What follows belongs to an exercise in optimizing a design on an open flow for small area; a production flow would make more cautious choices. At most, simulation tests tie the RTL to the original design; equivalence was not proved. The series may have gaps, and a smaller design here may also do less where the tests do not look. Function not checked in runs 2 and 3: the RTL went through the layout flow alone.

--- flow/constraint.sdc ---
create_clock -name core_clock -period 11.0 [get_ports {clk}]
set_input_delay 2.2000 -clock core_clock [delete_from_list [all_inputs] [get_ports {clk}]]
set_output_delay 2.2000 -clock core_clock [all_outputs]
set_load 0.01 [all_outputs]
--- flow/config.mk ---
export PLATFORM = sky130hd
export DESIGN_NAME = jpeg_dctq
export DESIGN_NICKNAME = jpeg_dctq
export VERILOG_FILES = /design/flow/design.v
export SDC_FILE = /design/flow/constraint.sdc
export NUM_CORES = 4
export LEC_CHECK = 0
export CAP_MARGIN = 20
export CORE_MARGIN = 2
export CORE_UTILIZATION = 40
export PLACE_DENSITY = 0.6
export SLEW_MARGIN = 20
--- flow/run.sh ---
#!/bin/bash
# synth_recipe.tcl (not shown) runs the flow's synth.tcl, then flattens the netlist and writes it again
# the make line also repeats each setting of config.mk as NAME=value (left out here)
make -C /OpenROAD-flow-scripts/flow DESIGN_CONFIG=/design/flow/config.mk WORK_HOME=/design/flow/orfs CLKGATE_MAP_FILE= SYNTH_SCRIPT=/design/flow/synth_recipe.tcl finish
--- flow/design.v ---
module jpeg_dctq (clk, reset, pix_in, coef_out);
  input clk, reset;
  input [63:0] pix_in;
  output [63:0] coef_out;
  reg [2:0] ph;
  reg [2:0] bc;
  always @(posedge clk)
    if (~reset) begin ph <= 3'd0; bc <= 3'd0; end
    else begin
      ph <= ph + 3'd1;
      if (ph == 3'd7 && bc != 3'd4) bc <= bc + 3'd1;
    end
  wire [55:0] d1;
  dct_row row (.in(pix_in), .out(d1));
  reg [63:0] ln0;
  reg [71:0] ln1;
  reg [79:0] ln2;
  reg [87:0] ln3;
  reg [95:0] ln4;
  reg [103:0] ln5;
  reg [111:0] ln6;
  always @(posedge clk) begin
    ln0 <= {ln0[55:0], d1[55:48]};
    ln1 <= {ln1[63:0], d1[47:40]};
    ln2 <= {ln2[71:0], d1[39:32]};
    ln3 <= {ln3[79:0], d1[31:24]};
    ln4 <= {ln4[87:0], d1[23:16]};
    ln5 <= {ln5[95:0], d1[15:8]};
    ln6 <= {ln6[103:0], d1[7:0]};
  end
  wire b0 = (bc == 3'd1);           
  wire [3:0] lsel = b0 ? {1'b0, ph} + 4'd1 : {1'b0, ph};
  reg [63:0] col;
  always @(*) begin
    case (lsel)
      4'd0: col = {(b0 ? 8'd0 : ln0[63:56]), ln0[55:48], ln0[47:40], ln0[39:32], ln0[31:24], ln0[23:16], ln0[15:8], ln0[7:0]};
      4'd1: col = {(b0 ? ln1[7:0] : ln1[71:64]), ln1[63:56], ln1[55:48], ln1[47:40], ln1[39:32], ln1[31:24], ln1[23:16], ln1[15:8]};
      4'd2: col = {(b0 ? ln2[15:8] : ln2[79:72]), ln2[71:64], ln2[63:56], ln2[55:48], ln2[47:40], ln2[39:32], ln2[31:24], ln2[23:16]};
      4'd3: col = {(b0 ? ln3[23:16] : ln3[87:80]), ln3[79:72], ln3[71:64], ln3[63:56], ln3[55:48], ln3[47:40], ln3[39:32], ln3[31:24]};
      4'd4: col = {(b0 ? ln4[31:24] : ln4[95:88]), ln4[87:80], ln4[79:72], ln4[71:64], ln4[63:56], ln4[55:48], ln4[47:40], ln4[39:32]};
      4'd5: col = {(b0 ? ln5[39:32] : ln5[103:96]), ln5[95:88], ln5[87:80], ln5[79:72], ln5[71:64], ln5[63:56], ln5[55:48], ln5[47:40]};
      4'd6: col = {(b0 ? ln6[47:40] : ln6[111:104]), ln6[103:96], ln6[95:88], ln6[87:80], ln6[79:72], ln6[71:64], ln6[63:56], ln6[55:48]};
      default: col = 64'd0;
    endcase
  end
  wire [39:0] d2;
  dct_col cdct (.in(col), .dc(ph == 3'd0), .out(d2));
  reg [39:0] d2r;
  always @(posedge clk) d2r <= d2;
  wire [2:0] uq = ph - 3'd1;
  reg [5:0] q0;
  reg [5:0] q1;
  reg [5:0] q2;
  reg [5:0] q3;
  always @(*) begin
    case (uq)
      3'd0: begin q0 = 6'd32; q1 = 6'd10; q2 = 6'd9; q3 = 6'd9; end
      3'd1: begin q0 = 6'd11; q1 = 6'd10; q2 = 6'd9; q3 = 6'd7; end
      3'd2: begin q0 = 6'd12; q1 = 6'd9; q2 = 6'd8; q3 = 6'd5; end
      3'd3: begin q0 = 6'd8; q1 = 6'd6; q2 = 6'd5; q3 = 6'd4; end
      3'd4: begin q0 = 6'd5; q1 = 6'd4; q2 = 6'd3; q3 = 6'd2; end
      3'd5: begin q0 = 6'd3; q1 = 6'd2; q2 = 6'd2; q3 = 6'd1; end
      3'd6: begin q0 = 6'd2; q1 = 6'd2; q2 = 6'd1; q3 = 6'd1; end
      default: begin q0 = 6'd0; q1 = 6'd0; q2 = 6'd0; q3 = 6'd0; end
    endcase
  end
  wire [7:0] qo0;
  quant qu0 (.in(d2r[39:30]), .q(q0), .out(qo0));
  wire [7:0] qo1;
  quant qu1 (.in(d2r[29:20]), .q(q1), .out(qo1));
  wire [7:0] qo2;
  quant qu2 (.in(d2r[19:10]), .q(q2), .out(qo2));
  wire [7:0] qo3;
  quant qu3 (.in(d2r[9:0]), .q(q3), .out(qo3));
  reg [87:0] zz0;
  reg [87:0] zz1;
  reg [87:0] zz2;
  reg [95:0] zz3;
  always @(posedge clk) begin
    zz0 <= {zz0[79:0], qo0};
    zz1 <= {zz1[79:0], qo1};
    zz2 <= {zz2[79:0], qo2};
    zz3 <= {zz3[87:0], qo3};
  end
  wire [2:0] r = {~ph[2], ph[1:0]};
  wire ob0 = (bc == 3'd3 && !ph[2]) || (bc == 3'd2 && ph[2]);
  wire obn = !ob0;
  wire e0 = obn && r == 3'd0;
  wire e1 = obn && r == 3'd1;
  wire e2 = (obn && r == 3'd2) || (ob0 && r == 3'd0);
  wire e3 = (obn && r == 3'd3) || (ob0 && r == 3'd1);
  wire e5 = (obn && r == 3'd5) || (ob0 && r == 3'd3);
  assign coef_out[63:56] = ({8{e0}} & zz0[87:80]) | ({8{e1}} & zz2[87:80]) | ({8{e2}} & zz1[71:64]) | ({8{e3}} & zz3[87:80]) | ({8{e5}} & zz3[87:80]);
  assign coef_out[55:48] = ({8{e0}} & zz0[79:72]) | ({8{e1}} & zz3[95:88]) | ({8{e2}} & zz2[79:72]) | ({8{e3}} & zz2[79:72]) | ({8{e5}} & zz2[79:72]);
  assign coef_out[47:40] = ({8{e0}} & zz1[87:80]) | ({8{e2}} & zz3[87:80]) | ({8{e3}} & zz1[71:64]) | ({8{e5}} & zz1[71:64]);
  assign coef_out[39:32] = ({8{e0}} & zz2[87:80]) | ({8{e1}} & zz3[87:80]) | ({8{e3}} & zz0[63:56]) | ({8{e5}} & zz2[71:64]);
  assign coef_out[31:24] = ({8{e0}} & zz1[79:72]) | ({8{e1}} & zz2[79:72]) | ({8{e3}} & zz0[55:48]) | ({8{e5}} & zz3[79:72]);
  assign coef_out[23:16] = ({8{e0}} & zz0[71:64]) | ({8{e1}} & zz1[71:64]) | ({8{e3}} & zz1[63:56]);
  assign coef_out[15:8] = ({8{e0}} & zz0[63:56]) | ({8{e1}} & zz0[63:56]) | ({8{e3}} & zz2[71:64]);
  assign coef_out[7:0] = ({8{e0}} & zz1[71:64]) | ({8{e1}} & zz0[55:48]) | ({8{e3}} & zz3[79:72]);
endmodule
module dct_row (in, out);
  input [63:0] in;
  output [55:0] out;
  wire signed [7:0] p0 = in[63:56], p1 = in[55:48], p2 = in[47:40], p3 = in[39:32],
                    p4 = in[31:24], p5 = in[23:16], p6 = in[15:8],  p7 = in[7:0];
  wire signed [8:0] a1 = p0 + p7, a2 = p1 + p6, a3 = p2 + p5, a4 = p3 + p4;
  wire signed [8:0] a5 = p0 - p7, a6 = p1 - p6, a7 = p2 - p5, a8 = p3 - p4;
  wire signed [9:0] b1 = a1 + a4, b2 = a2 + a3, b3 = a1 - a4, b4 = a2 - a3;
  wire signed [10:0] c1 = b1 + b2, c2 = b1 - b2;
  wire signed [17:0] s0 = 45 * c1;
  wire signed [17:0] s4 = 45 * c2;
  wire signed [17:0] s2 = 59 * b3 + 24 * b4;
  wire signed [17:0] s6 = 24 * b3 - 73 * b4;
  wire signed [17:0] s1 = 63 * a5 + 53 * a6 + 36 * a7 + 12 * a8;
  wire signed [17:0] s3 = 53 * a5 - 12 * a6 - 63 * a7 - 36 * a8;
  wire signed [17:0] s5 = 36 * a5 - 63 * a6 + 12 * a7 + 53 * a8;
  rnd9 r0 (s0, out[55:48]);
  rnd9 r1 (s1, out[47:40]);
  rnd9 r2 (s2, out[39:32]);
  rnd9 r3 (s3, out[31:24]);
  rnd9 r4 (s4, out[23:16]);
  rnd9 r5 (s5, out[15:8]);
  rnd9 r6 (s6, out[7:0]);
endmodule
module rnd9 (s, o);
  input [17:0] s;
  output [7:0] o;
  wire up = s[8] & ((|s[7:0]) | ~s[17]);
  assign o = s[16:9] + {7'd0, up};
endmodule
module dct_col (in, dc, out);
  input [63:0] in;
  input dc;
  output [39:0] out;
  wire signed [7:0] x0 = in[63:56], x1 = in[55:48], x2 = in[47:40], x3 = in[39:32],
                    x4 = in[31:24], x5 = in[23:16], x6 = in[15:8],  x7 = in[7:0];
  wire signed [8:0] a1 = x0 + x7, a2 = x1 + x6, a3 = x2 + x5, a4 = x3 + x4;
  wire signed [8:0] a5 = x0 - x7, a6 = x1 - x6, a7 = x2 - x5, a8 = x3 - x4;
  wire signed [9:0] b1 = a1 + a4, b2 = a2 + a3, b3 = a1 - a4, b4 = a2 - a3;
  wire signed [9:0] b5 = a6 + a7, b6 = a5 - a8;
  wire signed [10:0] c1 = b1 + b2;
  wire signed [16:0] m = 45 * c1;
  wire [16:0] md = m + {c1[10], 15'd0};
  wire [9:0] v0 = dc ? md[16:7] : m[14:5];
  wire [9:0] v1 = b5 + {a5, 1'b0};
  wire [9:0] v3 = b6 - {a7, 1'b0};
  wire signed [16:0] t = 56 * b3 + 24 * b4;
  wire f1 = (b3 > 0);
  wire f2 = b4[9];
  wire [16:0] wv = t + {f1, 15'd0} + {f2, 15'd0} + {f2, 16'd0};
  wire inc2 = wv[16] ? (t[4:3] == 2'b11) : t[4];
  wire [9:0] v2 = t[14:5] + {9'd0, inc2};
  assign out = {v0, v1, v2, v3};
endmodule
module quant (in, q, out);
  input [9:0] in;
  input [5:0] q;
  output [7:0] out;
  wire signed [15:0] p = $signed(in) * $signed({1'b0, q});
  wire [14:0] pr = p[14:0] + 15'd63 + {14'd0, ~in[9]};
  assign out = pr[14:7];
endmodule
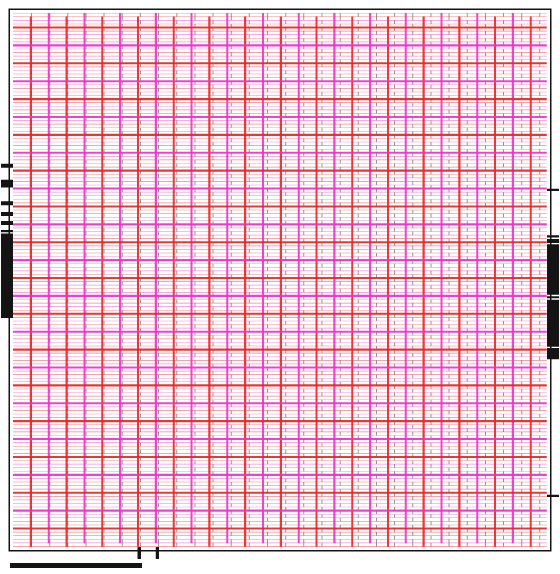
*Floorplan with the power grid, run 1*
Bar = 100 um. Pins as bars on the die edge. Tap cells in grey.
| colour | net |
|---|---|
| red | VSS |
| magenta | VDD |
met1 rails: 150
signal pins: 130
rows: 149
tap cells: 2,189
die width: 410 um
Die Ht: 410 um

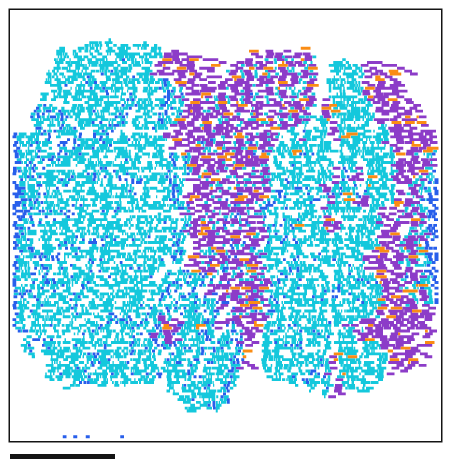
*Placed cells, one colour a class, run 1*
Bar = 100 um.
| colour | class | cells | share of their area |
|---|---|---|---|
| orange | clock drivers and dummy loads | 172 | 4.3% |
| cyan | combinational and other logic | 5,447 | 60% |
| blue | remaining buffers and delay cells | 788 | 8.4% |
| purple | sequential cells | 1,022 | 27% |
Final Cell Area: 78,400 um^2
row count: 149
Seq area share: 26.1%
core region area: 164,000 um^2
Finished Core Util: 47.7%

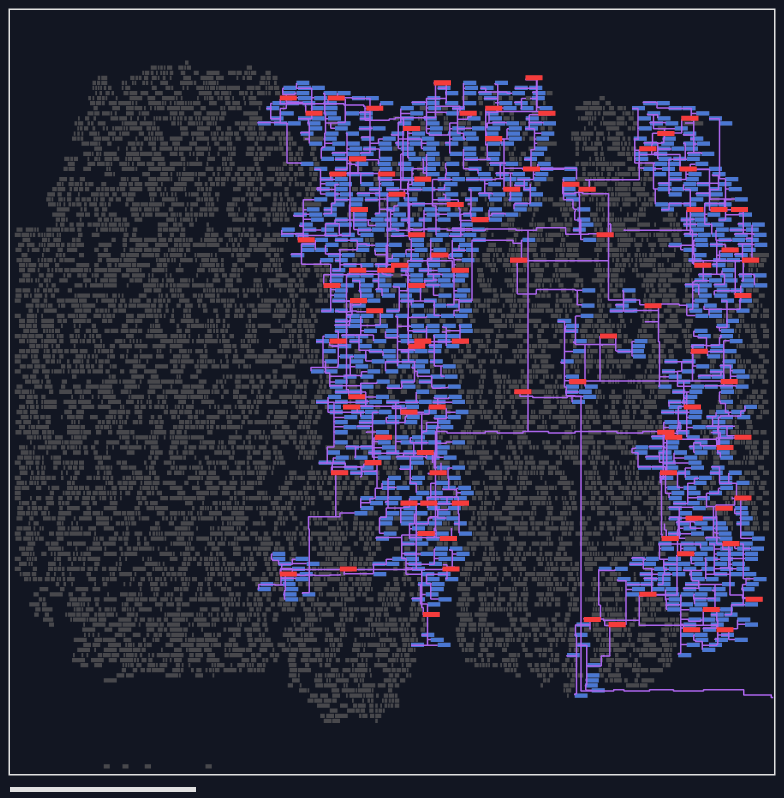
*Routed clock nets over the placement, run 1*
Bar = 100 um.
[purple] clock wires | length: 10,300 um
[blue] flip-flops | count: 1,022
[red] clock drivers | count: 94
routed clock nets: 95
worst skew pair latency: 690 ps
Setup Skew: 61.5 ps

==> flow_summary.toml, run 1 <==
[worst_setup_path]
cp_top_family = "adder cells"
worstPathArrival_ps = 11030
slowest_delay_ps = 540
start_kind = "input port"
startpoint = "pix_in[16]"
worst_path_most_repeated_cell = "fa_1"
r2r_start = "ph[1]"
crit_type = "in -> reg"
crit_slowest_cell = "fa_1"
end_kind = "flip-flop"
cp_max_fo = 5
cp_data_required_time_ps = 11510
critPathBufInv = 7

[global_routing]
grt_start_max_net_pins = 58
grt_overflow = 0
grt_pass1_wl_mm = 256
grt_pass1_vias = 47828
grt_antenna_before_repair = 4
grt_usage_pct = 19.3

[sta]
hold_viol_final = 0
rsz0062_at_grt = "yes"
clock.fmax_mhz = 95.0
setup_slack_ps = 478
finalMaxSlewViolations = 0
finalSetupViolCount = 0
worstMarginPinSlew_ps = 1100
finalCritPeriodShare_pct = 95.7
maxSlewHeadroom_pct = 26.4
setup_tns_ps = 0
fin_worst_hold_slack_ps = 294
period_minus_slack_ps = 10520

[yosys]
synth.area.top_cells = "dfxtp_1 (31%), ha_1 (18%), fa_1 (16%)"
synth_top_cell_by_area = "dfxtp_1"
synthFlopType = "dfxtp_1"
synth-seq-cells = 1022
synth_edf_count = 0
synth_top_area_share_pct = 31.0
yosys_warnings = 1
synth-seq-area-share_pct = 31.0
synth-async-reset-ratio_pct = 0
synth_area_um2 = 66100
synth_cells = 6589
synth_cell_types = 105
syn_avg_cell_area_um2 = 10.0

[clock_network]
cts_tree = "built"
path_clk_slew_ps = 60
ctsHtreeMaxLevel = 3
cts_root_buf = "clkbuf_16"
cts_buffers = 94
ctsLongestPathBuffers = 3
clock_sink_count = 1022

[final_layout]
drive_gt1_share_pct = 12.7
area_growth_syn_to_layout_pct = 18.6
nFillCells = 15295
fin_nets = 8878
layout_commonest_cell = "inv_1"
finalNonFillerCells = 9621
layout_common_cells = "inv_1 (1,079), dfxtp_1 (1,020), ha_1 (942)"

[floorplanning]
start_util_pct = 40.2
io_pins = 130
dieArea_um2 = 168000

[drt]
wl_mm = 164
vias = 47157
drc = 0
vias_per_cell = 4.90
drt_iter0_markers = 2560
post_drt_wl_per_cell_um = 17.1
ant_nets = 0
dr.pass1.iters = 12

[placement]
place_area_um2 = 74600
gp_congestion = 0.923
dp_slack_ps = -418
dp_hpwl_mm = 139
numPortBuffers = 129
numPlacedInstances = 9425

[flow_run]
cap_violations = 0

[run_status]
run_status = "finished clean"

[hold_path]
hold_start = "zz3[24]"
hp-class = "reg -> reg"
run 1: metal layers:
metal | vias up | global-route usage [%] | wire, um
met2 | 892 | 36.3 | 84500
met4 | 2 | 7.49 | 6820
met3 | 220 | 1.75 | 5130
li1 | 23493 | - | -
met1 | 22550 | 22.4 | 68000
met5 | - | 0 | 11
run 1: path summary, 6_finish.rpt:
check,slack [ps],depth (start not counted),to
min reg2reg,290,0,zz3[32]
max,480,40,ln3[4]
max reg2reg,640,50,d2r[18]
min,290,0,zz3[32]
run 1: logic make-up (layout without fill, tap and decap cells):
kind of cell | after synthesis | after routing | synth area share [%]
adders and majority gates | 1462 | 1462 | 33.5
buffers and inverters | 1209 | 2049 | 6.88
AOI/OAI and AO/OA | 1168 | 1168 | 12.2
and+or+nand+nor | 1124 | 1124 | 8.24
DFF | 1022 | 1022 | 31.0
xor gates and xnor gates | 568 | 568 | 7.64
muxes | 35 | 35 | 0.543
other | 1 | 4 | 0.00568
run 1: cells in the mapped netlist, drive strengths merged, types with 76 or more instances:
master,n
a21oi,317
a222oi,120
a22oi,76
and2,97
clkbuf,104
dfxtp,1022
fa,514
ha,945
inv,1087
nand2,304
nand3,95
nor2,274
nor2b,81
nor3,83
o21ai,209
xnor2,397
xor2,168
run 1: area by class of cell:
| type | count | area, um^2 | area share [%] |
|---|---|---|---|
| antenna | 3 | 7.51 | 0.00958 |
| clock buffer | 137 | 2720 | 3.47 |
| clock inverter | 35 | 561 | 0.715 |
| inverter | 1089 | 4090 | 5.22 |
| multi-input combinational | 4358 | 41500 | 52.9 |
| sequential | 1022 | 20500 | 26.1 |
| tap | 2189 | 2740 | 3.49 |
| timing repair buffer | 788 | 6350 | 8.10 |
run 1: sequential cells by signal, summed over array words and instances (netlist names), 80 cells and up:
name / count
ln2: 80
ln4: 96
ln5: 104
ln6: 112
ln3: 88
zz2: 88
zz0: 88
zz3: 96
zz1: 88
run 1: repair_timing:
action / 4_1_cts / 5_1_grt
hold buffers: 0 / 0
setup endpoints to repair: 0 / 37
resized for setup: 0 / 70
setup buffers: 0 / 21
## Run 2: files that changed since run 1, shown whole
==> flow/design.v <==
module D_ff_64b(in,out,clk,reset);
  input clk, reset;
  input [63:0]in;
  output reg[63:0]out;
  always@(posedge clk)
  begin
    if(~reset)
      out <= 64'b0;
    else
      out <= in;
  end
endmodule
module DCT_first(in,out);
  input [63:0]in;
  output wire [71:0]out;
  wire signed [7:0] in_temp [7:0];
  wire signed [17:0] out_temp [7:0];
  wire signed [9:0] a1,a2,a3,a4,a5,a6,a7,a8;
  wire signed [11:0] b1,b2,b3,b4,b5,b6,b7,a62,a72,a82;
  wire signed [12:0] b31,a63,a73,a83;
  wire signed [13:0] a54,a64,a84,b52,b62,b72;
  wire signed [14:0] c1,c2,b33,b43,a55;
  wire signed [15:0] b34,b44,a56,a66,a76;
  wire signed [16:0] c12,c22,b55,b65,b75;
  wire signed [17:0] c13,b36,b46,c23;
  wire signed [19:0] c15,c25;
  assign in_temp[7] = in[7:0];
  assign in_temp[6] = in[15:8];
  assign in_temp[5] = in[23:16];
  assign in_temp[4] = in[31:24];
  assign in_temp[3] = in[39:32];
  assign in_temp[2] = in[47:40];
  assign in_temp[1] = in[55:48];
  assign in_temp[0] = in[63:56];
  assign a1 = $signed(in_temp[0]) + $signed(in_temp[7]);
  assign a2 = $signed(in_temp[1]) + $signed(in_temp[6]);
  assign a3 = $signed(in_temp[2]) + $signed(in_temp[5]);
  assign a4 = $signed(in_temp[3]) + $signed(in_temp[4]);
  assign a5 = $signed(in_temp[0]) - $signed(in_temp[7]);
  assign a6 = $signed(in_temp[1]) - $signed(in_temp[6]);
  assign a7 = $signed(in_temp[2]) - $signed(in_temp[5]);
  assign a8 = $signed(in_temp[3]) - $signed(in_temp[4]);
  assign b1 = a1 + a4;
  assign b2 = a2 + a3;
  assign b3 = a1 - a4;
  assign b4 = a2 - a3;
  assign b5 = a6 + a7;
  assign b6 = a5 - a8;
  assign b7 = a5 + a8;
  assign c1 = b1 + b2; 
  assign c2 = b1 - b2;
  assign b31 = {b3,1'b0};
  assign b33 = {b3,3'b0};
  assign b34 = {b3,4'b0};
  assign b36 = {b3,6'b0};
  assign b44 = {b4,4'b0};
  assign b43 = {b4,3'b0};
  assign b46 = {b4,6'b0};
  assign b52 = {b5,2'b0};
  assign b55 = {b5,5'b0};
  assign b62 = {b6,2'b0};
  assign b65 = {b6,5'b0};
  assign b72 = {b7,2'b0};
  assign b75 = {b7,5'b0};
  assign a54 = {a5,4'b0};
  assign a56 = {a5,6'b0};
  assign a62 = {a6,2'b0};
  assign a63 = {a6,3'b0};
  assign a64 = {a6,4'b0};
  assign a66 = {a6,6'b0};
  assign a72 = {a7,2'b0};
  assign a73 = {a7,3'b0};
  assign a76 = {a7,6'b0};
  assign a82 = {a8,2'b0};
  assign a83 = {a8,3'b0};
  assign a84 = {a8,4'b0};
  assign c12 = {c1,2'b0};
  assign c13 = {c1,3'b0};
  assign c15 = {c1,5'b0};
  assign c22 = {c2,2'b0};
  assign c23 = {c2,3'b0};
  assign c25 = {c2,5'b0};
  assign out_temp[0]= c1 + c12 + c13 + c15; 
  assign out_temp[2]= b3 + b31 - b33 + b36 + b43 + b44;
  assign out_temp[4]= c2 + c22 + c23 + c25;
  assign out_temp[6]= -b4 -b43 - b46 + b33 + b34;
  assign out_temp[1]= b52 + b55 -a5 + a56 +a6 + a64 + a82 + a83;
  assign out_temp[3]= b62 + b65 +a7 - a76 +a5 + a54 - a62 - a63;
  assign out_temp[5]= b72 + b75 +a6 - a66 +a8 + a84 + a72 + a73;
  assign out_temp[7]= 20'd0;
  round1  rnd1(out_temp[0],out[71:63]),
          rnd2(out_temp[1],out[62:54]),
          rnd3(out_temp[2],out[53:45]),
          rnd4(out_temp[3],out[44:36]),
          rnd5(out_temp[4],out[35:27]),
          rnd6(out_temp[5],out[26:18]),
          rnd7(out_temp[6],out[17:9]),
          rnd8(out_temp[7],out[8:0]);
endmodule
module round1(out_temp,out);
  input [17:0]out_temp;
  output reg[8:0]out;
  always @(out_temp)
  begin
    if(out_temp[17])
      begin
        if(out_temp[8:0] > 9'b100000000)
          out  = out_temp[17:9] + 1'b1;
        else
          out = out_temp[17:9];
      end
    else
      begin
        if(out_temp[8])
          out = out_temp[17:9] + 1'b1;
        else
          out = out_temp[17:9];
      end
  end
endmodule
module TPmem1
#( parameter BW = 9 )
(  input [8*BW-1:0]  i_data,
   input	   i_enable,
   input 	   i_clk,
   input	   i_Reset,
   output reg [8*BW-1:0] o_data
);
reg [4-1:0]  counter ;
reg [8*BW-1:0] array [8-1:0];
reg [8*BW-1:0] data_out;
wire [8*BW-1:0] col [8-1:0];
wire [3-1:0] index = counter[3-1:0] ;
wire [8*BW-1:0] w_data;
always@(posedge i_clk) begin
    if(~i_Reset) begin
    counter <= 4'b0;
    o_data <= {BW{8'b0}};
    end
    else    begin
	o_data <= w_data ;
        if(i_enable) 
        counter <= counter + 4'b1;
        else begin    
            if(counter[3]==1'b1)
	    counter <= counter + 4'b1;
    	    else    
    	    counter <= counter ;
    	    end
    end
end
always@(posedge i_clk) begin
    if(~i_Reset) begin
	array[7] <= {BW{8'b0}};
	array[6] <= {BW{8'b0}};
	array[5] <= {BW{8'b0}};
	array[4] <= {BW{8'b0}};
	array[3] <= {BW{8'b0}};
	array[2] <= {BW{8'b0}};
	array[1] <= {BW{8'b0}};
	array[0] <= {BW{8'b0}};
    end
    else    begin
	if(i_enable) begin
	array[index] <= i_data ;
	end
    end
end
assign col[0] = {{array[0][8*BW-1:7*BW]},{array[1][8*BW-1:7*BW]},{array[2][8*BW-1:7*BW]},{array[3][8*BW-1:7*BW]},{array[4][8*BW-1:7*BW]},{array[5][8*BW-1:7*BW]},{array[6][8*BW-1:7*BW]},{array[7][8*BW-1:7*BW]}} ; 
assign col[1] = {{array[0][7*BW-1:6*BW]},{array[1][7*BW-1:6*BW]},{array[2][7*BW-1:6*BW]},{array[3][7*BW-1:6*BW]},{array[4][7*BW-1:6*BW]},{array[5][7*BW-1:6*BW]},{array[6][7*BW-1:6*BW]},{array[7][7*BW-1:6*BW]}} ; 
assign col[2] = {{array[0][6*BW-1:5*BW]},{array[1][6*BW-1:5*BW]},{array[2][6*BW-1:5*BW]},{array[3][6*BW-1:5*BW]},{array[4][6*BW-1:5*BW]},{array[5][6*BW-1:5*BW]},{array[6][6*BW-1:5*BW]},{array[7][6*BW-1:5*BW]}} ; 
assign col[3] = {{array[0][5*BW-1:4*BW]},{array[1][5*BW-1:4*BW]},{array[2][5*BW-1:4*BW]},{array[3][5*BW-1:4*BW]},{array[4][5*BW-1:4*BW]},{array[5][5*BW-1:4*BW]},{array[6][5*BW-1:4*BW]},{array[7][5*BW-1:4*BW]}} ; 
assign col[4] = {{array[0][4*BW-1:3*BW]},{array[1][4*BW-1:3*BW]},{array[2][4*BW-1:3*BW]},{array[3][4*BW-1:3*BW]},{array[4][4*BW-1:3*BW]},{array[5][4*BW-1:3*BW]},{array[6][4*BW-1:3*BW]},{array[7][4*BW-1:3*BW]}} ; 
assign col[5] = {{array[0][3*BW-1:2*BW]},{array[1][3*BW-1:2*BW]},{array[2][3*BW-1:2*BW]},{array[3][3*BW-1:2*BW]},{array[4][3*BW-1:2*BW]},{array[5][3*BW-1:2*BW]},{array[6][3*BW-1:2*BW]},{array[7][3*BW-1:2*BW]}} ; 
assign col[6] = {{array[0][2*BW-1:1*BW]},{array[1][2*BW-1:1*BW]},{array[2][2*BW-1:1*BW]},{array[3][2*BW-1:1*BW]},{array[4][2*BW-1:1*BW]},{array[5][2*BW-1:1*BW]},{array[6][2*BW-1:1*BW]},{array[7][2*BW-1:1*BW]}} ; 
assign col[7] = 72'b0; 
always@(*) begin
    if(counter[3]==1'b1) begin
    data_out = col[index] ;
    end
    else    begin
    data_out = {BW{8'b0}}; 
    end
end
assign w_data = data_out ; 
endmodule
module DCT_second(in,out,count1);
  input [72-1:0]in;
  input wire [2:0] count1;
  output [80-1:0]out;
  wire signed [9-1:0] in_temp [7:0];
  wire signed [16:0] out_temp [7:0];
  wire signed [9:0] a1,a2,a3,a4,a5,a6,a7,a8;
  wire signed [11:0] b1,b2,b3,b4,b5,b6;
  wire signed [14:0] c1;
	wire signed [9:0]out_temp2,out_temp3,out_temp4;
  assign in_temp[7] = in[8:0];
  assign in_temp[6] = in[17:9];
  assign in_temp[5] = in[26:18];
  assign in_temp[4] = in[35:27];
  assign in_temp[3] = in[44:36];
  assign in_temp[2] = in[53:45];
  assign in_temp[1] = in[62:54];
  assign in_temp[0] = in[71:63];
  assign a1 = $signed(in_temp[0]) + $signed(in_temp[7]);
  assign a2 = $signed(in_temp[1]) + $signed(in_temp[6]);
  assign a3 = $signed(in_temp[2]) + $signed(in_temp[5]);
  assign a4 = $signed(in_temp[3]) + $signed(in_temp[4]);
  assign a5 = $signed(in_temp[0]) - $signed(in_temp[7]);
  assign a6 = $signed(in_temp[1]) - $signed(in_temp[6]);
  assign a7 = $signed(in_temp[2]) - $signed(in_temp[5]);
  assign a8 = $signed(in_temp[3]) - $signed(in_temp[4]);
  assign b1 = a1 + a4;
  assign b2 = a2 + a3;
  assign b3 = a1 - a4;
  assign b4 = a2 - a3;
  assign b5 = a6 + a7;
  assign b6 = a5 - a8;
  assign c1 = b1 + b2; 
  assign out_temp[0] = ({c1,5'b0} + {c1,3'b0} + {c1,2'b0} + c1);
  assign out_temp[2] = {-b3,3'b0} - {-b3,6'b0} + {b4,3'b0} + {b4,4'b0}; 
  assign out_temp[1] =  {b5,5'b0} + {a5,6'b0};
  assign out_temp[3] =  {b6,5'b0} - {a7,6'b0};
  assign out_temp[4] =  20'b0;
  assign out_temp[5] =  20'b0;
  assign out_temp[6] =  20'b0;
  assign out_temp[7] =  20'b0;
  round2  rnd2(out_temp[1],out_temp2),
          rnd3(out_temp[2],out_temp3),
					rnd4(out_temp[3],out_temp4);
  assign out = (count1==3'b010) ? {out_temp[0][16:7],out_temp2,out_temp3,out_temp4,40'b0}:
                                  {out_temp[0][14:5],out_temp2,out_temp3,out_temp4,40'b0};
endmodule
module round2(out_temp,out);
  input [16:0]out_temp;
  output reg[9:0]out;
  always @(out_temp)
  begin
    if(out_temp[16])
      begin
        if(out_temp[4:0] > 5'b10000)
          out  = out_temp[14:5] + 1'b1;
        else
          out = out_temp[14:5];
      end
    else
      begin
        if(out_temp[4])
          out = out_temp[14:5] + 1'b1;
        else
          out = out_temp[14:5];
      end
  end
endmodule
module D_ff_80b(in,out,clk,reset);
  input clk, reset;
  input [79:0]in;
  output reg[79:0]out;
  always@(posedge clk)
  begin
    if(~reset)
      out <= 80'b0;
    else
      out <= in;
  end
endmodule
module Quantization_re(in,out,count,clk,reset);
  input [79:0]in;
  input clk,reset;
  input [2:0]count;
  output wire [63:0]out;
  wire signed [9:0] in_temp [7:0];
  reg signed [17:0] out_temp [7:0];
  assign in_temp[7] = in[9:0];
  assign in_temp[6] = in[19:10];
  assign in_temp[5] = in[29:20];
  assign in_temp[4] = in[39:30];
  assign in_temp[3] = in[49:40];
  assign in_temp[2] = in[59:50];
  assign in_temp[1] = in[69:60];
  assign in_temp[0] = in[79:70];
  parameter signed q11 = 7'h20;
  parameter signed q12 = 7'h0B;
  parameter signed q13 = 7'h0C; 
  parameter signed q14 = 7'h08; 
  parameter signed q15 = 7'h05; 
  parameter signed q16 = 7'h03; 
  parameter signed q17 = 7'h02; 
  parameter signed q18 = 7'h02;
  parameter signed q21 = 7'h0A;
  parameter signed q22 = 7'h0A;
  parameter signed q23 = 7'h09;
  parameter signed q24 = 7'h06;
  parameter signed q25 = 7'h04;
  parameter signed q26 = 7'h02;
  parameter signed q27 = 7'h02;
  parameter signed q28 = 7'h02;
  parameter signed q31 = 7'h09;
  parameter signed q32 = 7'h09;
  parameter signed q33 = 7'h08;
  parameter signed q34 = 7'h05;
  parameter signed q35 = 7'h03;
  parameter signed q36 = 7'h02;
  parameter signed q37 = 7'h01;
  parameter signed q38 = 7'h02;
  parameter signed q41 = 7'h09;
  parameter signed q42 = 7'h07;
  parameter signed q43 = 7'h05;
  parameter signed q44 = 7'h04;
  parameter signed q45 = 7'h02;
  parameter signed q46 = 7'h01;
  parameter signed q47 = 7'h01;
  parameter signed q48 = 7'h02;
  parameter signed q51 = 7'h07;
  parameter signed q52 = 7'h05;
  parameter signed q53 = 7'h03;
  parameter signed q54 = 7'h02;
  parameter signed q55 = 7'h01;
  parameter signed q56 = 7'h01;
  parameter signed q57 = 7'h01;
  parameter signed q58 = 7'h01;
  parameter signed q61 = 7'h05;
  parameter signed q62 = 7'h03;
  parameter signed q63 = 7'h02;
  parameter signed q64 = 7'h02 ;
  parameter signed q65 = 7'h01 ;
  parameter signed q66 = 7'h01 ;
  parameter signed q67 = 7'h01 ;
  parameter signed q68 = 7'h01 ;
  parameter signed q71 = 7'h02;
  parameter signed q72 = 7'h02;
  parameter signed q73 = 7'h01;
  parameter signed q74 = 7'h01;
  parameter signed q75 = 7'h01;
  parameter signed q76 = 7'h01;
  parameter signed q77 = 7'h01;
  parameter signed q78 = 7'h01;
  parameter signed q81 = 7'h01;
  parameter signed q82 = 7'h01;
  parameter signed q83 = 7'h01;
  parameter signed q84 = 7'h01;
  parameter signed q85 = 7'h01;
  parameter signed q86 = 7'h01;
  parameter signed q87 = 7'h01;
  parameter signed q88 = 7'h01;
  round rnd1(out_temp[0],out[63:56]),
        rnd2(out_temp[1],out[55:48]),
        rnd3(out_temp[2],out[47:40]),
        rnd4(out_temp[3],out[39:32]),
        rnd5(out_temp[4],out[31:24]),
        rnd6(out_temp[5],out[23:16]),
        rnd7(out_temp[6],out[15:8]),
        rnd8(out_temp[7],out[7:0]);
  always @(*)
  case(count)
    3'b000: begin out_temp[0] = $signed(in_temp[0]) * $signed(q11);out_temp[1] = $signed(in_temp[1]) * $signed(q21);out_temp[2] = $signed(in_temp[2]) * $signed(q31);out_temp[3] = $signed(in_temp[3]) * $signed(q41);out_temp[4] = $signed(in_temp[4]) * $signed(q51);out_temp[5] = $signed(in_temp[5]) * $signed(q61);out_temp[6] = $signed(in_temp[6]) * $signed(q71);out_temp[7] = $signed(in_temp[7]) * $signed(q81); end
    3'b001: begin out_temp[0] = $signed(in_temp[0]) * $signed(q12);out_temp[1] = $signed(in_temp[1]) * $signed(q22);out_temp[2] = $signed(in_temp[2]) * $signed(q32);out_temp[3] = $signed(in_temp[3]) * $signed(q42);out_temp[4] = $signed(in_temp[4]) * $signed(q52);out_temp[5] = $signed(in_temp[5]) * $signed(q62);out_temp[6] = $signed(in_temp[6]) * $signed(q72);out_temp[7] = $signed(in_temp[7]) * $signed(q82); end
    3'b010: begin out_temp[0] = $signed(in_temp[0]) * $signed(q13);out_temp[1] = $signed(in_temp[1]) * $signed(q23);out_temp[2] = $signed(in_temp[2]) * $signed(q33);out_temp[3] = $signed(in_temp[3]) * $signed(q43);out_temp[4] = $signed(in_temp[4]) * $signed(q53);out_temp[5] = $signed(in_temp[5]) * $signed(q63);out_temp[6] = $signed(in_temp[6]) * $signed(q73);out_temp[7] = $signed(in_temp[7]) * $signed(q83); end
    3'b011: begin out_temp[0] = $signed(in_temp[0]) * $signed(q14);out_temp[1] = $signed(in_temp[1]) * $signed(q24);out_temp[2] = $signed(in_temp[2]) * $signed(q34);out_temp[3] = $signed(in_temp[3]) * $signed(q44);out_temp[4] = $signed(in_temp[4]) * $signed(q54);out_temp[5] = $signed(in_temp[5]) * $signed(q64);out_temp[6] = $signed(in_temp[6]) * $signed(q74);out_temp[7] = $signed(in_temp[7]) * $signed(q84); end
    3'b100: begin out_temp[0] = $signed(in_temp[0]) * $signed(q15);out_temp[1] = $signed(in_temp[1]) * $signed(q25);out_temp[2] = $signed(in_temp[2]) * $signed(q35);out_temp[3] = $signed(in_temp[3]) * $signed(q45);out_temp[4] = $signed(in_temp[4]) * $signed(q55);out_temp[5] = $signed(in_temp[5]) * $signed(q65);out_temp[6] = $signed(in_temp[6]) * $signed(q75);out_temp[7] = $signed(in_temp[7]) * $signed(q85); end
    3'b101: begin out_temp[0] = $signed(in_temp[0]) * $signed(q16);out_temp[1] = $signed(in_temp[1]) * $signed(q26);out_temp[2] = $signed(in_temp[2]) * $signed(q36);out_temp[3] = $signed(in_temp[3]) * $signed(q46);out_temp[4] = $signed(in_temp[4]) * $signed(q56);out_temp[5] = $signed(in_temp[5]) * $signed(q66);out_temp[6] = $signed(in_temp[6]) * $signed(q76);out_temp[7] = $signed(in_temp[7]) * $signed(q86); end
    3'b110: begin out_temp[0] = $signed(in_temp[0]) * $signed(q17);out_temp[1] = $signed(in_temp[1]) * $signed(q27);out_temp[2] = $signed(in_temp[2]) * $signed(q37);out_temp[3] = $signed(in_temp[3]) * $signed(q47);out_temp[4] = $signed(in_temp[4]) * $signed(q57);out_temp[5] = $signed(in_temp[5]) * $signed(q67);out_temp[6] = $signed(in_temp[6]) * $signed(q77);out_temp[7] = $signed(in_temp[7]) * $signed(q87); end
    3'b111: begin out_temp[0] = $signed(in_temp[0]) * $signed(q18);out_temp[1] = $signed(in_temp[1]) * $signed(q28);out_temp[2] = $signed(in_temp[2]) * $signed(q38);out_temp[3] = $signed(in_temp[3]) * $signed(q48);out_temp[4] = $signed(in_temp[4]) * $signed(q58);out_temp[5] = $signed(in_temp[5]) * $signed(q68);out_temp[6] = $signed(in_temp[6]) * $signed(q78);out_temp[7] = $signed(in_temp[7]) * $signed(q88); end
  endcase
endmodule
module round(out_temp,out);
  input [17:0]out_temp;
  output reg[7:0]out;
  always @(out_temp)
  begin
    if(out_temp[17])
      begin
        if(out_temp[6:0] > 7'b1000000)
          out  = out_temp[14:7] + 1'b1;
        else
          out = out_temp[14:7];
      end
    else
      begin
        if(out_temp[6])
          out = out_temp[14:7] + 1'b1;
        else
          out = out_temp[14:7];
      end
  end
endmodule
module ZigZag_TP
#( parameter BW = 8 )
(  input [8*BW-1:0]  i_data,
   input	   i_enable,
   input 	   i_clk,
   input	   i_Reset,
   output reg [8*BW-1:0] o_data
);
  reg [4-1:0]  counter ;
  reg [8*BW-1:0] array [8-1:0];
  reg [8*BW-1:0] data_out;
  wire [8*BW-1:0] col [8-1:0];
  wire [3-1:0] index = counter[3-1:0] ;
  wire [8*BW-1:0] w_data;
  always@(posedge i_clk) 
  begin
      if(~i_Reset) 
      begin
        counter <= 4'b1111;
        o_data <= {BW{8'b0}}; 
      end
      else    
      begin
        o_data <= w_data ;
        if(i_enable) 
          counter <= counter + 4'b1;
        else 
        begin
        if(counter[3]==1'b1)
          counter <= counter + 4'b1;
   	    else    
     	    counter <= counter ;
   	    end
      end
  end
  always@(posedge i_clk) 
  begin
      if(~i_Reset) 
      begin
        array[7] <= {BW{8'b0}};
        array[6] <= {BW{8'b0}};
        array[5] <= {BW{8'b0}};
        array[4] <= {BW{8'b0}};
        array[3] <= {BW{8'b0}};
        array[2] <= {BW{8'b0}};
        array[1] <= {BW{8'b0}};
        array[0] <= {BW{8'b0}};
      end
      else    
      begin
        if(i_enable)
        begin
          array[index] <= i_data ;
        end
      end
  end
	assign col[0] = {{array[0][8*BW-1:7*BW]},{array[1][8*BW-1:7*BW]},{array[0][7*BW-1:6*BW]},{array[0][6*BW-1:5*BW]},{array[1][7*BW-1:6*BW]},{array[2][8*BW-1:7*BW]},{array[3][8*BW-1:7*BW]},{array[2][7*BW-1:6*BW]}} ; 
  assign col[1] = {{array[1][6*BW-1:5*BW]},{array[0][5*BW-1:4*BW]},8'b0,{array[1][5*BW-1:4*BW]},{array[2][6*BW-1:5*BW]},{array[3][7*BW-1:6*BW]},{array[4][8*BW-1:7*BW]},{array[5][8*BW-1:7*BW]}} ; 
  assign col[2] = {{array[4][7*BW-1:6*BW]},{array[3][6*BW-1:5*BW]},{array[2][5*BW-1:4*BW]},40'b0} ; 
  assign col[3] = {{array[3][5*BW-1:4*BW]},{array[4][6*BW-1:5*BW]},{array[5][7*BW-1:6*BW]},{array[6][8*BW-1:7*BW]},{array[7][8*BW-1:7*BW]},{array[6][7*BW-1:6*BW]},{array[5][6*BW-1:5*BW]},{array[4][5*BW-1:4*BW]}} ; 
  assign col[4] = 64'b0;
  assign col[5] = {{array[5][5*BW-1:4*BW]},{array[6][6*BW-1:5*BW]},{array[7][7*BW-1:6*BW]},{array[7][6*BW-1:5*BW]},{array[6][5*BW-1:4*BW]},24'b0} ; 
  assign col[6] = 64'b0; 
  assign col[7] = 64'b0;
  always@(*) 
  begin
    if(counter[3]==1'b1)
    begin
      data_out = col[index] ;
    end
    else
    begin
      data_out = {BW{8'b0}}; 
    end
  end
  assign w_data = data_out ; 
endmodule
module jpeg_dctq (clk, reset, pix_in, coef_out);
  input clk, reset;
  input [63:0] pix_in;
  output [63:0] coef_out;
  wire [3:0]count1;
  wire [71:0]DCT_out1,tp_out1,tp_out2;
  wire [79:0]DCT_out2,DCT_out2_ff;
  wire [63:0]DIN1;
  wire [71:0]DIN2;
  wire [63:0]qt_out,tp_out4,tp_out3,out;
  wire en1,en2;
  D_ff_64b      din(pix_in,DIN1,clk,reset);
  DCT_first     d1(DIN1,DCT_out1);
  TPmem1 TP1(DCT_out1, en1,clk,reset,tp_out1);
  TPmem1 TP2(DCT_out1,~en1,clk,reset,tp_out2);
  DCT_second    d2(DIN2,DCT_out2,count1[2:0]);
  D_ff_80b      df1(DCT_out2,DCT_out2_ff,clk,reset);
  Quantization_re qt2(DCT_out2_ff,qt_out,(count1[2:0]-3'b011),clk,reset);
  ZigZag_TP Zg3(qt_out, en2,clk,reset,tp_out3),
            Zg4(qt_out,~en2,clk,reset,tp_out4);
  counter  cnt1(count1,       clk,reset);
  TPcontrol tp1(count1,en1,en2,clk,reset);
  assign DIN2 = en1 ? tp_out2 : tp_out1;
  assign out = en2 ? tp_out4 : tp_out3;
  assign coef_out = out;
endmodule
module counter(count,clk,reset);
  input clk,reset;
  output reg [3:0]count;
  always @(posedge clk)
  begin
    if(~reset)
      count <= 4'b0;
    else
      count <= count + 1'b1;
  end
endmodule
module TPcontrol(count,en1,en2,clk,reset);
input [3:0]count;
input clk,reset;
output reg en1,en2;
  always @(posedge clk)
  begin
    if(~reset)
      en1 <= 1'b1;
    else if(count[3:0] == 4'b0000)
      en1 <= 1'b1;
    else
      begin
        if(count[2:0] == 3'b000)
          en1 <= ~en1;
      end
  end
  always @(posedge clk)
    if(~reset)
      en2 <= 1'b1;
    else if(count[3:0]==4'b1010)
      en2<=1'b1;
    else if(count[2:0] == 3'b010)
      en2<=(~en2);
endmodule
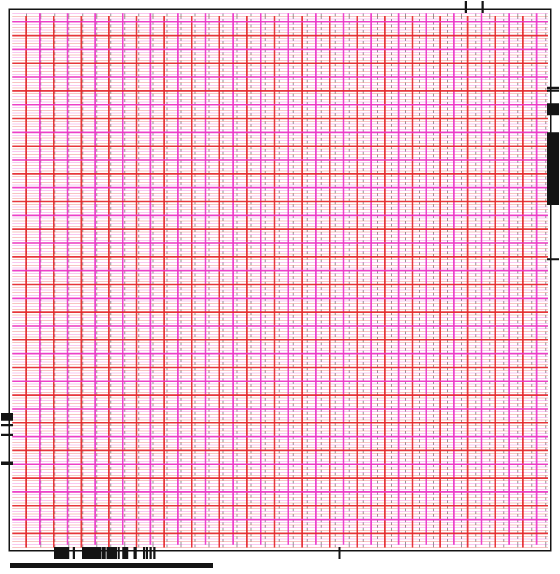
*Floorplan with the power grid, run 2*
Bar = 200 um. Pins as bars on the die edge. Tap cells in grey.
| colour | net |
|---|---|
| magenta | VDD |
| red | VSS |
met4 straps: 38
met5 straps: 38
met1 rails: 194
Die Ht: 531 um

==> flow_summary.toml, run 2 <==
[run_status]
run_status = "finished clean"

[sta]
period_minus_slack_ps = 9480
setup_tns_ps = 0
finalMaxSlewViolations = 0
hold_viol_final = 0
maxSlewHeadroom_pct = 18.0
fin_worst_hold_slack_ps = 489
clock.fmax_mhz = 106
fin_worst_skew_ps = 109
finalCritPeriodShare_pct = 86.1
rsz0062_at_grt = "no"
worstMarginPinSlew_ps = 1200
finalSetupViolCount = 0

[yosys]
synthTopCellsByCount = "nor2_1 (1,999), edfxtp_1 (1,504), ha_1 (750)"
yosysMostFrequentCell = "nor2_1"
synth-seq-area-share_pct = 47.8
synth.area.top_cells = "edfxtp_1 (41%), ha_1 (8.4%), dfxtp_1 (7.2%)"
yosys_warnings = 14
synthFlopType = "edfxtp_1"
synth_edf_count = 1504
synth_top_cell_by_area = "edfxtp_1"
synth_cell_types = 117
synth-async-reset-ratio_pct = 0
synth_cells = 10197
synth_area_um2 = 111000
synth_top_area_share_pct = 40.6
syn_avg_cell_area_um2 = 10.9
synth-seq-cells = 1902

[final_layout]
area_growth_syn_to_layout_pct = 11.9
largestRegisters = "TP1.array x504, TP2.array x504"
layout_common_cells = "nor2_1 (1,997), edfxtp_1 (1,504), ha_1 (741)"
nFillCells = 25430
layout_commonest_cell = "nor2_1"
fin_nets = 11352
fin_area_um2 = 124000
drive_gt1_share_pct = 10.9

[worst_setup_path]
reg2reg_slack_ps = 1520
worstPathArrival_ps = 10040
reg2reg_to = "TP1.array[0][48]"
cp_max_fo = 16
start_kind = "flip-flop"
r2r_start = "din.out[25]"
slowest_delay_ps = 910
crit_slowest_cell = "a31oi_2"
crit_type = "reg -> reg"
end_kind = "flip-flop"
worst-r2r-cell-count = 32
cp_data_required_time_ps = 11560
cp_top_family = "compound AO/OA/AOI/OAI gates"
critPathBufInv = 5

[floorplanning]
dieArea_um2 = 282000
start_util_pct = 40.2
io_pins = 130
fp.dieW_um = 531
coreArea_um2 = 276000
placementRows = 193

[drt]
wl_mm = 352
vias = 80714
ant_nets = 0
dr.pass1.iters = 10
post_drt_wl_per_cell_um = 25.1
vias_per_cell = 5.76
drc = 0
drt_iter0_markers = 9259

[clock_network]
holdBufCountCts = 0
cts_tree = "built"
cts_root_buf = "clkbuf_16"
clock_sink_count = 1902
cts_setup_buffers = 0
cts_resized = 0
cts_buffers = 203
clock_latency_ps = 950
path_clk_slew_ps = 60
ctsHtreeMaxLevel = 4
ctsLongestPathBuffers = 4

[placement]
numPortBuffers = 129
place_area_um2 = 117000
dp_hpwl_mm = 232
gp_congestion = 0.919

[global_routing]
grt_pass1_vias = 80612
grt_start_max_net_pins = 109
grt_pass1_wl_mm = 523
grt_antenna_before_repair = 7
grt_usage_pct = 24.6
grt_overflow = 0

[hold_path]
hold_depth = 2
hp-class = "reg -> reg"
hold_end = "TP1.o_data[70]"
hold_start = "TP1.array[0][70]"

[flow_run]
cap_violations = 0
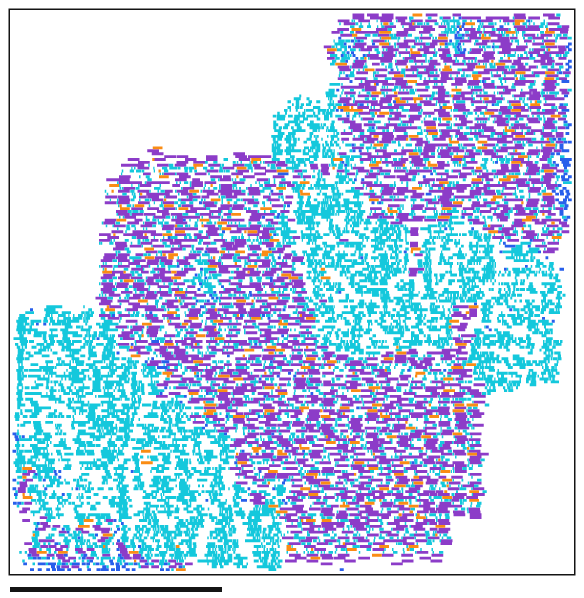
*Placed cells, one colour a class, run 2*
Bar = 200 um.
| colour | class | cells | share of their area |
|---|---|---|---|
| blue | remaining buffers and delay cells | 328 | 2.4% |
| cyan | combinational and other logic | 7,707 | 48% |
| purple | sequential cells | 1,902 | 44% |
| orange | clock drivers and dummy loads | 380 | 5.6% |

[run 2: worst max-delay path by stage]
stage	startpoint	to	depth (start not counted)	slack (ps)
after floorplan	din.out[15]	TP1.array[0][39]	22	2180
after global placement	din.out[24]	TP2.array[6][48]	27	1520
after detailed placement	din.out[24]	TP2.array[5][48]	27	1380
after CTS	din.out[24]	TP1.array[0][48]	27	1340
after global routing	din.out[25]	TP1.array[0][48]	32	790
final	din.out[25]	TP1.array[0][48]	32	1520
[run 2: kinds of logic (layout without fill, tap and decap cells)]
kind of cell,count (synthesis),after routing,share of synthesized area [%]
buffers and inverters,1331,1451,4.57
xor gates and xnor gates,471,471,3.82
DFF,1902,1902,47.8
and+or+nand+nor,3038,3038,11.8
muxes,487,487,4.87
adders and majority gates,1144,1144,15.5
other,0,2,0
AOI/OAI and AO/OA,1824,1824,11.6
[run 2: per-layer routing]
layer | global-route usage [%] | vias to the layer above | wire, um | part of all wire (%)
met5 | 0 | - | 0 | 0
met4 | 7.34 | 0 | 11600 | 3.3
met2 | 40.5 | 3819 | 164000 | 46
met3 | 3.89 | 552 | 31400 | 8.9
li1 | - | 36075 | - | -
met1 | 33.4 | 40268 | 146000 | 41
[run 2: worst reg2reg max path: cells and delay by family, from the launching register on]
| kind | cells | cell delay, ps |
|---|---|---|
| fa+ha+maj | 7 | 2830 |
| buf+inv | 5 | 370 |
| simple gates | 4 | 670 |
| compound gates | 13 | 3860 |
| flops | 1 | 390 |
| xor+xnor | 3 | 1070 |
[run 2: stage by stage]
stage	utilization [%]	cells	setup WS, ps
detailed placement	42.5	13640	1380
global route	45.0	14023	786
finish	45.0	14024	1520
CTS	44.9	14020	1340
floorplan	-	10197	2180
global placement	42.4	13635	1520
[run 2: cell type report]
cell class | instances | area [um^2] | share of cell area (%)
antenna | 2 | 5.00 | 0.00403
clock buffer | 287 | 5710 | 4.60
clock inverter | 93 | 953 | 0.767
inverter | 743 | 2790 | 2.24
multi-input combinational | 6964 | 54200 | 43.6
sequential | 1902 | 53100 | 42.8
tap | 3705 | 4640 | 3.73
timing repair buffer | 328 | 2900 | 2.33
==> run 3: too many edits to list; what changed since run 2 <==
flow/design.v: 524 -> 1937 lines; modules unchanged: 0
  jpeg_dctq: edited, 26 -> 101 lines
  dct_row: new, 1222 lines
  dct_col: new, 449 lines
  quant: new, 165 lines
  removed: D_ff_64b, DCT_first, round1, TPmem1, DCT_second, round2, D_ff_80b, Quantization_re, round, ZigZag_TP, counter, TPcontrol
==> module jpeg_dctq as of run 3 <==
module jpeg_dctq (clk, reset, pix_in, coef_out);
  input clk, reset;
  input [63:0] pix_in;
  output [63:0] coef_out;
  reg [2:0] ph;
  reg [2:0] bc;
  always @(posedge clk)
    if (~reset) begin ph <= 3'd0; bc <= 3'd0; end
    else begin
      ph <= ph + 3'd1;
      if (ph == 3'd7 && bc != 3'd4) bc <= bc + 3'd1;
    end
  wire [55:0] d1;
  dct_row row (.in(pix_in), .out(d1));
  reg [63:0] ln0;
  reg [71:0] ln1;
  reg [79:0] ln2;
  reg [87:0] ln3;
  reg [95:0] ln4;
  reg [103:0] ln5;
  reg [111:0] ln6;
  always @(posedge clk) begin
    ln0 <= {ln0[55:0], d1[55:48]};
    ln1 <= {ln1[63:0], d1[47:40]};
    ln2 <= {ln2[71:0], d1[39:32]};
    ln3 <= {ln3[79:0], d1[31:24]};
    ln4 <= {ln4[87:0], d1[23:16]};
    ln5 <= {ln5[95:0], d1[15:8]};
    ln6 <= {ln6[103:0], d1[7:0]};
  end
  wire b0 = (bc == 3'd1);           
  wire [3:0] lsel = b0 ? {1'b0, ph} + 4'd1 : {1'b0, ph};
  reg [63:0] col;
  always @(*) begin
    case (lsel)
      4'd0: col = {(b0 ? 8'd0 : ln0[63:56]), ln0[55:48], ln0[47:40], ln0[39:32], ln0[31:24], ln0[23:16], ln0[15:8], ln0[7:0]};
      4'd1: col = {(b0 ? ln1[7:0] : ln1[71:64]), ln1[63:56], ln1[55:48], ln1[47:40], ln1[39:32], ln1[31:24], ln1[23:16], ln1[15:8]};
      4'd2: col = {(b0 ? ln2[15:8] : ln2[79:72]), ln2[71:64], ln2[63:56], ln2[55:48], ln2[47:40], ln2[39:32], ln2[31:24], ln2[23:16]};
      4'd3: col = {(b0 ? ln3[23:16] : ln3[87:80]), ln3[79:72], ln3[71:64], ln3[63:56], ln3[55:48], ln3[47:40], ln3[39:32], ln3[31:24]};
      4'd4: col = {(b0 ? ln4[31:24] : ln4[95:88]), ln4[87:80], ln4[79:72], ln4[71:64], ln4[63:56], ln4[55:48], ln4[47:40], ln4[39:32]};
      4'd5: col = {(b0 ? ln5[39:32] : ln5[103:96]), ln5[95:88], ln5[87:80], ln5[79:72], ln5[71:64], ln5[63:56], ln5[55:48], ln5[47:40]};
      4'd6: col = {(b0 ? ln6[47:40] : ln6[111:104]), ln6[103:96], ln6[95:88], ln6[87:80], ln6[79:72], ln6[71:64], ln6[63:56], ln6[55:48]};
      default: col = 64'd0;
    endcase
  end
  wire [39:0] d2;
  dct_col cdct (.in(col), .dc(ph == 3'd0), .out(d2));
  reg [39:0] d2r;
  always @(posedge clk) d2r <= d2;
  wire [2:0] uq = ph - 3'd1;
  reg [5:0] q0;
  reg [5:0] q1;
  reg [5:0] q2;
  reg [5:0] q3;
  always @(*) begin
    case (uq)
      3'd0: begin q0 = 6'd32; q1 = 6'd10; q2 = 6'd9; q3 = 6'd9; end
      3'd1: begin q0 = 6'd11; q1 = 6'd10; q2 = 6'd9; q3 = 6'd7; end
      3'd2: begin q0 = 6'd12; q1 = 6'd9; q2 = 6'd8; q3 = 6'd5; end
      3'd3: begin q0 = 6'd8; q1 = 6'd6; q2 = 6'd5; q3 = 6'd4; end
      3'd4: begin q0 = 6'd5; q1 = 6'd4; q2 = 6'd3; q3 = 6'd2; end
      3'd5: begin q0 = 6'd3; q1 = 6'd2; q2 = 6'd2; q3 = 6'd1; end
      3'd6: begin q0 = 6'd2; q1 = 6'd2; q2 = 6'd1; q3 = 6'd1; end
      default: begin q0 = 6'd0; q1 = 6'd0; q2 = 6'd0; q3 = 6'd0; end
    endcase
  end
  wire [7:0] qo0;
  quant qu0 (.in(d2r[39:30]), .q(q0), .out(qo0));
  wire [7:0] qo1;
  quant qu1 (.in(d2r[29:20]), .q(q1), .out(qo1));
  wire [7:0] qo2;
  quant qu2 (.in(d2r[19:10]), .q(q2), .out(qo2));
  wire [7:0] qo3;
  quant qu3 (.in(d2r[9:0]), .q(q3), .out(qo3));
  reg [87:0] zz0;
  reg [87:0] zz1;
  reg [87:0] zz2;
  reg [95:0] zz3;
  always @(posedge clk) begin
    zz0 <= {zz0[79:0], qo0};
    zz1 <= {zz1[79:0], qo1};
    zz2 <= {zz2[79:0], qo2};
    zz3 <= {zz3[87:0], qo3};
  end
  wire [2:0] r = {~ph[2], ph[1:0]};
  wire ob0 = (bc == 3'd3 && !ph[2]) || (bc == 3'd2 && ph[2]);
  wire obn = !ob0;
  wire e0 = obn && r == 3'd0;
  wire e1 = obn && r == 3'd1;
  wire e2 = (obn && r == 3'd2) || (ob0 && r == 3'd0);
  wire e3 = (obn && r == 3'd3) || (ob0 && r == 3'd1);
  wire e5 = (obn && r == 3'd5) || (ob0 && r == 3'd3);
  assign coef_out[63:56] = ({8{e0}} & zz0[87:80]) | ({8{e1}} & zz2[87:80]) | ({8{e2}} & zz1[71:64]) | ({8{e3}} & zz3[87:80]) | ({8{e5}} & zz3[87:80]);
  assign coef_out[55:48] = ({8{e0}} & zz0[79:72]) | ({8{e1}} & zz3[95:88]) | ({8{e2}} & zz2[79:72]) | ({8{e3}} & zz2[79:72]) | ({8{e5}} & zz2[79:72]);
  assign coef_out[47:40] = ({8{e0}} & zz1[87:80]) | ({8{e2}} & zz3[87:80]) | ({8{e3}} & zz1[71:64]) | ({8{e5}} & zz1[71:64]);
  assign coef_out[39:32] = ({8{e0}} & zz2[87:80]) | ({8{e1}} & zz3[87:80]) | ({8{e3}} & zz0[63:56]) | ({8{e5}} & zz2[71:64]);
  assign coef_out[31:24] = ({8{e0}} & zz1[79:72]) | ({8{e1}} & zz2[79:72]) | ({8{e3}} & zz0[55:48]) | ({8{e5}} & zz3[79:72]);
  assign coef_out[23:16] = ({8{e0}} & zz0[71:64]) | ({8{e1}} & zz1[71:64]) | ({8{e3}} & zz1[63:56]);
  assign coef_out[15:8] = ({8{e0}} & zz0[63:56]) | ({8{e1}} & zz0[63:56]) | ({8{e3}} & zz2[71:64]);
  assign coef_out[7:0] = ({8{e0}} & zz1[71:64]) | ({8{e1}} & zz0[55:48]) | ({8{e3}} & zz3[79:72]);
endmodule
==> module quant as of run 3 <==
module quant (in, q, out);
  input [9:0] in;
  input [5:0] q;
  output [7:0] out;
  wire q1 = q[0] & in[0];
  wire q2 = q[0] & in[1];
  wire q3 = q[0] & in[2];
  wire q4 = q[0] & in[3];
  wire q5 = q[0] & in[4];
  wire q6 = q[0] & in[5];
  wire q7 = q[0] & in[6];
  wire q8 = q[0] & in[7];
  wire q9 = q[0] & in[8];
  wire q10 = q[0] & in[9];
  wire q11 = q[1] & in[0];
  wire q12 = q[1] & in[1];
  wire q13 = q[1] & in[2];
  wire q14 = q[1] & in[3];
  wire q15 = q[1] & in[4];
  wire q16 = q[1] & in[5];
  wire q17 = q[1] & in[6];
  wire q18 = q[1] & in[7];
  wire q19 = q[1] & in[8];
  wire q20 = q[1] & in[9];
  wire q21 = q[2] & in[0];
  wire q22 = q[2] & in[1];
  wire q23 = q[2] & in[2];
  wire q24 = q[2] & in[3];
  wire q25 = q[2] & in[4];
  wire q26 = q[2] & in[5];
  wire q27 = q[2] & in[6];
  wire q28 = q[2] & in[7];
  wire q29 = q[2] & in[8];
  wire q30 = q[2] & in[9];
  wire q31 = q[3] & in[0];
  wire q32 = q[3] & in[1];
  wire q33 = q[3] & in[2];
  wire q34 = q[3] & in[3];
  wire q35 = q[3] & in[4];
  wire q36 = q[3] & in[5];
  wire q37 = q[3] & in[6];
  wire q38 = q[3] & in[7];
  wire q39 = q[3] & in[8];
  wire q40 = q[3] & in[9];
  wire q41 = q[5] & in[0];
  wire q42 = q[5] & in[1];
  wire q43 = q[5] & in[2];
  wire q44 = q[5] & in[3];
  wire q45 = q[5] & in[4];
  wire q46 = q[5] & in[5];
  wire q47 = q[5] & in[6];
  wire q48 = q[5] & in[7];
  wire q49 = q[5] & in[8];
  wire q50 = q[5] & in[9];
  wire q51 = ~(~in[9] ^ q1);
  wire q52 = ~in[9] | q1;
  wire q53 = ~(q2 ^ q11);
  wire q54 = q2 | q11;
  wire q55 = q52 ^ q53;
  wire q56 = q52 & q53;
  wire q57 = ~(q3 ^ q12);
  wire q58 = q3 | q12;
  wire q59 = q21 ^ q54 ^ q57;
  wire q60 = (q21 & q54) | (q21 & q57) | (q54 & q57);
  wire q61 = q56 ^ q59;
  wire q62 = q56 & q59;
  wire q63 = ~(q4 ^ q13);
  wire q64 = q4 | q13;
  wire q65 = q22 ^ q31 ^ q58;
  wire q66 = (q22 & q31) | (q22 & q58) | (q31 & q58);
  wire q67 = q63 ^ q60 ^ q65;
  wire q68 = (q63 & q60) | (q63 & q65) | (q60 & q65);
  wire q69 = q62 ^ q67;
  wire q70 = q62 & q67;
  wire q71 = ~(q5 ^ q14);
  wire q72 = q5 | q14;
  wire q73 = q23 ^ q32 ^ q64;
  wire q74 = (q23 & q32) | (q23 & q64) | (q32 & q64);
  wire q75 = q71 ^ q66 ^ q73;
  wire q76 = (q71 & q66) | (q71 & q73) | (q66 & q73);
  wire q77 = q68 ^ q75 ^ q70;
  wire q78 = (q68 & q75) | (q68 & q70) | (q75 & q70);
  wire q79 = ~(q6 ^ q15);
  wire q80 = q6 | q15;
  wire q81 = q24 ^ q33 ^ q41;
  wire q82 = (q24 & q33) | (q24 & q41) | (q33 & q41);
  wire q83 = q72 ^ q79 ^ q81;
  wire q84 = (q72 & q79) | (q72 & q81) | (q79 & q81);
  wire q85 = q74 ^ q83 ^ q76;
  wire q86 = (q74 & q83) | (q74 & q76) | (q83 & q76);
  wire q87 = q85 ^ q78;
  wire q88 = q85 & q78;
  wire q89 = q7 ^ q16 ^ q25;
  wire q90 = (q7 & q16) | (q7 & q25) | (q16 & q25);
  wire q91 = q34 ^ q42 ^ q80;
  wire q92 = (q34 & q42) | (q34 & q80) | (q42 & q80);
  wire q93 = q82 ^ q89 ^ q91;
  wire q94 = (q82 & q89) | (q82 & q91) | (q89 & q91);
  wire q95 = q84 ^ q93 ^ q86;
  wire q96 = (q84 & q93) | (q84 & q86) | (q93 & q86);
  wire q97 = q95 ^ q88;
  wire q98 = q95 & q88;
  wire q99 = q8 ^ q17 ^ q26;
  wire q100 = (q8 & q17) | (q8 & q26) | (q17 & q26);
  wire q101 = q35 ^ q43 ^ q90;
  wire q102 = (q35 & q43) | (q35 & q90) | (q43 & q90);
  wire q103 = q99 ^ q92 ^ q101;
  wire q104 = (q99 & q92) | (q99 & q101) | (q92 & q101);
  wire q105 = q94 ^ q103 ^ q96;
  wire q106 = (q94 & q103) | (q94 & q96) | (q103 & q96);
  wire q107 = q98 ^ q105;
  wire q108 = q98 & q105;
  wire q109 = q9 ^ q18 ^ q27;
  wire q110 = (q9 & q18) | (q9 & q27) | (q18 & q27);
  wire q111 = q36 ^ q44 ^ q100;
  wire q112 = (q36 & q44) | (q36 & q100) | (q44 & q100);
  wire q113 = q109 ^ q102 ^ q111;
  wire q114 = (q109 & q102) | (q109 & q111) | (q102 & q111);
  wire q115 = q104 ^ q113 ^ q106;
  wire q116 = (q104 & q113) | (q104 & q106) | (q113 & q106);
  wire q117 = q108 ^ q115;
  wire q118 = q108 & q115;
  wire q119 = ~(~q10 ^ q19);
  wire q120 = ~q10 | q19;
  wire q121 = q28 ^ q37 ^ q45;
  wire q122 = (q28 & q37) | (q28 & q45) | (q37 & q45);
  wire q123 = q119 ^ q110 ^ q121;
  wire q124 = (q119 & q110) | (q119 & q121) | (q110 & q121);
  wire q125 = q112 ^ q123 ^ q114;
  wire q126 = (q112 & q123) | (q112 & q114) | (q123 & q114);
  wire q127 = q125 ^ q116 ^ q118;
  wire q128 = (q125 & q116) | (q125 & q118) | (q116 & q118);
  wire q129 = ~q20 ^ q29 ^ q38;
  wire q130 = (~q20 & q29) | (~q20 & q38) | (q29 & q38);
  wire q131 = q46 ^ q120 ^ q122;
  wire q132 = (q46 & q120) | (q46 & q122) | (q120 & q122);
  wire q133 = q129 ^ q124 ^ q131;
  wire q134 = (q129 & q124) | (q129 & q131) | (q124 & q131);
  wire q135 = q133 ^ q126 ^ q128;
  wire q136 = (q133 & q126) | (q133 & q128) | (q126 & q128);
  wire q137 = ~q30 ^ q39 ^ q47;
  wire q138 = (~q30 & q39) | (~q30 & q47) | (q39 & q47);
  wire q139 = q130 ^ q137 ^ q132;
  wire q140 = (q130 & q137) | (q130 & q132) | (q137 & q132);
  wire q141 = q134 ^ q139 ^ q136;
  wire q142 = (q134 & q139) | (q134 & q136) | (q139 & q136);
  wire q143 = ~q40 ^ q48 ^ q138;
  wire q144 = (~q40 & q48) | (~q40 & q138) | (q48 & q138);
  wire q145 = q143 ^ q140 ^ q142;
  wire q146 = (q143 & q140) | (q143 & q142) | (q140 & q142);
  wire q147 = ~(q49 ^ q144);
  wire q148 = q49 | q144;
  wire q149 = q147 ^ q146;
  wire q150 = q147 & q146;
  wire q151 = ~q50 ^ q148 ^ q150;
  wire q152 = (~q50 & q148) | (~q50 & q150) | (q148 & q150);
  assign out[0] = q107;
  assign out[1] = q117;
  assign out[2] = q127;
  assign out[3] = q135;
  assign out[4] = q141;
  assign out[5] = q145;
  assign out[6] = q149;
  assign out[7] = q151;
endmodule
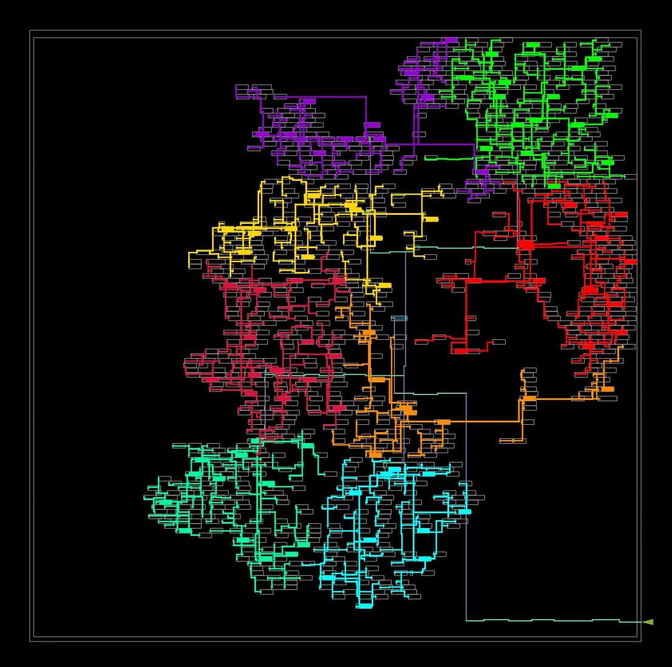
*CTS result over the die, run 3*
CTS buffer count: 98
root cell of the clock tree: clkbuf_16
sequential cell count: 1,022
CTS sink cnt: 1,022

==> flow_summary.toml, run 3 <==
[run_status]
run_status = "finished clean"

[final_layout]
seq_area_um2 = 20500
num_antenna_cells = 0
finalNonFillerCells = 6300
layout_commonest_cell = "dfxtp_1"
regMostFlops = "ln6"
layout_common_cells = "dfxtp_1 (1,021), inv_1 (863), fa_1 (582)"

[global_routing]
grt_usage_pct = 19.6
grt_overflow = 0
grt_start_max_net_pins = 58
grt_antenna_before_repair = 0

[placement]
dp_slack_ps = -955
dp_hpwl_mm = 96.9
gp_congestion = 0.957

[clock_network]
ctsHtreeMaxLevel = 3
ctsLongestPathBuffers = 3
holdBufCountCts = 0
path_clk_slew_ps = 60

[sta]
clock.fmax_mhz = 93.2
finalSetupViolCount = 0
setup_tns_ps = 0
finalCritPeriodShare_pct = 97.5
setup_slack_ps = 272
hold_viol_final = 0
maxSlewHeadroom_pct = 31.8
worstMarginPinSlew_ps = 1020
period_minus_slack_ps = 10730

[drt]
ant_nets = 0
drc = 0
dr.pass1.iters = 10
post_drt_wl_per_cell_um = 19.1
wl_mm = 121
vias_per_cell = 4.74

[yosys]
synthTopCellsByCount = "dfxtp_1 (1,022), inv_1 (892), fa_1 (684)"
synth_top_area_share_pct = 42.1
synth-seq-cells = 1022
synthFlopType = "dfxtp_1"

[worst_setup_path]
cp_data_required_time_ps = 11550
worst_path_most_repeated_cell = "fa_2"
critPathBufInv = 8
slowest_delay_ps = 560
cp_max_fo = 3
start_kind = "input port"
crit_type = "in -> reg"
cp_top_family = "adder cells"
end_kind = "flip-flop"

[hold_path]
hp-class = "reg -> reg"

[floorplanning]
dieArea_um2 = 124000
io_pins = 130
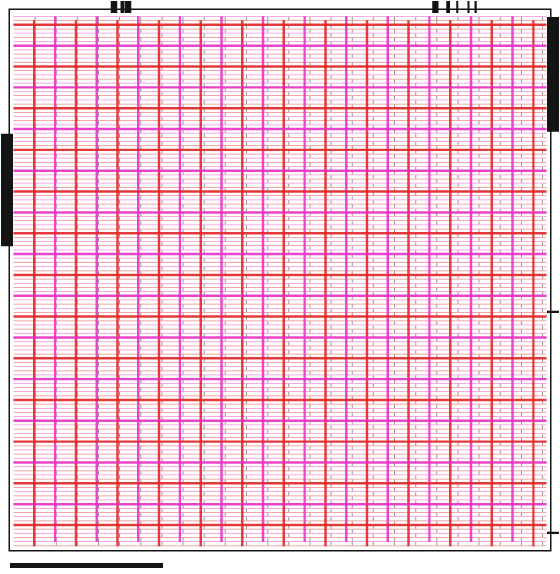
*Floorplan with the power grid, run 3*
Bar = 100 um. Pins as bars on the die edge. Tap cells in grey.
| colour | net |
|---|---|
| red | VSS |
| magenta | VDD |
met5 straps: 25
met4 straps: 25
signal pins: 130
met1 rails: 128
tap cells: 1,612
core region area: 120,000 um^2
Die Ht: 352 um
die width: 352 um

[run 3: cell types whose count changed after synthesis, moves of 195 or more]
cell | before | now
ha_1 | 750 | 257
clkbuf_1 | 509 | 56
mux2_2 | 401 | 3
edfxtp_1 | 1504 | 0
dfxtp_1 | 398 | 1022
a211oi_1 | 204 | 9
nor2_1 | 1999 | 76
nor3_1 | 229 | 11
xnor2_1 | 296 | 28
a21oi_1 | 548 | 101
fa_1 | 394 | 684
[run 3: kinds of logic after synthesis]
group,synth area share (%)
flops,42.1
buf+inv,8.08
fa+ha+maj,34.9
simple gates,6.00
compound gates,6.25
mux,1.44
xor+xnor,1.14
[run 3: area by class of cell]
| cell class | count | area share (%) |
|---|---|---|
| clock inverters | 49 | 1.30 |
| clock buffers | 131 | 4.73 |
| repair buffers | 469 | 6.91 |
| flip-flops and latches | 1022 | 35.3 |
| inverters | 894 | 5.80 |
| well taps | 1612 | 3.47 |
| multi-input cells | 2123 | 42.5 |
[run 3: worst register-to-register path: cells and delay by family, from the launching register on]
family,cells,cell delay [ps]
compound gates,4,1010
buf+inv,8,910
simple gates,5,780
xor+xnor,2,300
fa+ha+maj,20,7110
flops,1,350
[run 3: repair_timing]
action | 4_1_cts | 5_1_grt
gates resized for setup | 34 | 122
hold endpoints to repair | 0 | 0
setup endpoints to repair | 11 | 27
gates cloned | 0 | 1
pin swaps | 28 | 70
buffers inserted | 6 | 19
[run 3: worst paths after layout]
path | end | startpoint | cells after the start | slack, ps
hold reg to reg | zz2[33] | zz2[25] | 0 | 300
hold / removal | zz2[33] | zz2[25] | 0 | 300
setup / recovery | ln5[7] | pix_in[25] | 36 | 270
setup reg to reg | d2r[18] | bc[1] | 39 | 400
[run 3: per-layer routing]
metal	share of wire, %	GRT usage, %
met1	42	24.6
met2	50	34.5
met3	4.8	2.24
met4	3.8	7.28
met5	0	0
## Run 4: large edit since run 3, in outline
flow/design.v: 1937 -> 2008 lines; modules unchanged: 0
  jpeg_dctq: edited, 101 -> 163 lines
  dct_row: edited, 1222 -> 1220 lines
  dct_col: edited, 449 -> 448 lines
  quant: edited, 165 -> 165 lines
  fa: new, 6 lines
  ha: new, 6 lines
==> module quant as of run 4 <==
module quant (in, q, out);
  input [9:0] in;
  input [5:0] q;
  output [7:0] out;
  wire q1 = q[0] & in[0];
  wire q2 = q[0] & in[1];
  wire q3 = q[0] & in[2];
  wire q4 = q[0] & in[3];
  wire q5 = q[0] & in[4];
  wire q6 = q[0] & in[5];
  wire q7 = q[0] & in[6];
  wire q8 = q[0] & in[7];
  wire q9 = q[0] & in[8];
  wire q10 = q[0] & in[9];
  wire q11 = q[1] & in[0];
  wire q12 = q[1] & in[1];
  wire q13 = q[1] & in[2];
  wire q14 = q[1] & in[3];
  wire q15 = q[1] & in[4];
  wire q16 = q[1] & in[5];
  wire q17 = q[1] & in[6];
  wire q18 = q[1] & in[7];
  wire q19 = q[1] & in[8];
  wire q20 = q[1] & in[9];
  wire q21 = q[2] & in[0];
  wire q22 = q[2] & in[1];
  wire q23 = q[2] & in[2];
  wire q24 = q[2] & in[3];
  wire q25 = q[2] & in[4];
  wire q26 = q[2] & in[5];
  wire q27 = q[2] & in[6];
  wire q28 = q[2] & in[7];
  wire q29 = q[2] & in[8];
  wire q30 = q[2] & in[9];
  wire q31 = q[3] & in[0];
  wire q32 = q[3] & in[1];
  wire q33 = q[3] & in[2];
  wire q34 = q[3] & in[3];
  wire q35 = q[3] & in[4];
  wire q36 = q[3] & in[5];
  wire q37 = q[3] & in[6];
  wire q38 = q[3] & in[7];
  wire q39 = q[3] & in[8];
  wire q40 = q[3] & in[9];
  wire q41 = q[5] & in[0];
  wire q42 = q[5] & in[1];
  wire q43 = q[5] & in[2];
  wire q44 = q[5] & in[3];
  wire q45 = q[5] & in[4];
  wire q46 = q[5] & in[5];
  wire q47 = q[5] & in[6];
  wire q48 = q[5] & in[7];
  wire q49 = q[5] & in[8];
  wire q50 = q[5] & in[9];
  wire q51 = in[9] ^ q1;
  wire q52 = ~in[9] | q1;
  wire q53 = q2 ^ q11;
  wire q54 = q2 | q11;
  wire q55 = q52 ^ q53;
  wire q56 = q52 & ~q53;
  wire q57 = q3 ^ q12;
  wire q58 = q3 | q12;
  wire q59s, q59c;
  fa q59u (q21, q54, ~q57, q59s, q59c);
  wire q60s, q60c;
  ha q60u (q56, q59s, q60s, q60c);
  wire q61 = q4 ^ q13;
  wire q62 = q4 | q13;
  wire q63s, q63c;
  fa q63u (q22, q31, q58, q63s, q63c);
  wire q64s, q64c;
  fa q64u (~q61, q59c, q63s, q64s, q64c);
  wire q65s, q65c;
  ha q65u (q60c, q64s, q65s, q65c);
  wire q66 = q5 ^ q14;
  wire q67 = q5 | q14;
  wire q68s, q68c;
  fa q68u (q23, q32, q62, q68s, q68c);
  wire q69s, q69c;
  fa q69u (~q66, q63c, q68s, q69s, q69c);
  wire q70s, q70c;
  fa q70u (q64c, q69s, q65c, q70s, q70c);
  wire q71 = q6 ^ q15;
  wire q72 = q6 | q15;
  wire q73s, q73c;
  fa q73u (q24, q33, q41, q73s, q73c);
  wire q74s, q74c;
  fa q74u (q67, q73s, q68c, q74s, q74c);
  wire q75s, q75c;
  fa q75u (~q71, q69c, q74s, q75s, q75c);
  wire q76s, q76c;
  ha q76u (q75s, q70c, q76s, q76c);
  wire q77s, q77c;
  fa q77u (q7, q16, q25, q77s, q77c);
  wire q78s, q78c;
  fa q78u (q34, q42, q72, q78s, q78c);
  wire q79s, q79c;
  fa q79u (q73c, q77s, q78s, q79s, q79c);
  wire q80s, q80c;
  fa q80u (q74c, q79s, q75c, q80s, q80c);
  wire q81s, q81c;
  ha q81u (q80s, q76c, q81s, q81c);
  wire q82s, q82c;
  fa q82u (q8, q17, q26, q82s, q82c);
  wire q83s, q83c;
  fa q83u (q35, q43, q77c, q83s, q83c);
  wire q84s, q84c;
  fa q84u (q82s, q78c, q83s, q84s, q84c);
  wire q85s, q85c;
  fa q85u (q79c, q84s, q80c, q85s, q85c);
  wire q86s, q86c;
  ha q86u (q81c, q85s, q86s, q86c);
  wire q87s, q87c;
  fa q87u (q9, q18, q27, q87s, q87c);
  wire q88s, q88c;
  fa q88u (q36, q44, q82c, q88s, q88c);
  wire q89s, q89c;
  fa q89u (q87s, q83c, q88s, q89s, q89c);
  wire q90s, q90c;
  fa q90u (q84c, q89s, q85c, q90s, q90c);
  wire q91s, q91c;
  ha q91u (q86c, q90s, q91s, q91c);
  wire q92 = q19 ^ q28;
  wire q93 = q19 | q28;
  wire q94s, q94c;
  fa q94u (~q10, q37, q45, q94s, q94c);
  wire q95s, q95c;
  fa q95u (~q92, q87c, q94s, q95s, q95c);
  wire q96s, q96c;
  fa q96u (q88c, q95s, q89c, q96s, q96c);
  wire q97s, q97c;
  fa q97u (q96s, q90c, q91c, q97s, q97c);
  wire q98s, q98c;
  fa q98u (q29, q38, q46, q98s, q98c);
  wire q99s, q99c;
  fa q99u (q93, q94c, q98s, q99s, q99c);
  wire q100s, q100c;
  fa q100u (~q20, q95c, q99s, q100s, q100c);
  wire q101s, q101c;
  fa q101u (q100s, q96c, q97c, q101s, q101c);
  wire q102s, q102c;
  fa q102u (~q30, q39, q47, q102s, q102c);
  wire q103s, q103c;
  fa q103u (q98c, q102s, q99c, q103s, q103c);
  wire q104s, q104c;
  fa q104u (q100c, q103s, q101c, q104s, q104c);
  wire q105s, q105c;
  fa q105u (~q40, q48, q102c, q105s, q105c);
  wire q106s, q106c;
  fa q106u (q105s, q103c, q104c, q106s, q106c);
  wire q107 = q49 ^ q105c;
  wire q108 = q49 | q105c;
  wire q109 = q107 ^ q106c;
  wire q110 = ~q107 & q106c;
  wire q111 = q50 ^ q108;
  wire q112 = q111 ^ q110;
  assign out[0] = q86s;
  assign out[1] = q91s;
  assign out[2] = q97s;
  assign out[3] = q101s;
  assign out[4] = q104s;
  assign out[5] = q106s;
  assign out[6] = ~q109;
  assign out[7] = ~q112;
endmodule
==> module ha as of run 4 <==
module ha (a, b, s, co);
  input a, b;
  output s, co;
  assign s = a ^ b;
  assign co = a & b;
endmodule
==> module fa as of run 4 <==
module fa (a, b, c, s, co);
  input a, b, c;
  output s, co;
  assign s = a ^ b ^ c;
  assign co = (a & b) | (a & c) | (b & c);
endmodule
--- a/flow/config.mk
+++ b/flow/config.mk
@@ -11,2 +11,4 @@
 export PLACE_DENSITY = 0.6
 export SLEW_MARGIN = 20
+export SYNTH_HIERARCHICAL = 1
+export SYNTH_MINIMUM_KEEP_SIZE = 0
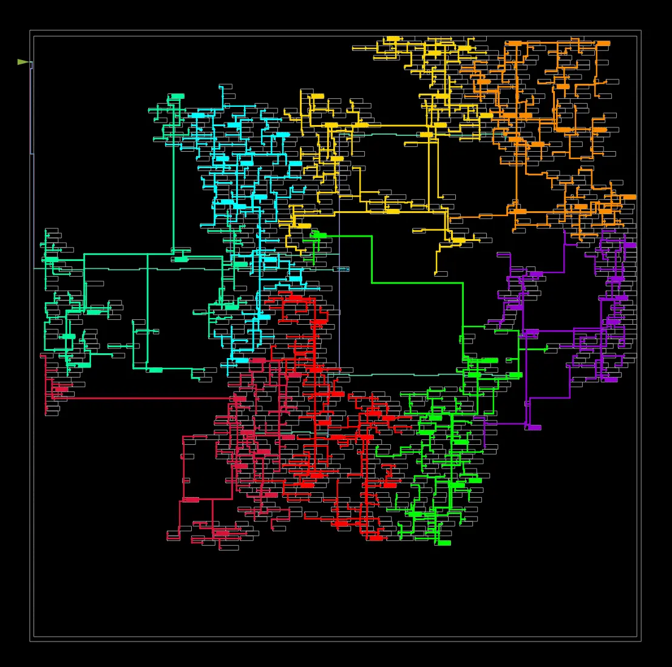
*CTS result over the die, run 4*
CTS sink cnt: 1,032
sequential cell count: 1,032

==> flow_summary.toml, run 4 <==
[clock_network]
cts_tree = "built"
ctsHtreeMaxLevel = 3
ctsLongestPathBuffers = 3
cts_resized = 0
cts_root_buf = "clkbuf_16"
cts_buffers = 96
path_clk_slew_ps = 60
holdBufCountCts = 0
cts_setup_buffers = 0

[final_layout]
finalNonFillerCells = 5171
nFillCells = 10462
largestRegisters = "ln6 x112, ln5 x104, ln4 x96"
num_antenna_cells = 0
fin_nets = 4623
largest_reg_flops = 112
layout_common_cells = "dfxtp_1 (1,025), fa_1 (741), inv_1 (471)"
regMostFlops = "ln6"
fin_util_pct = 45.3
drive_gt1_share_pct = 6.31
area_growth_syn_to_layout_pct = 12.4
layout_commonest_cell = "dfxtp_1"

[floorplanning]
placementRows = 125
io_pins = 130
start_util_pct = 40.3
dieArea_um2 = 120000
coreArea_um2 = 116000
fp.dieW_um = 346
die_h_um = 346

[global_routing]
grt_pass1_wl_mm = 155
grt_overflow = 0
grt_usage_pct = 16.7
grt_start_max_net_pins = 47
grt_pass1_vias = 27209
grt_antenna_before_repair = 1

[sta]
setup_tns_ps = 0
rsz0062_at_grt = "no"
maxSlewHeadroom_pct = 32.3
setup_slack_ps = 629
worstMarginPinSlew_ps = 1020
hold_viol_final = 0
finalMaxSlewViolations = 0
finalSetupViolCount = 0
period_minus_slack_ps = 10370
finalCritPeriodShare_pct = 94.3
clock.fmax_mhz = 96.4

[drt]
drc = 0
drt_iter0_markers = 1556
wl_mm = 97.2
ant_nets = 0
dr.pass1.iters = 8
vias = 24532
post_drt_wl_per_cell_um = 18.8
vias_per_cell = 4.74

[worst_setup_path]
end_kind = "flip-flop"
crit_slowest_cell = "dfxtp_2"
crit_type = "reg -> reg"
worst-r2r-cell-count = 31
worst_path_most_repeated_cell = "fa_1"
reg2reg_slack_ps = 630
reg2reg_to = "d2r[18]"
r2r_start = "sel[1]"
slowest_delay_ps = 900
cp_data_required_time_ps = 11570
start_kind = "flip-flop"
worstPathArrival_ps = 10940
cp_max_fo = 36

[placement]
numPortBuffers = 129
gp_congestion = 0.878
dp_slack_ps = 669
dp_hpwl_mm = 76.2
numPlacedInstances = 4999

[hold_path]
hold_end = "zz0[13]"
hold_depth = 0
hp-class = "reg -> reg"
hold_start = "zz0[5]"

[yosys]
syn_avg_cell_area_um2 = 13.5
synth_cells = 3468
synth_area_um2 = 46800
yosys_warnings = 7

[run_status]
run_status = "finished clean"

[flow_run]
cap_violations = 0
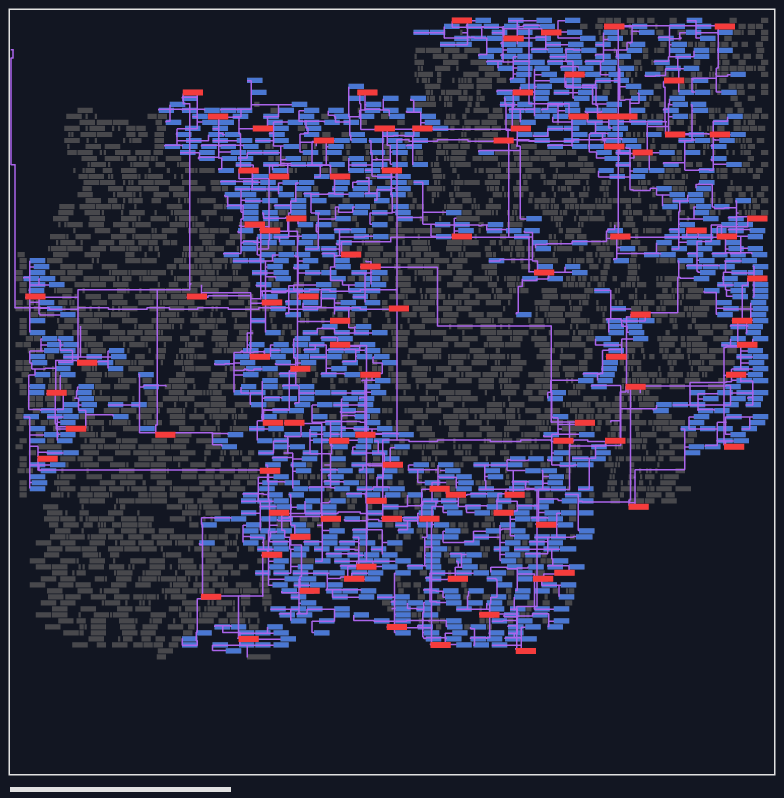
*Routed clock nets over the placement, run 4*
Bar = 100 um.
[purple] clock wires | length: 11,200 um
[blue] flip-flops | count: 1,032
[red] clock drivers | count: 96
routed clock nets: 97
worst skew pair latency: 680 ps
Setup Skew: 32.5 ps

[run 4: metrics by stage]
stage	area (um^2)	hold slack (ps)
2_1_floorplan	46900	310
3_3_place_gp	49300	310
3_5_place_dp	49300	312
4_1_cts	52600	305
5_1_grt	52600	309
6_report	52600	309
[run 4: critical path, delay by kind of cell (launching register included)]
kind            cells  cell delay (ps)
compound gates      4              800
fa+ha+maj          18             7210
simple gates        6              790
buf+inv             1               90
xor+xnor            1              130
mux                 1              300
flops               1              900
[run 4: worst max path at each step]
stage           start      end  slack (ps)  cells past startpoint
6_report       sel[1]  d2r[18]         630                     31
5_1_grt        sel[1]  d2r[18]         180                     31
4_1_cts        sel[1]  d2r[18]         620                     31
3_5_place_dp   sel[3]  d2r[18]         670                     31
3_3_place_gp   sel[3]  d2r[18]         810                     31
2_1_floorplan  sel[4]  d2r[18]         970                     34
[run 4: final cells by class]
cell class	instances	area, um^2	share of cell area [%]
multi-input cells	1823	23500	44.7
flip-flops and latches	1032	20700	39.3
clock inverters	38	594	1.13
well taps	1524	1910	3.62
repair buffers	149	1460	2.78
clock buffers	133	2690	5.12
inverters	472	1770	3.37
[run 4: per-layer routing]
| layer | vias to the layer above | global-route usage (%) | routed length [um] |
|---|---|---|---|
| li1 | 11313 | - | - |
| met1 | 12572 | 21.0 | 41400 |
| met2 | 512 | 29.5 | 49000 |
| met3 | 135 | 2.73 | 4000 |
| met4 | 0 | 5.00 | 2820 |
| met5 | - | 0 | 0 |
==> run 5: changes to the inputs <==
--- a/flow/config.mk
+++ b/flow/config.mk
@@ -9,4 +9,5 @@
 export CORE_MARGIN = 2
 export CORE_UTILIZATION = 40
+export GPL_TIMING_DRIVEN = 0
 export PLACE_DENSITY = 0.6
 export SLEW_MARGIN = 20
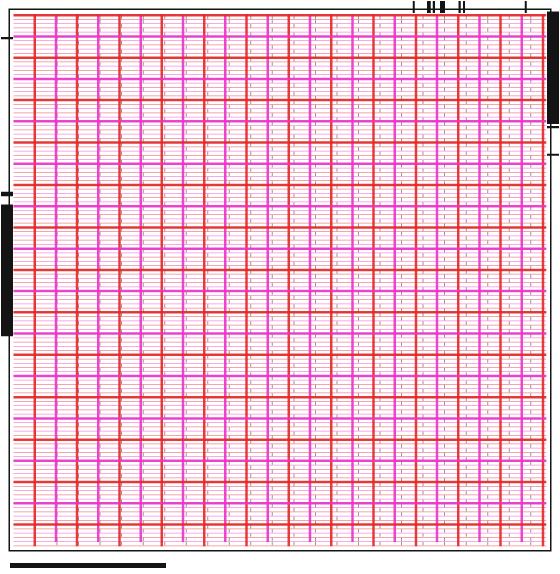
*Floorplan with the power grid, run 5*
Bar = 100 um. Pins as bars on the die edge. Tap cells in grey.
| colour | net |
|---|---|
| magenta | VDD |
| red | VSS |
tap cells: 1,524
rows: 125
core region area: 116,000 um^2
Die Ht: 346 um

==> flow_summary.toml, run 5 <==
[run_status]
run_status = "finished clean"

[drt]
post_drt_wl_per_cell_um = 19.7
vias_per_cell = 4.75
drc = 0
wl_mm = 105
ant_nets = 0
dr.pass1.iters = 8
drt_iter0_markers = 1799
vias = 25299

[clock_network]
path_clk_slew_ps = 60
holdBufCountCts = 0
cts_buffers = 98
cts_root_buf = "clkbuf_16"
ctsLongestPathBuffers = 3
cts_tree = "built"
ctsHtreeMaxLevel = 3
clock_latency_ps = 730
clock_sink_count = 1032

[floorplanning]
dieArea_um2 = 120000
start_util_pct = 40.3
io_pins = 130
placementRows = 125
fp.dieW_um = 346

[worst_setup_path]
path_depth = 32
worstPathArrival_ps = 11220
r2r_start = "sel[2]"
crit_type = "reg -> reg"
slowest_delay_ps = 590
cp_top_family = "adder cells"
critPathBufInv = 2
cp_max_fo = 10
startpoint = "sel[2]"
crit_slowest_cell = "fa_2"
worst-r2r-cell-count = 32
cp_data_required_time_ps = 11580

[yosys]
synth_cells = 3468
syn_avg_cell_area_um2 = 13.5
yosys_warnings = 7

[final_layout]
nFillCells = 10393
layout_commonest_cell = "dfxtp_1"
fin_nets = 4771
fin_util_pct = 46.3
largest_reg_flops = 112
area_growth_syn_to_layout_pct = 14.8
layout_common_cells = "dfxtp_1 (1,024), fa_1 (735), inv_1 (471)"
multi_input_area_um2 = 23600

[flow_run]
cap_violations = 0

[global_routing]
grt_antenna_before_repair = 4
grt_pass1_vias = 27846
grt_overflow = 0

[sta]
finalCritPeriodShare_pct = 96.7
worstMarginPinSlew_ps = 1020
finalMaxSlewViolations = 0
maxSlewHeadroom_pct = 31.9
finalSetupViolCount = 0
fin_worst_skew_ps = 45.1
setup_slack_ps = 359
period_minus_slack_ps = 10640
clock.fmax_mhz = 94.0
fin_worst_hold_slack_ps = 319

[placement]
numPortBuffers = 129
dp_slack_ps = -1280
dp_hpwl_mm = 84.7
gp_congestion = 0.867

[hold_path]
hold_start = "ln5[43]"
hold_depth = 0
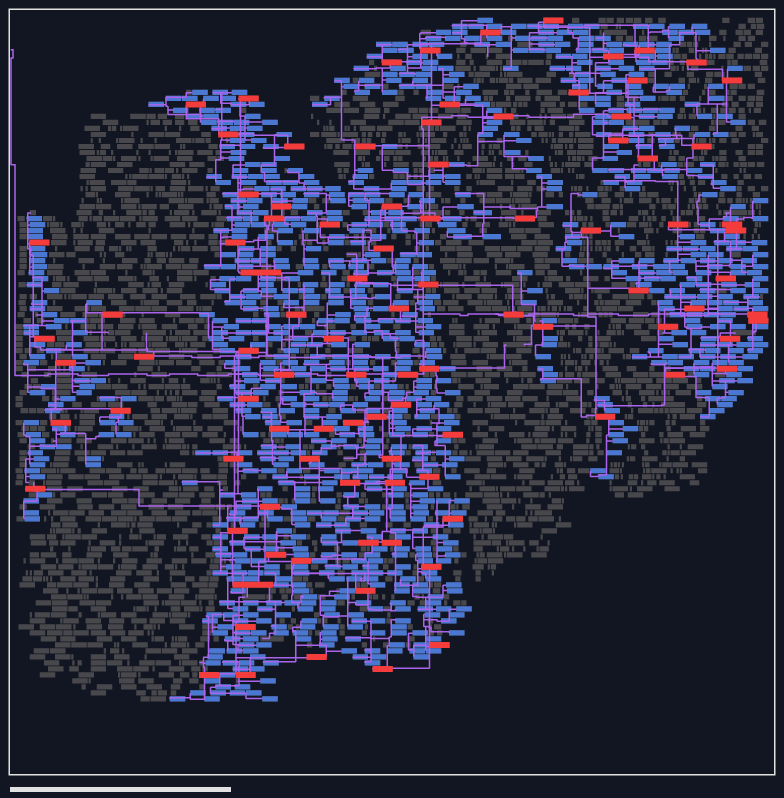
*Routed clock nets over the placement, run 5*
Bar = 100 um.
[purple] clock wires | length: 10,900 um
[red] clock drivers | count: 98
[blue] flip-flops | count: 1,032
flops lie: widely spread

run 5: changes by cell type in the layout (fill, tap and decap cells not counted), sizes merged:
cell | before | now
buf | 20 | 127
clkbuf | 133 | 172
clkinv | 17 | 27
bufinv | 11 | 6
inv | 474 | 479
clkinvlp | 8 | 9
diode | 0 | 1
run 5: per-stage QoR:
step | instances | instance area (um^2)
5_1_grt | 5328 | 53700
3_3_place_gp | 5147 | 50100
2_1_floorplan | 3494 | 46900
4_1_cts | 5322 | 53600
3_5_place_dp | 5147 | 50100
6_report | 5329 | 53700
run 5: worst paths after layout:
kind              endpoint  slack [ps]
setup / recovery   d2r[18]         360
hold / removal     ln5[51]         320
setup reg to reg   d2r[18]         360
hold reg to reg    ln5[51]         320
run 5: layout make-up:
| type | count | share of cell area, % |
|---|---|---|
| well taps | 1524 | 3.55 |
| diodes | 1 | 0.00466 |
| inverters | 472 | 3.30 |
| clock buffers | 133 | 5.16 |
| clock inverters | 49 | 1.15 |
| plain buffers | 159 | 1.98 |
| multi-input cells | 1823 | 43.8 |
| flip-flops and latches | 1032 | 38.5 |
| repair buffers | 136 | 2.50 |
run 5: metal layers:
metal  vias up  wire, um  track usage (%)
li1      11626         -                -
met1     12814     42200             21.6
met2       703     54500             32.8
met3       156      4890             2.71
met4         0      3560             6.65
met5         -         0                0
run 5: worst register-to-register path: cells and delay by family, from the launching register on:
| family | cells | cell delay [ps] |
|---|---|---|
| adders and majority gates | 20 | 7770 |
| and+or+nand+nor | 5 | 710 |
| buffers and inverters | 2 | 700 |
| DFF | 1 | 500 |
| AOI/OAI and AO/OA | 3 | 380 |
| muxes | 1 | 300 |
| xor gates and xnor gates | 1 | 130 |
run 5: what timing repair did:
action	CTS	global route
gates resized for setup	75	71
gates cloned	0	0
endpoints found under the setup margin	14	5
buffers inserted	0	7
pin swaps	0	10

==> gallery <==
CTS result over the die.
panel A
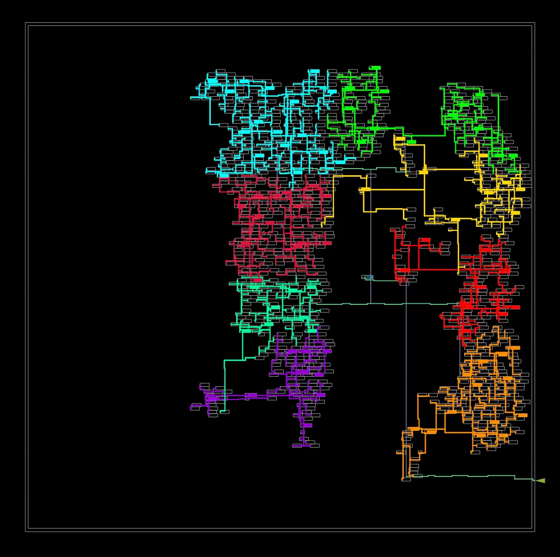
panel B
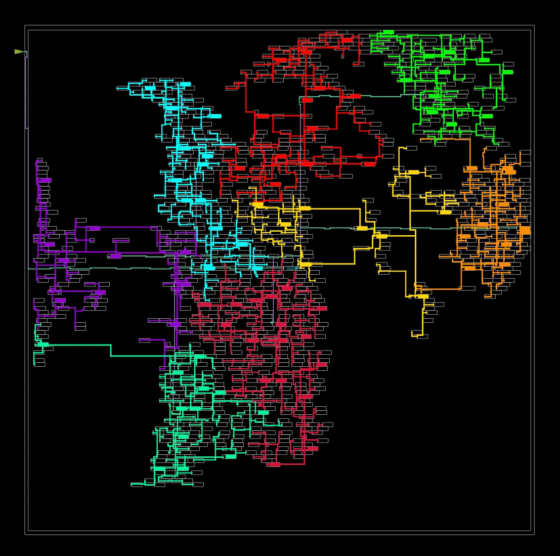
panel C
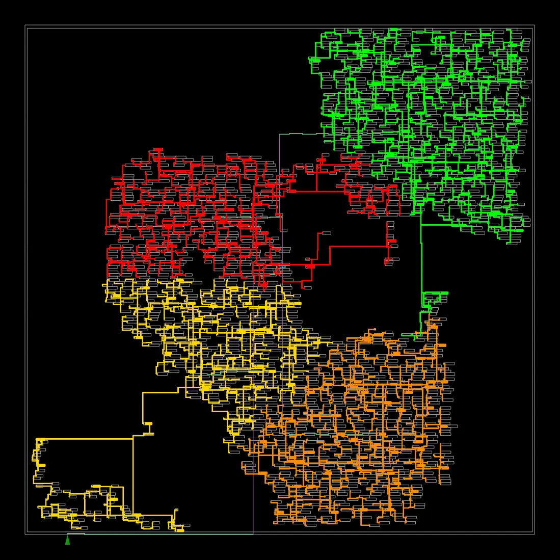
The one with the most sequential cells is panel C.
For run 5, see panel B.
For run 1, see panel A.
For run 2, see panel C.


==> screenshots <==
Placed cells, one colour a class.
Bar = 100 um.
Plate I
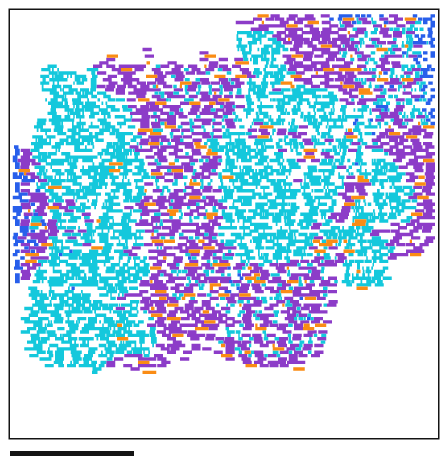
Plate II
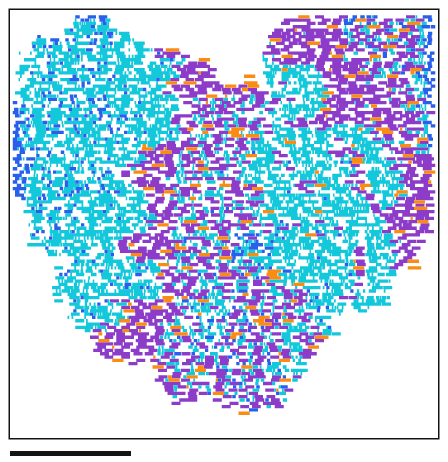
The one with the most cells is Plate II.
Plate I: run 4
Plate II: run 3

Key to Plate I:
| colour | class | cells | share of their area |
|---|---|---|---|
| purple | sequential cells | 1,032 | 41% |
| orange | clock drivers and dummy loads | 171 | 6.5% |
| cyan | combinational and other logic | 2,295 | 50% |
| blue | remaining buffers and delay cells | 149 | 2.9% |

==> what the ideal ports hide <==
In the flow no input, the clock included, has a driving cell. The finished layouts below were timed again as built, in two steps. Step 1 (the two cells are an assumption about what drives the block):
set clk [get_ports {clk}]
set_driving_cell -lib_cell sky130_fd_sc_hd__clkbuf_16 $clk
set_driving_cell -lib_cell sky130_fd_sc_hd__buf_2 [delete_from_list [all_inputs] $clk]
Step 2 adds t to the input delays and takes it off the output delays; t is the mean of the earliest and latest rising clock arrival at the registers after step 1. Input paths then give back, and output paths get back, about the clock's delay inside the block. Three values: ideal ports, drivers, drivers and shift; two values: the first two.
| run | t (ns) | setup WS [ns] | worst hold slack (ns) |
|---|---|---|---|
| run 1 | 0.730 | 0.478 / 0.523 / -0.207 | 0.294 / 0.294 / 0.294 |
| run 2 | 0.991 | 1.525 / 1.525 / 1.525 | 0.489 / 0.489 / 0.489 |
| run 3 | 0.726 | 0.272 / 0.316 / -0.409 | 0.295 / 0.295 / 0.295 |
| run 4 | 0.727 | 0.629 / 0.629 / 0.629 | 0.309 / 0.309 / 0.309 |
| run 5 | 0.776 | 0.359 / 0.359 / 0.359 | 0.319 / 0.319 / 0.319 |
With both steps, setup timing fails in run 1 and run 3, where it was met with ideal ports. The setup slack of run 1, which loses most, moves by +0.045 ns with the drivers and by -0.685 ns with both steps.
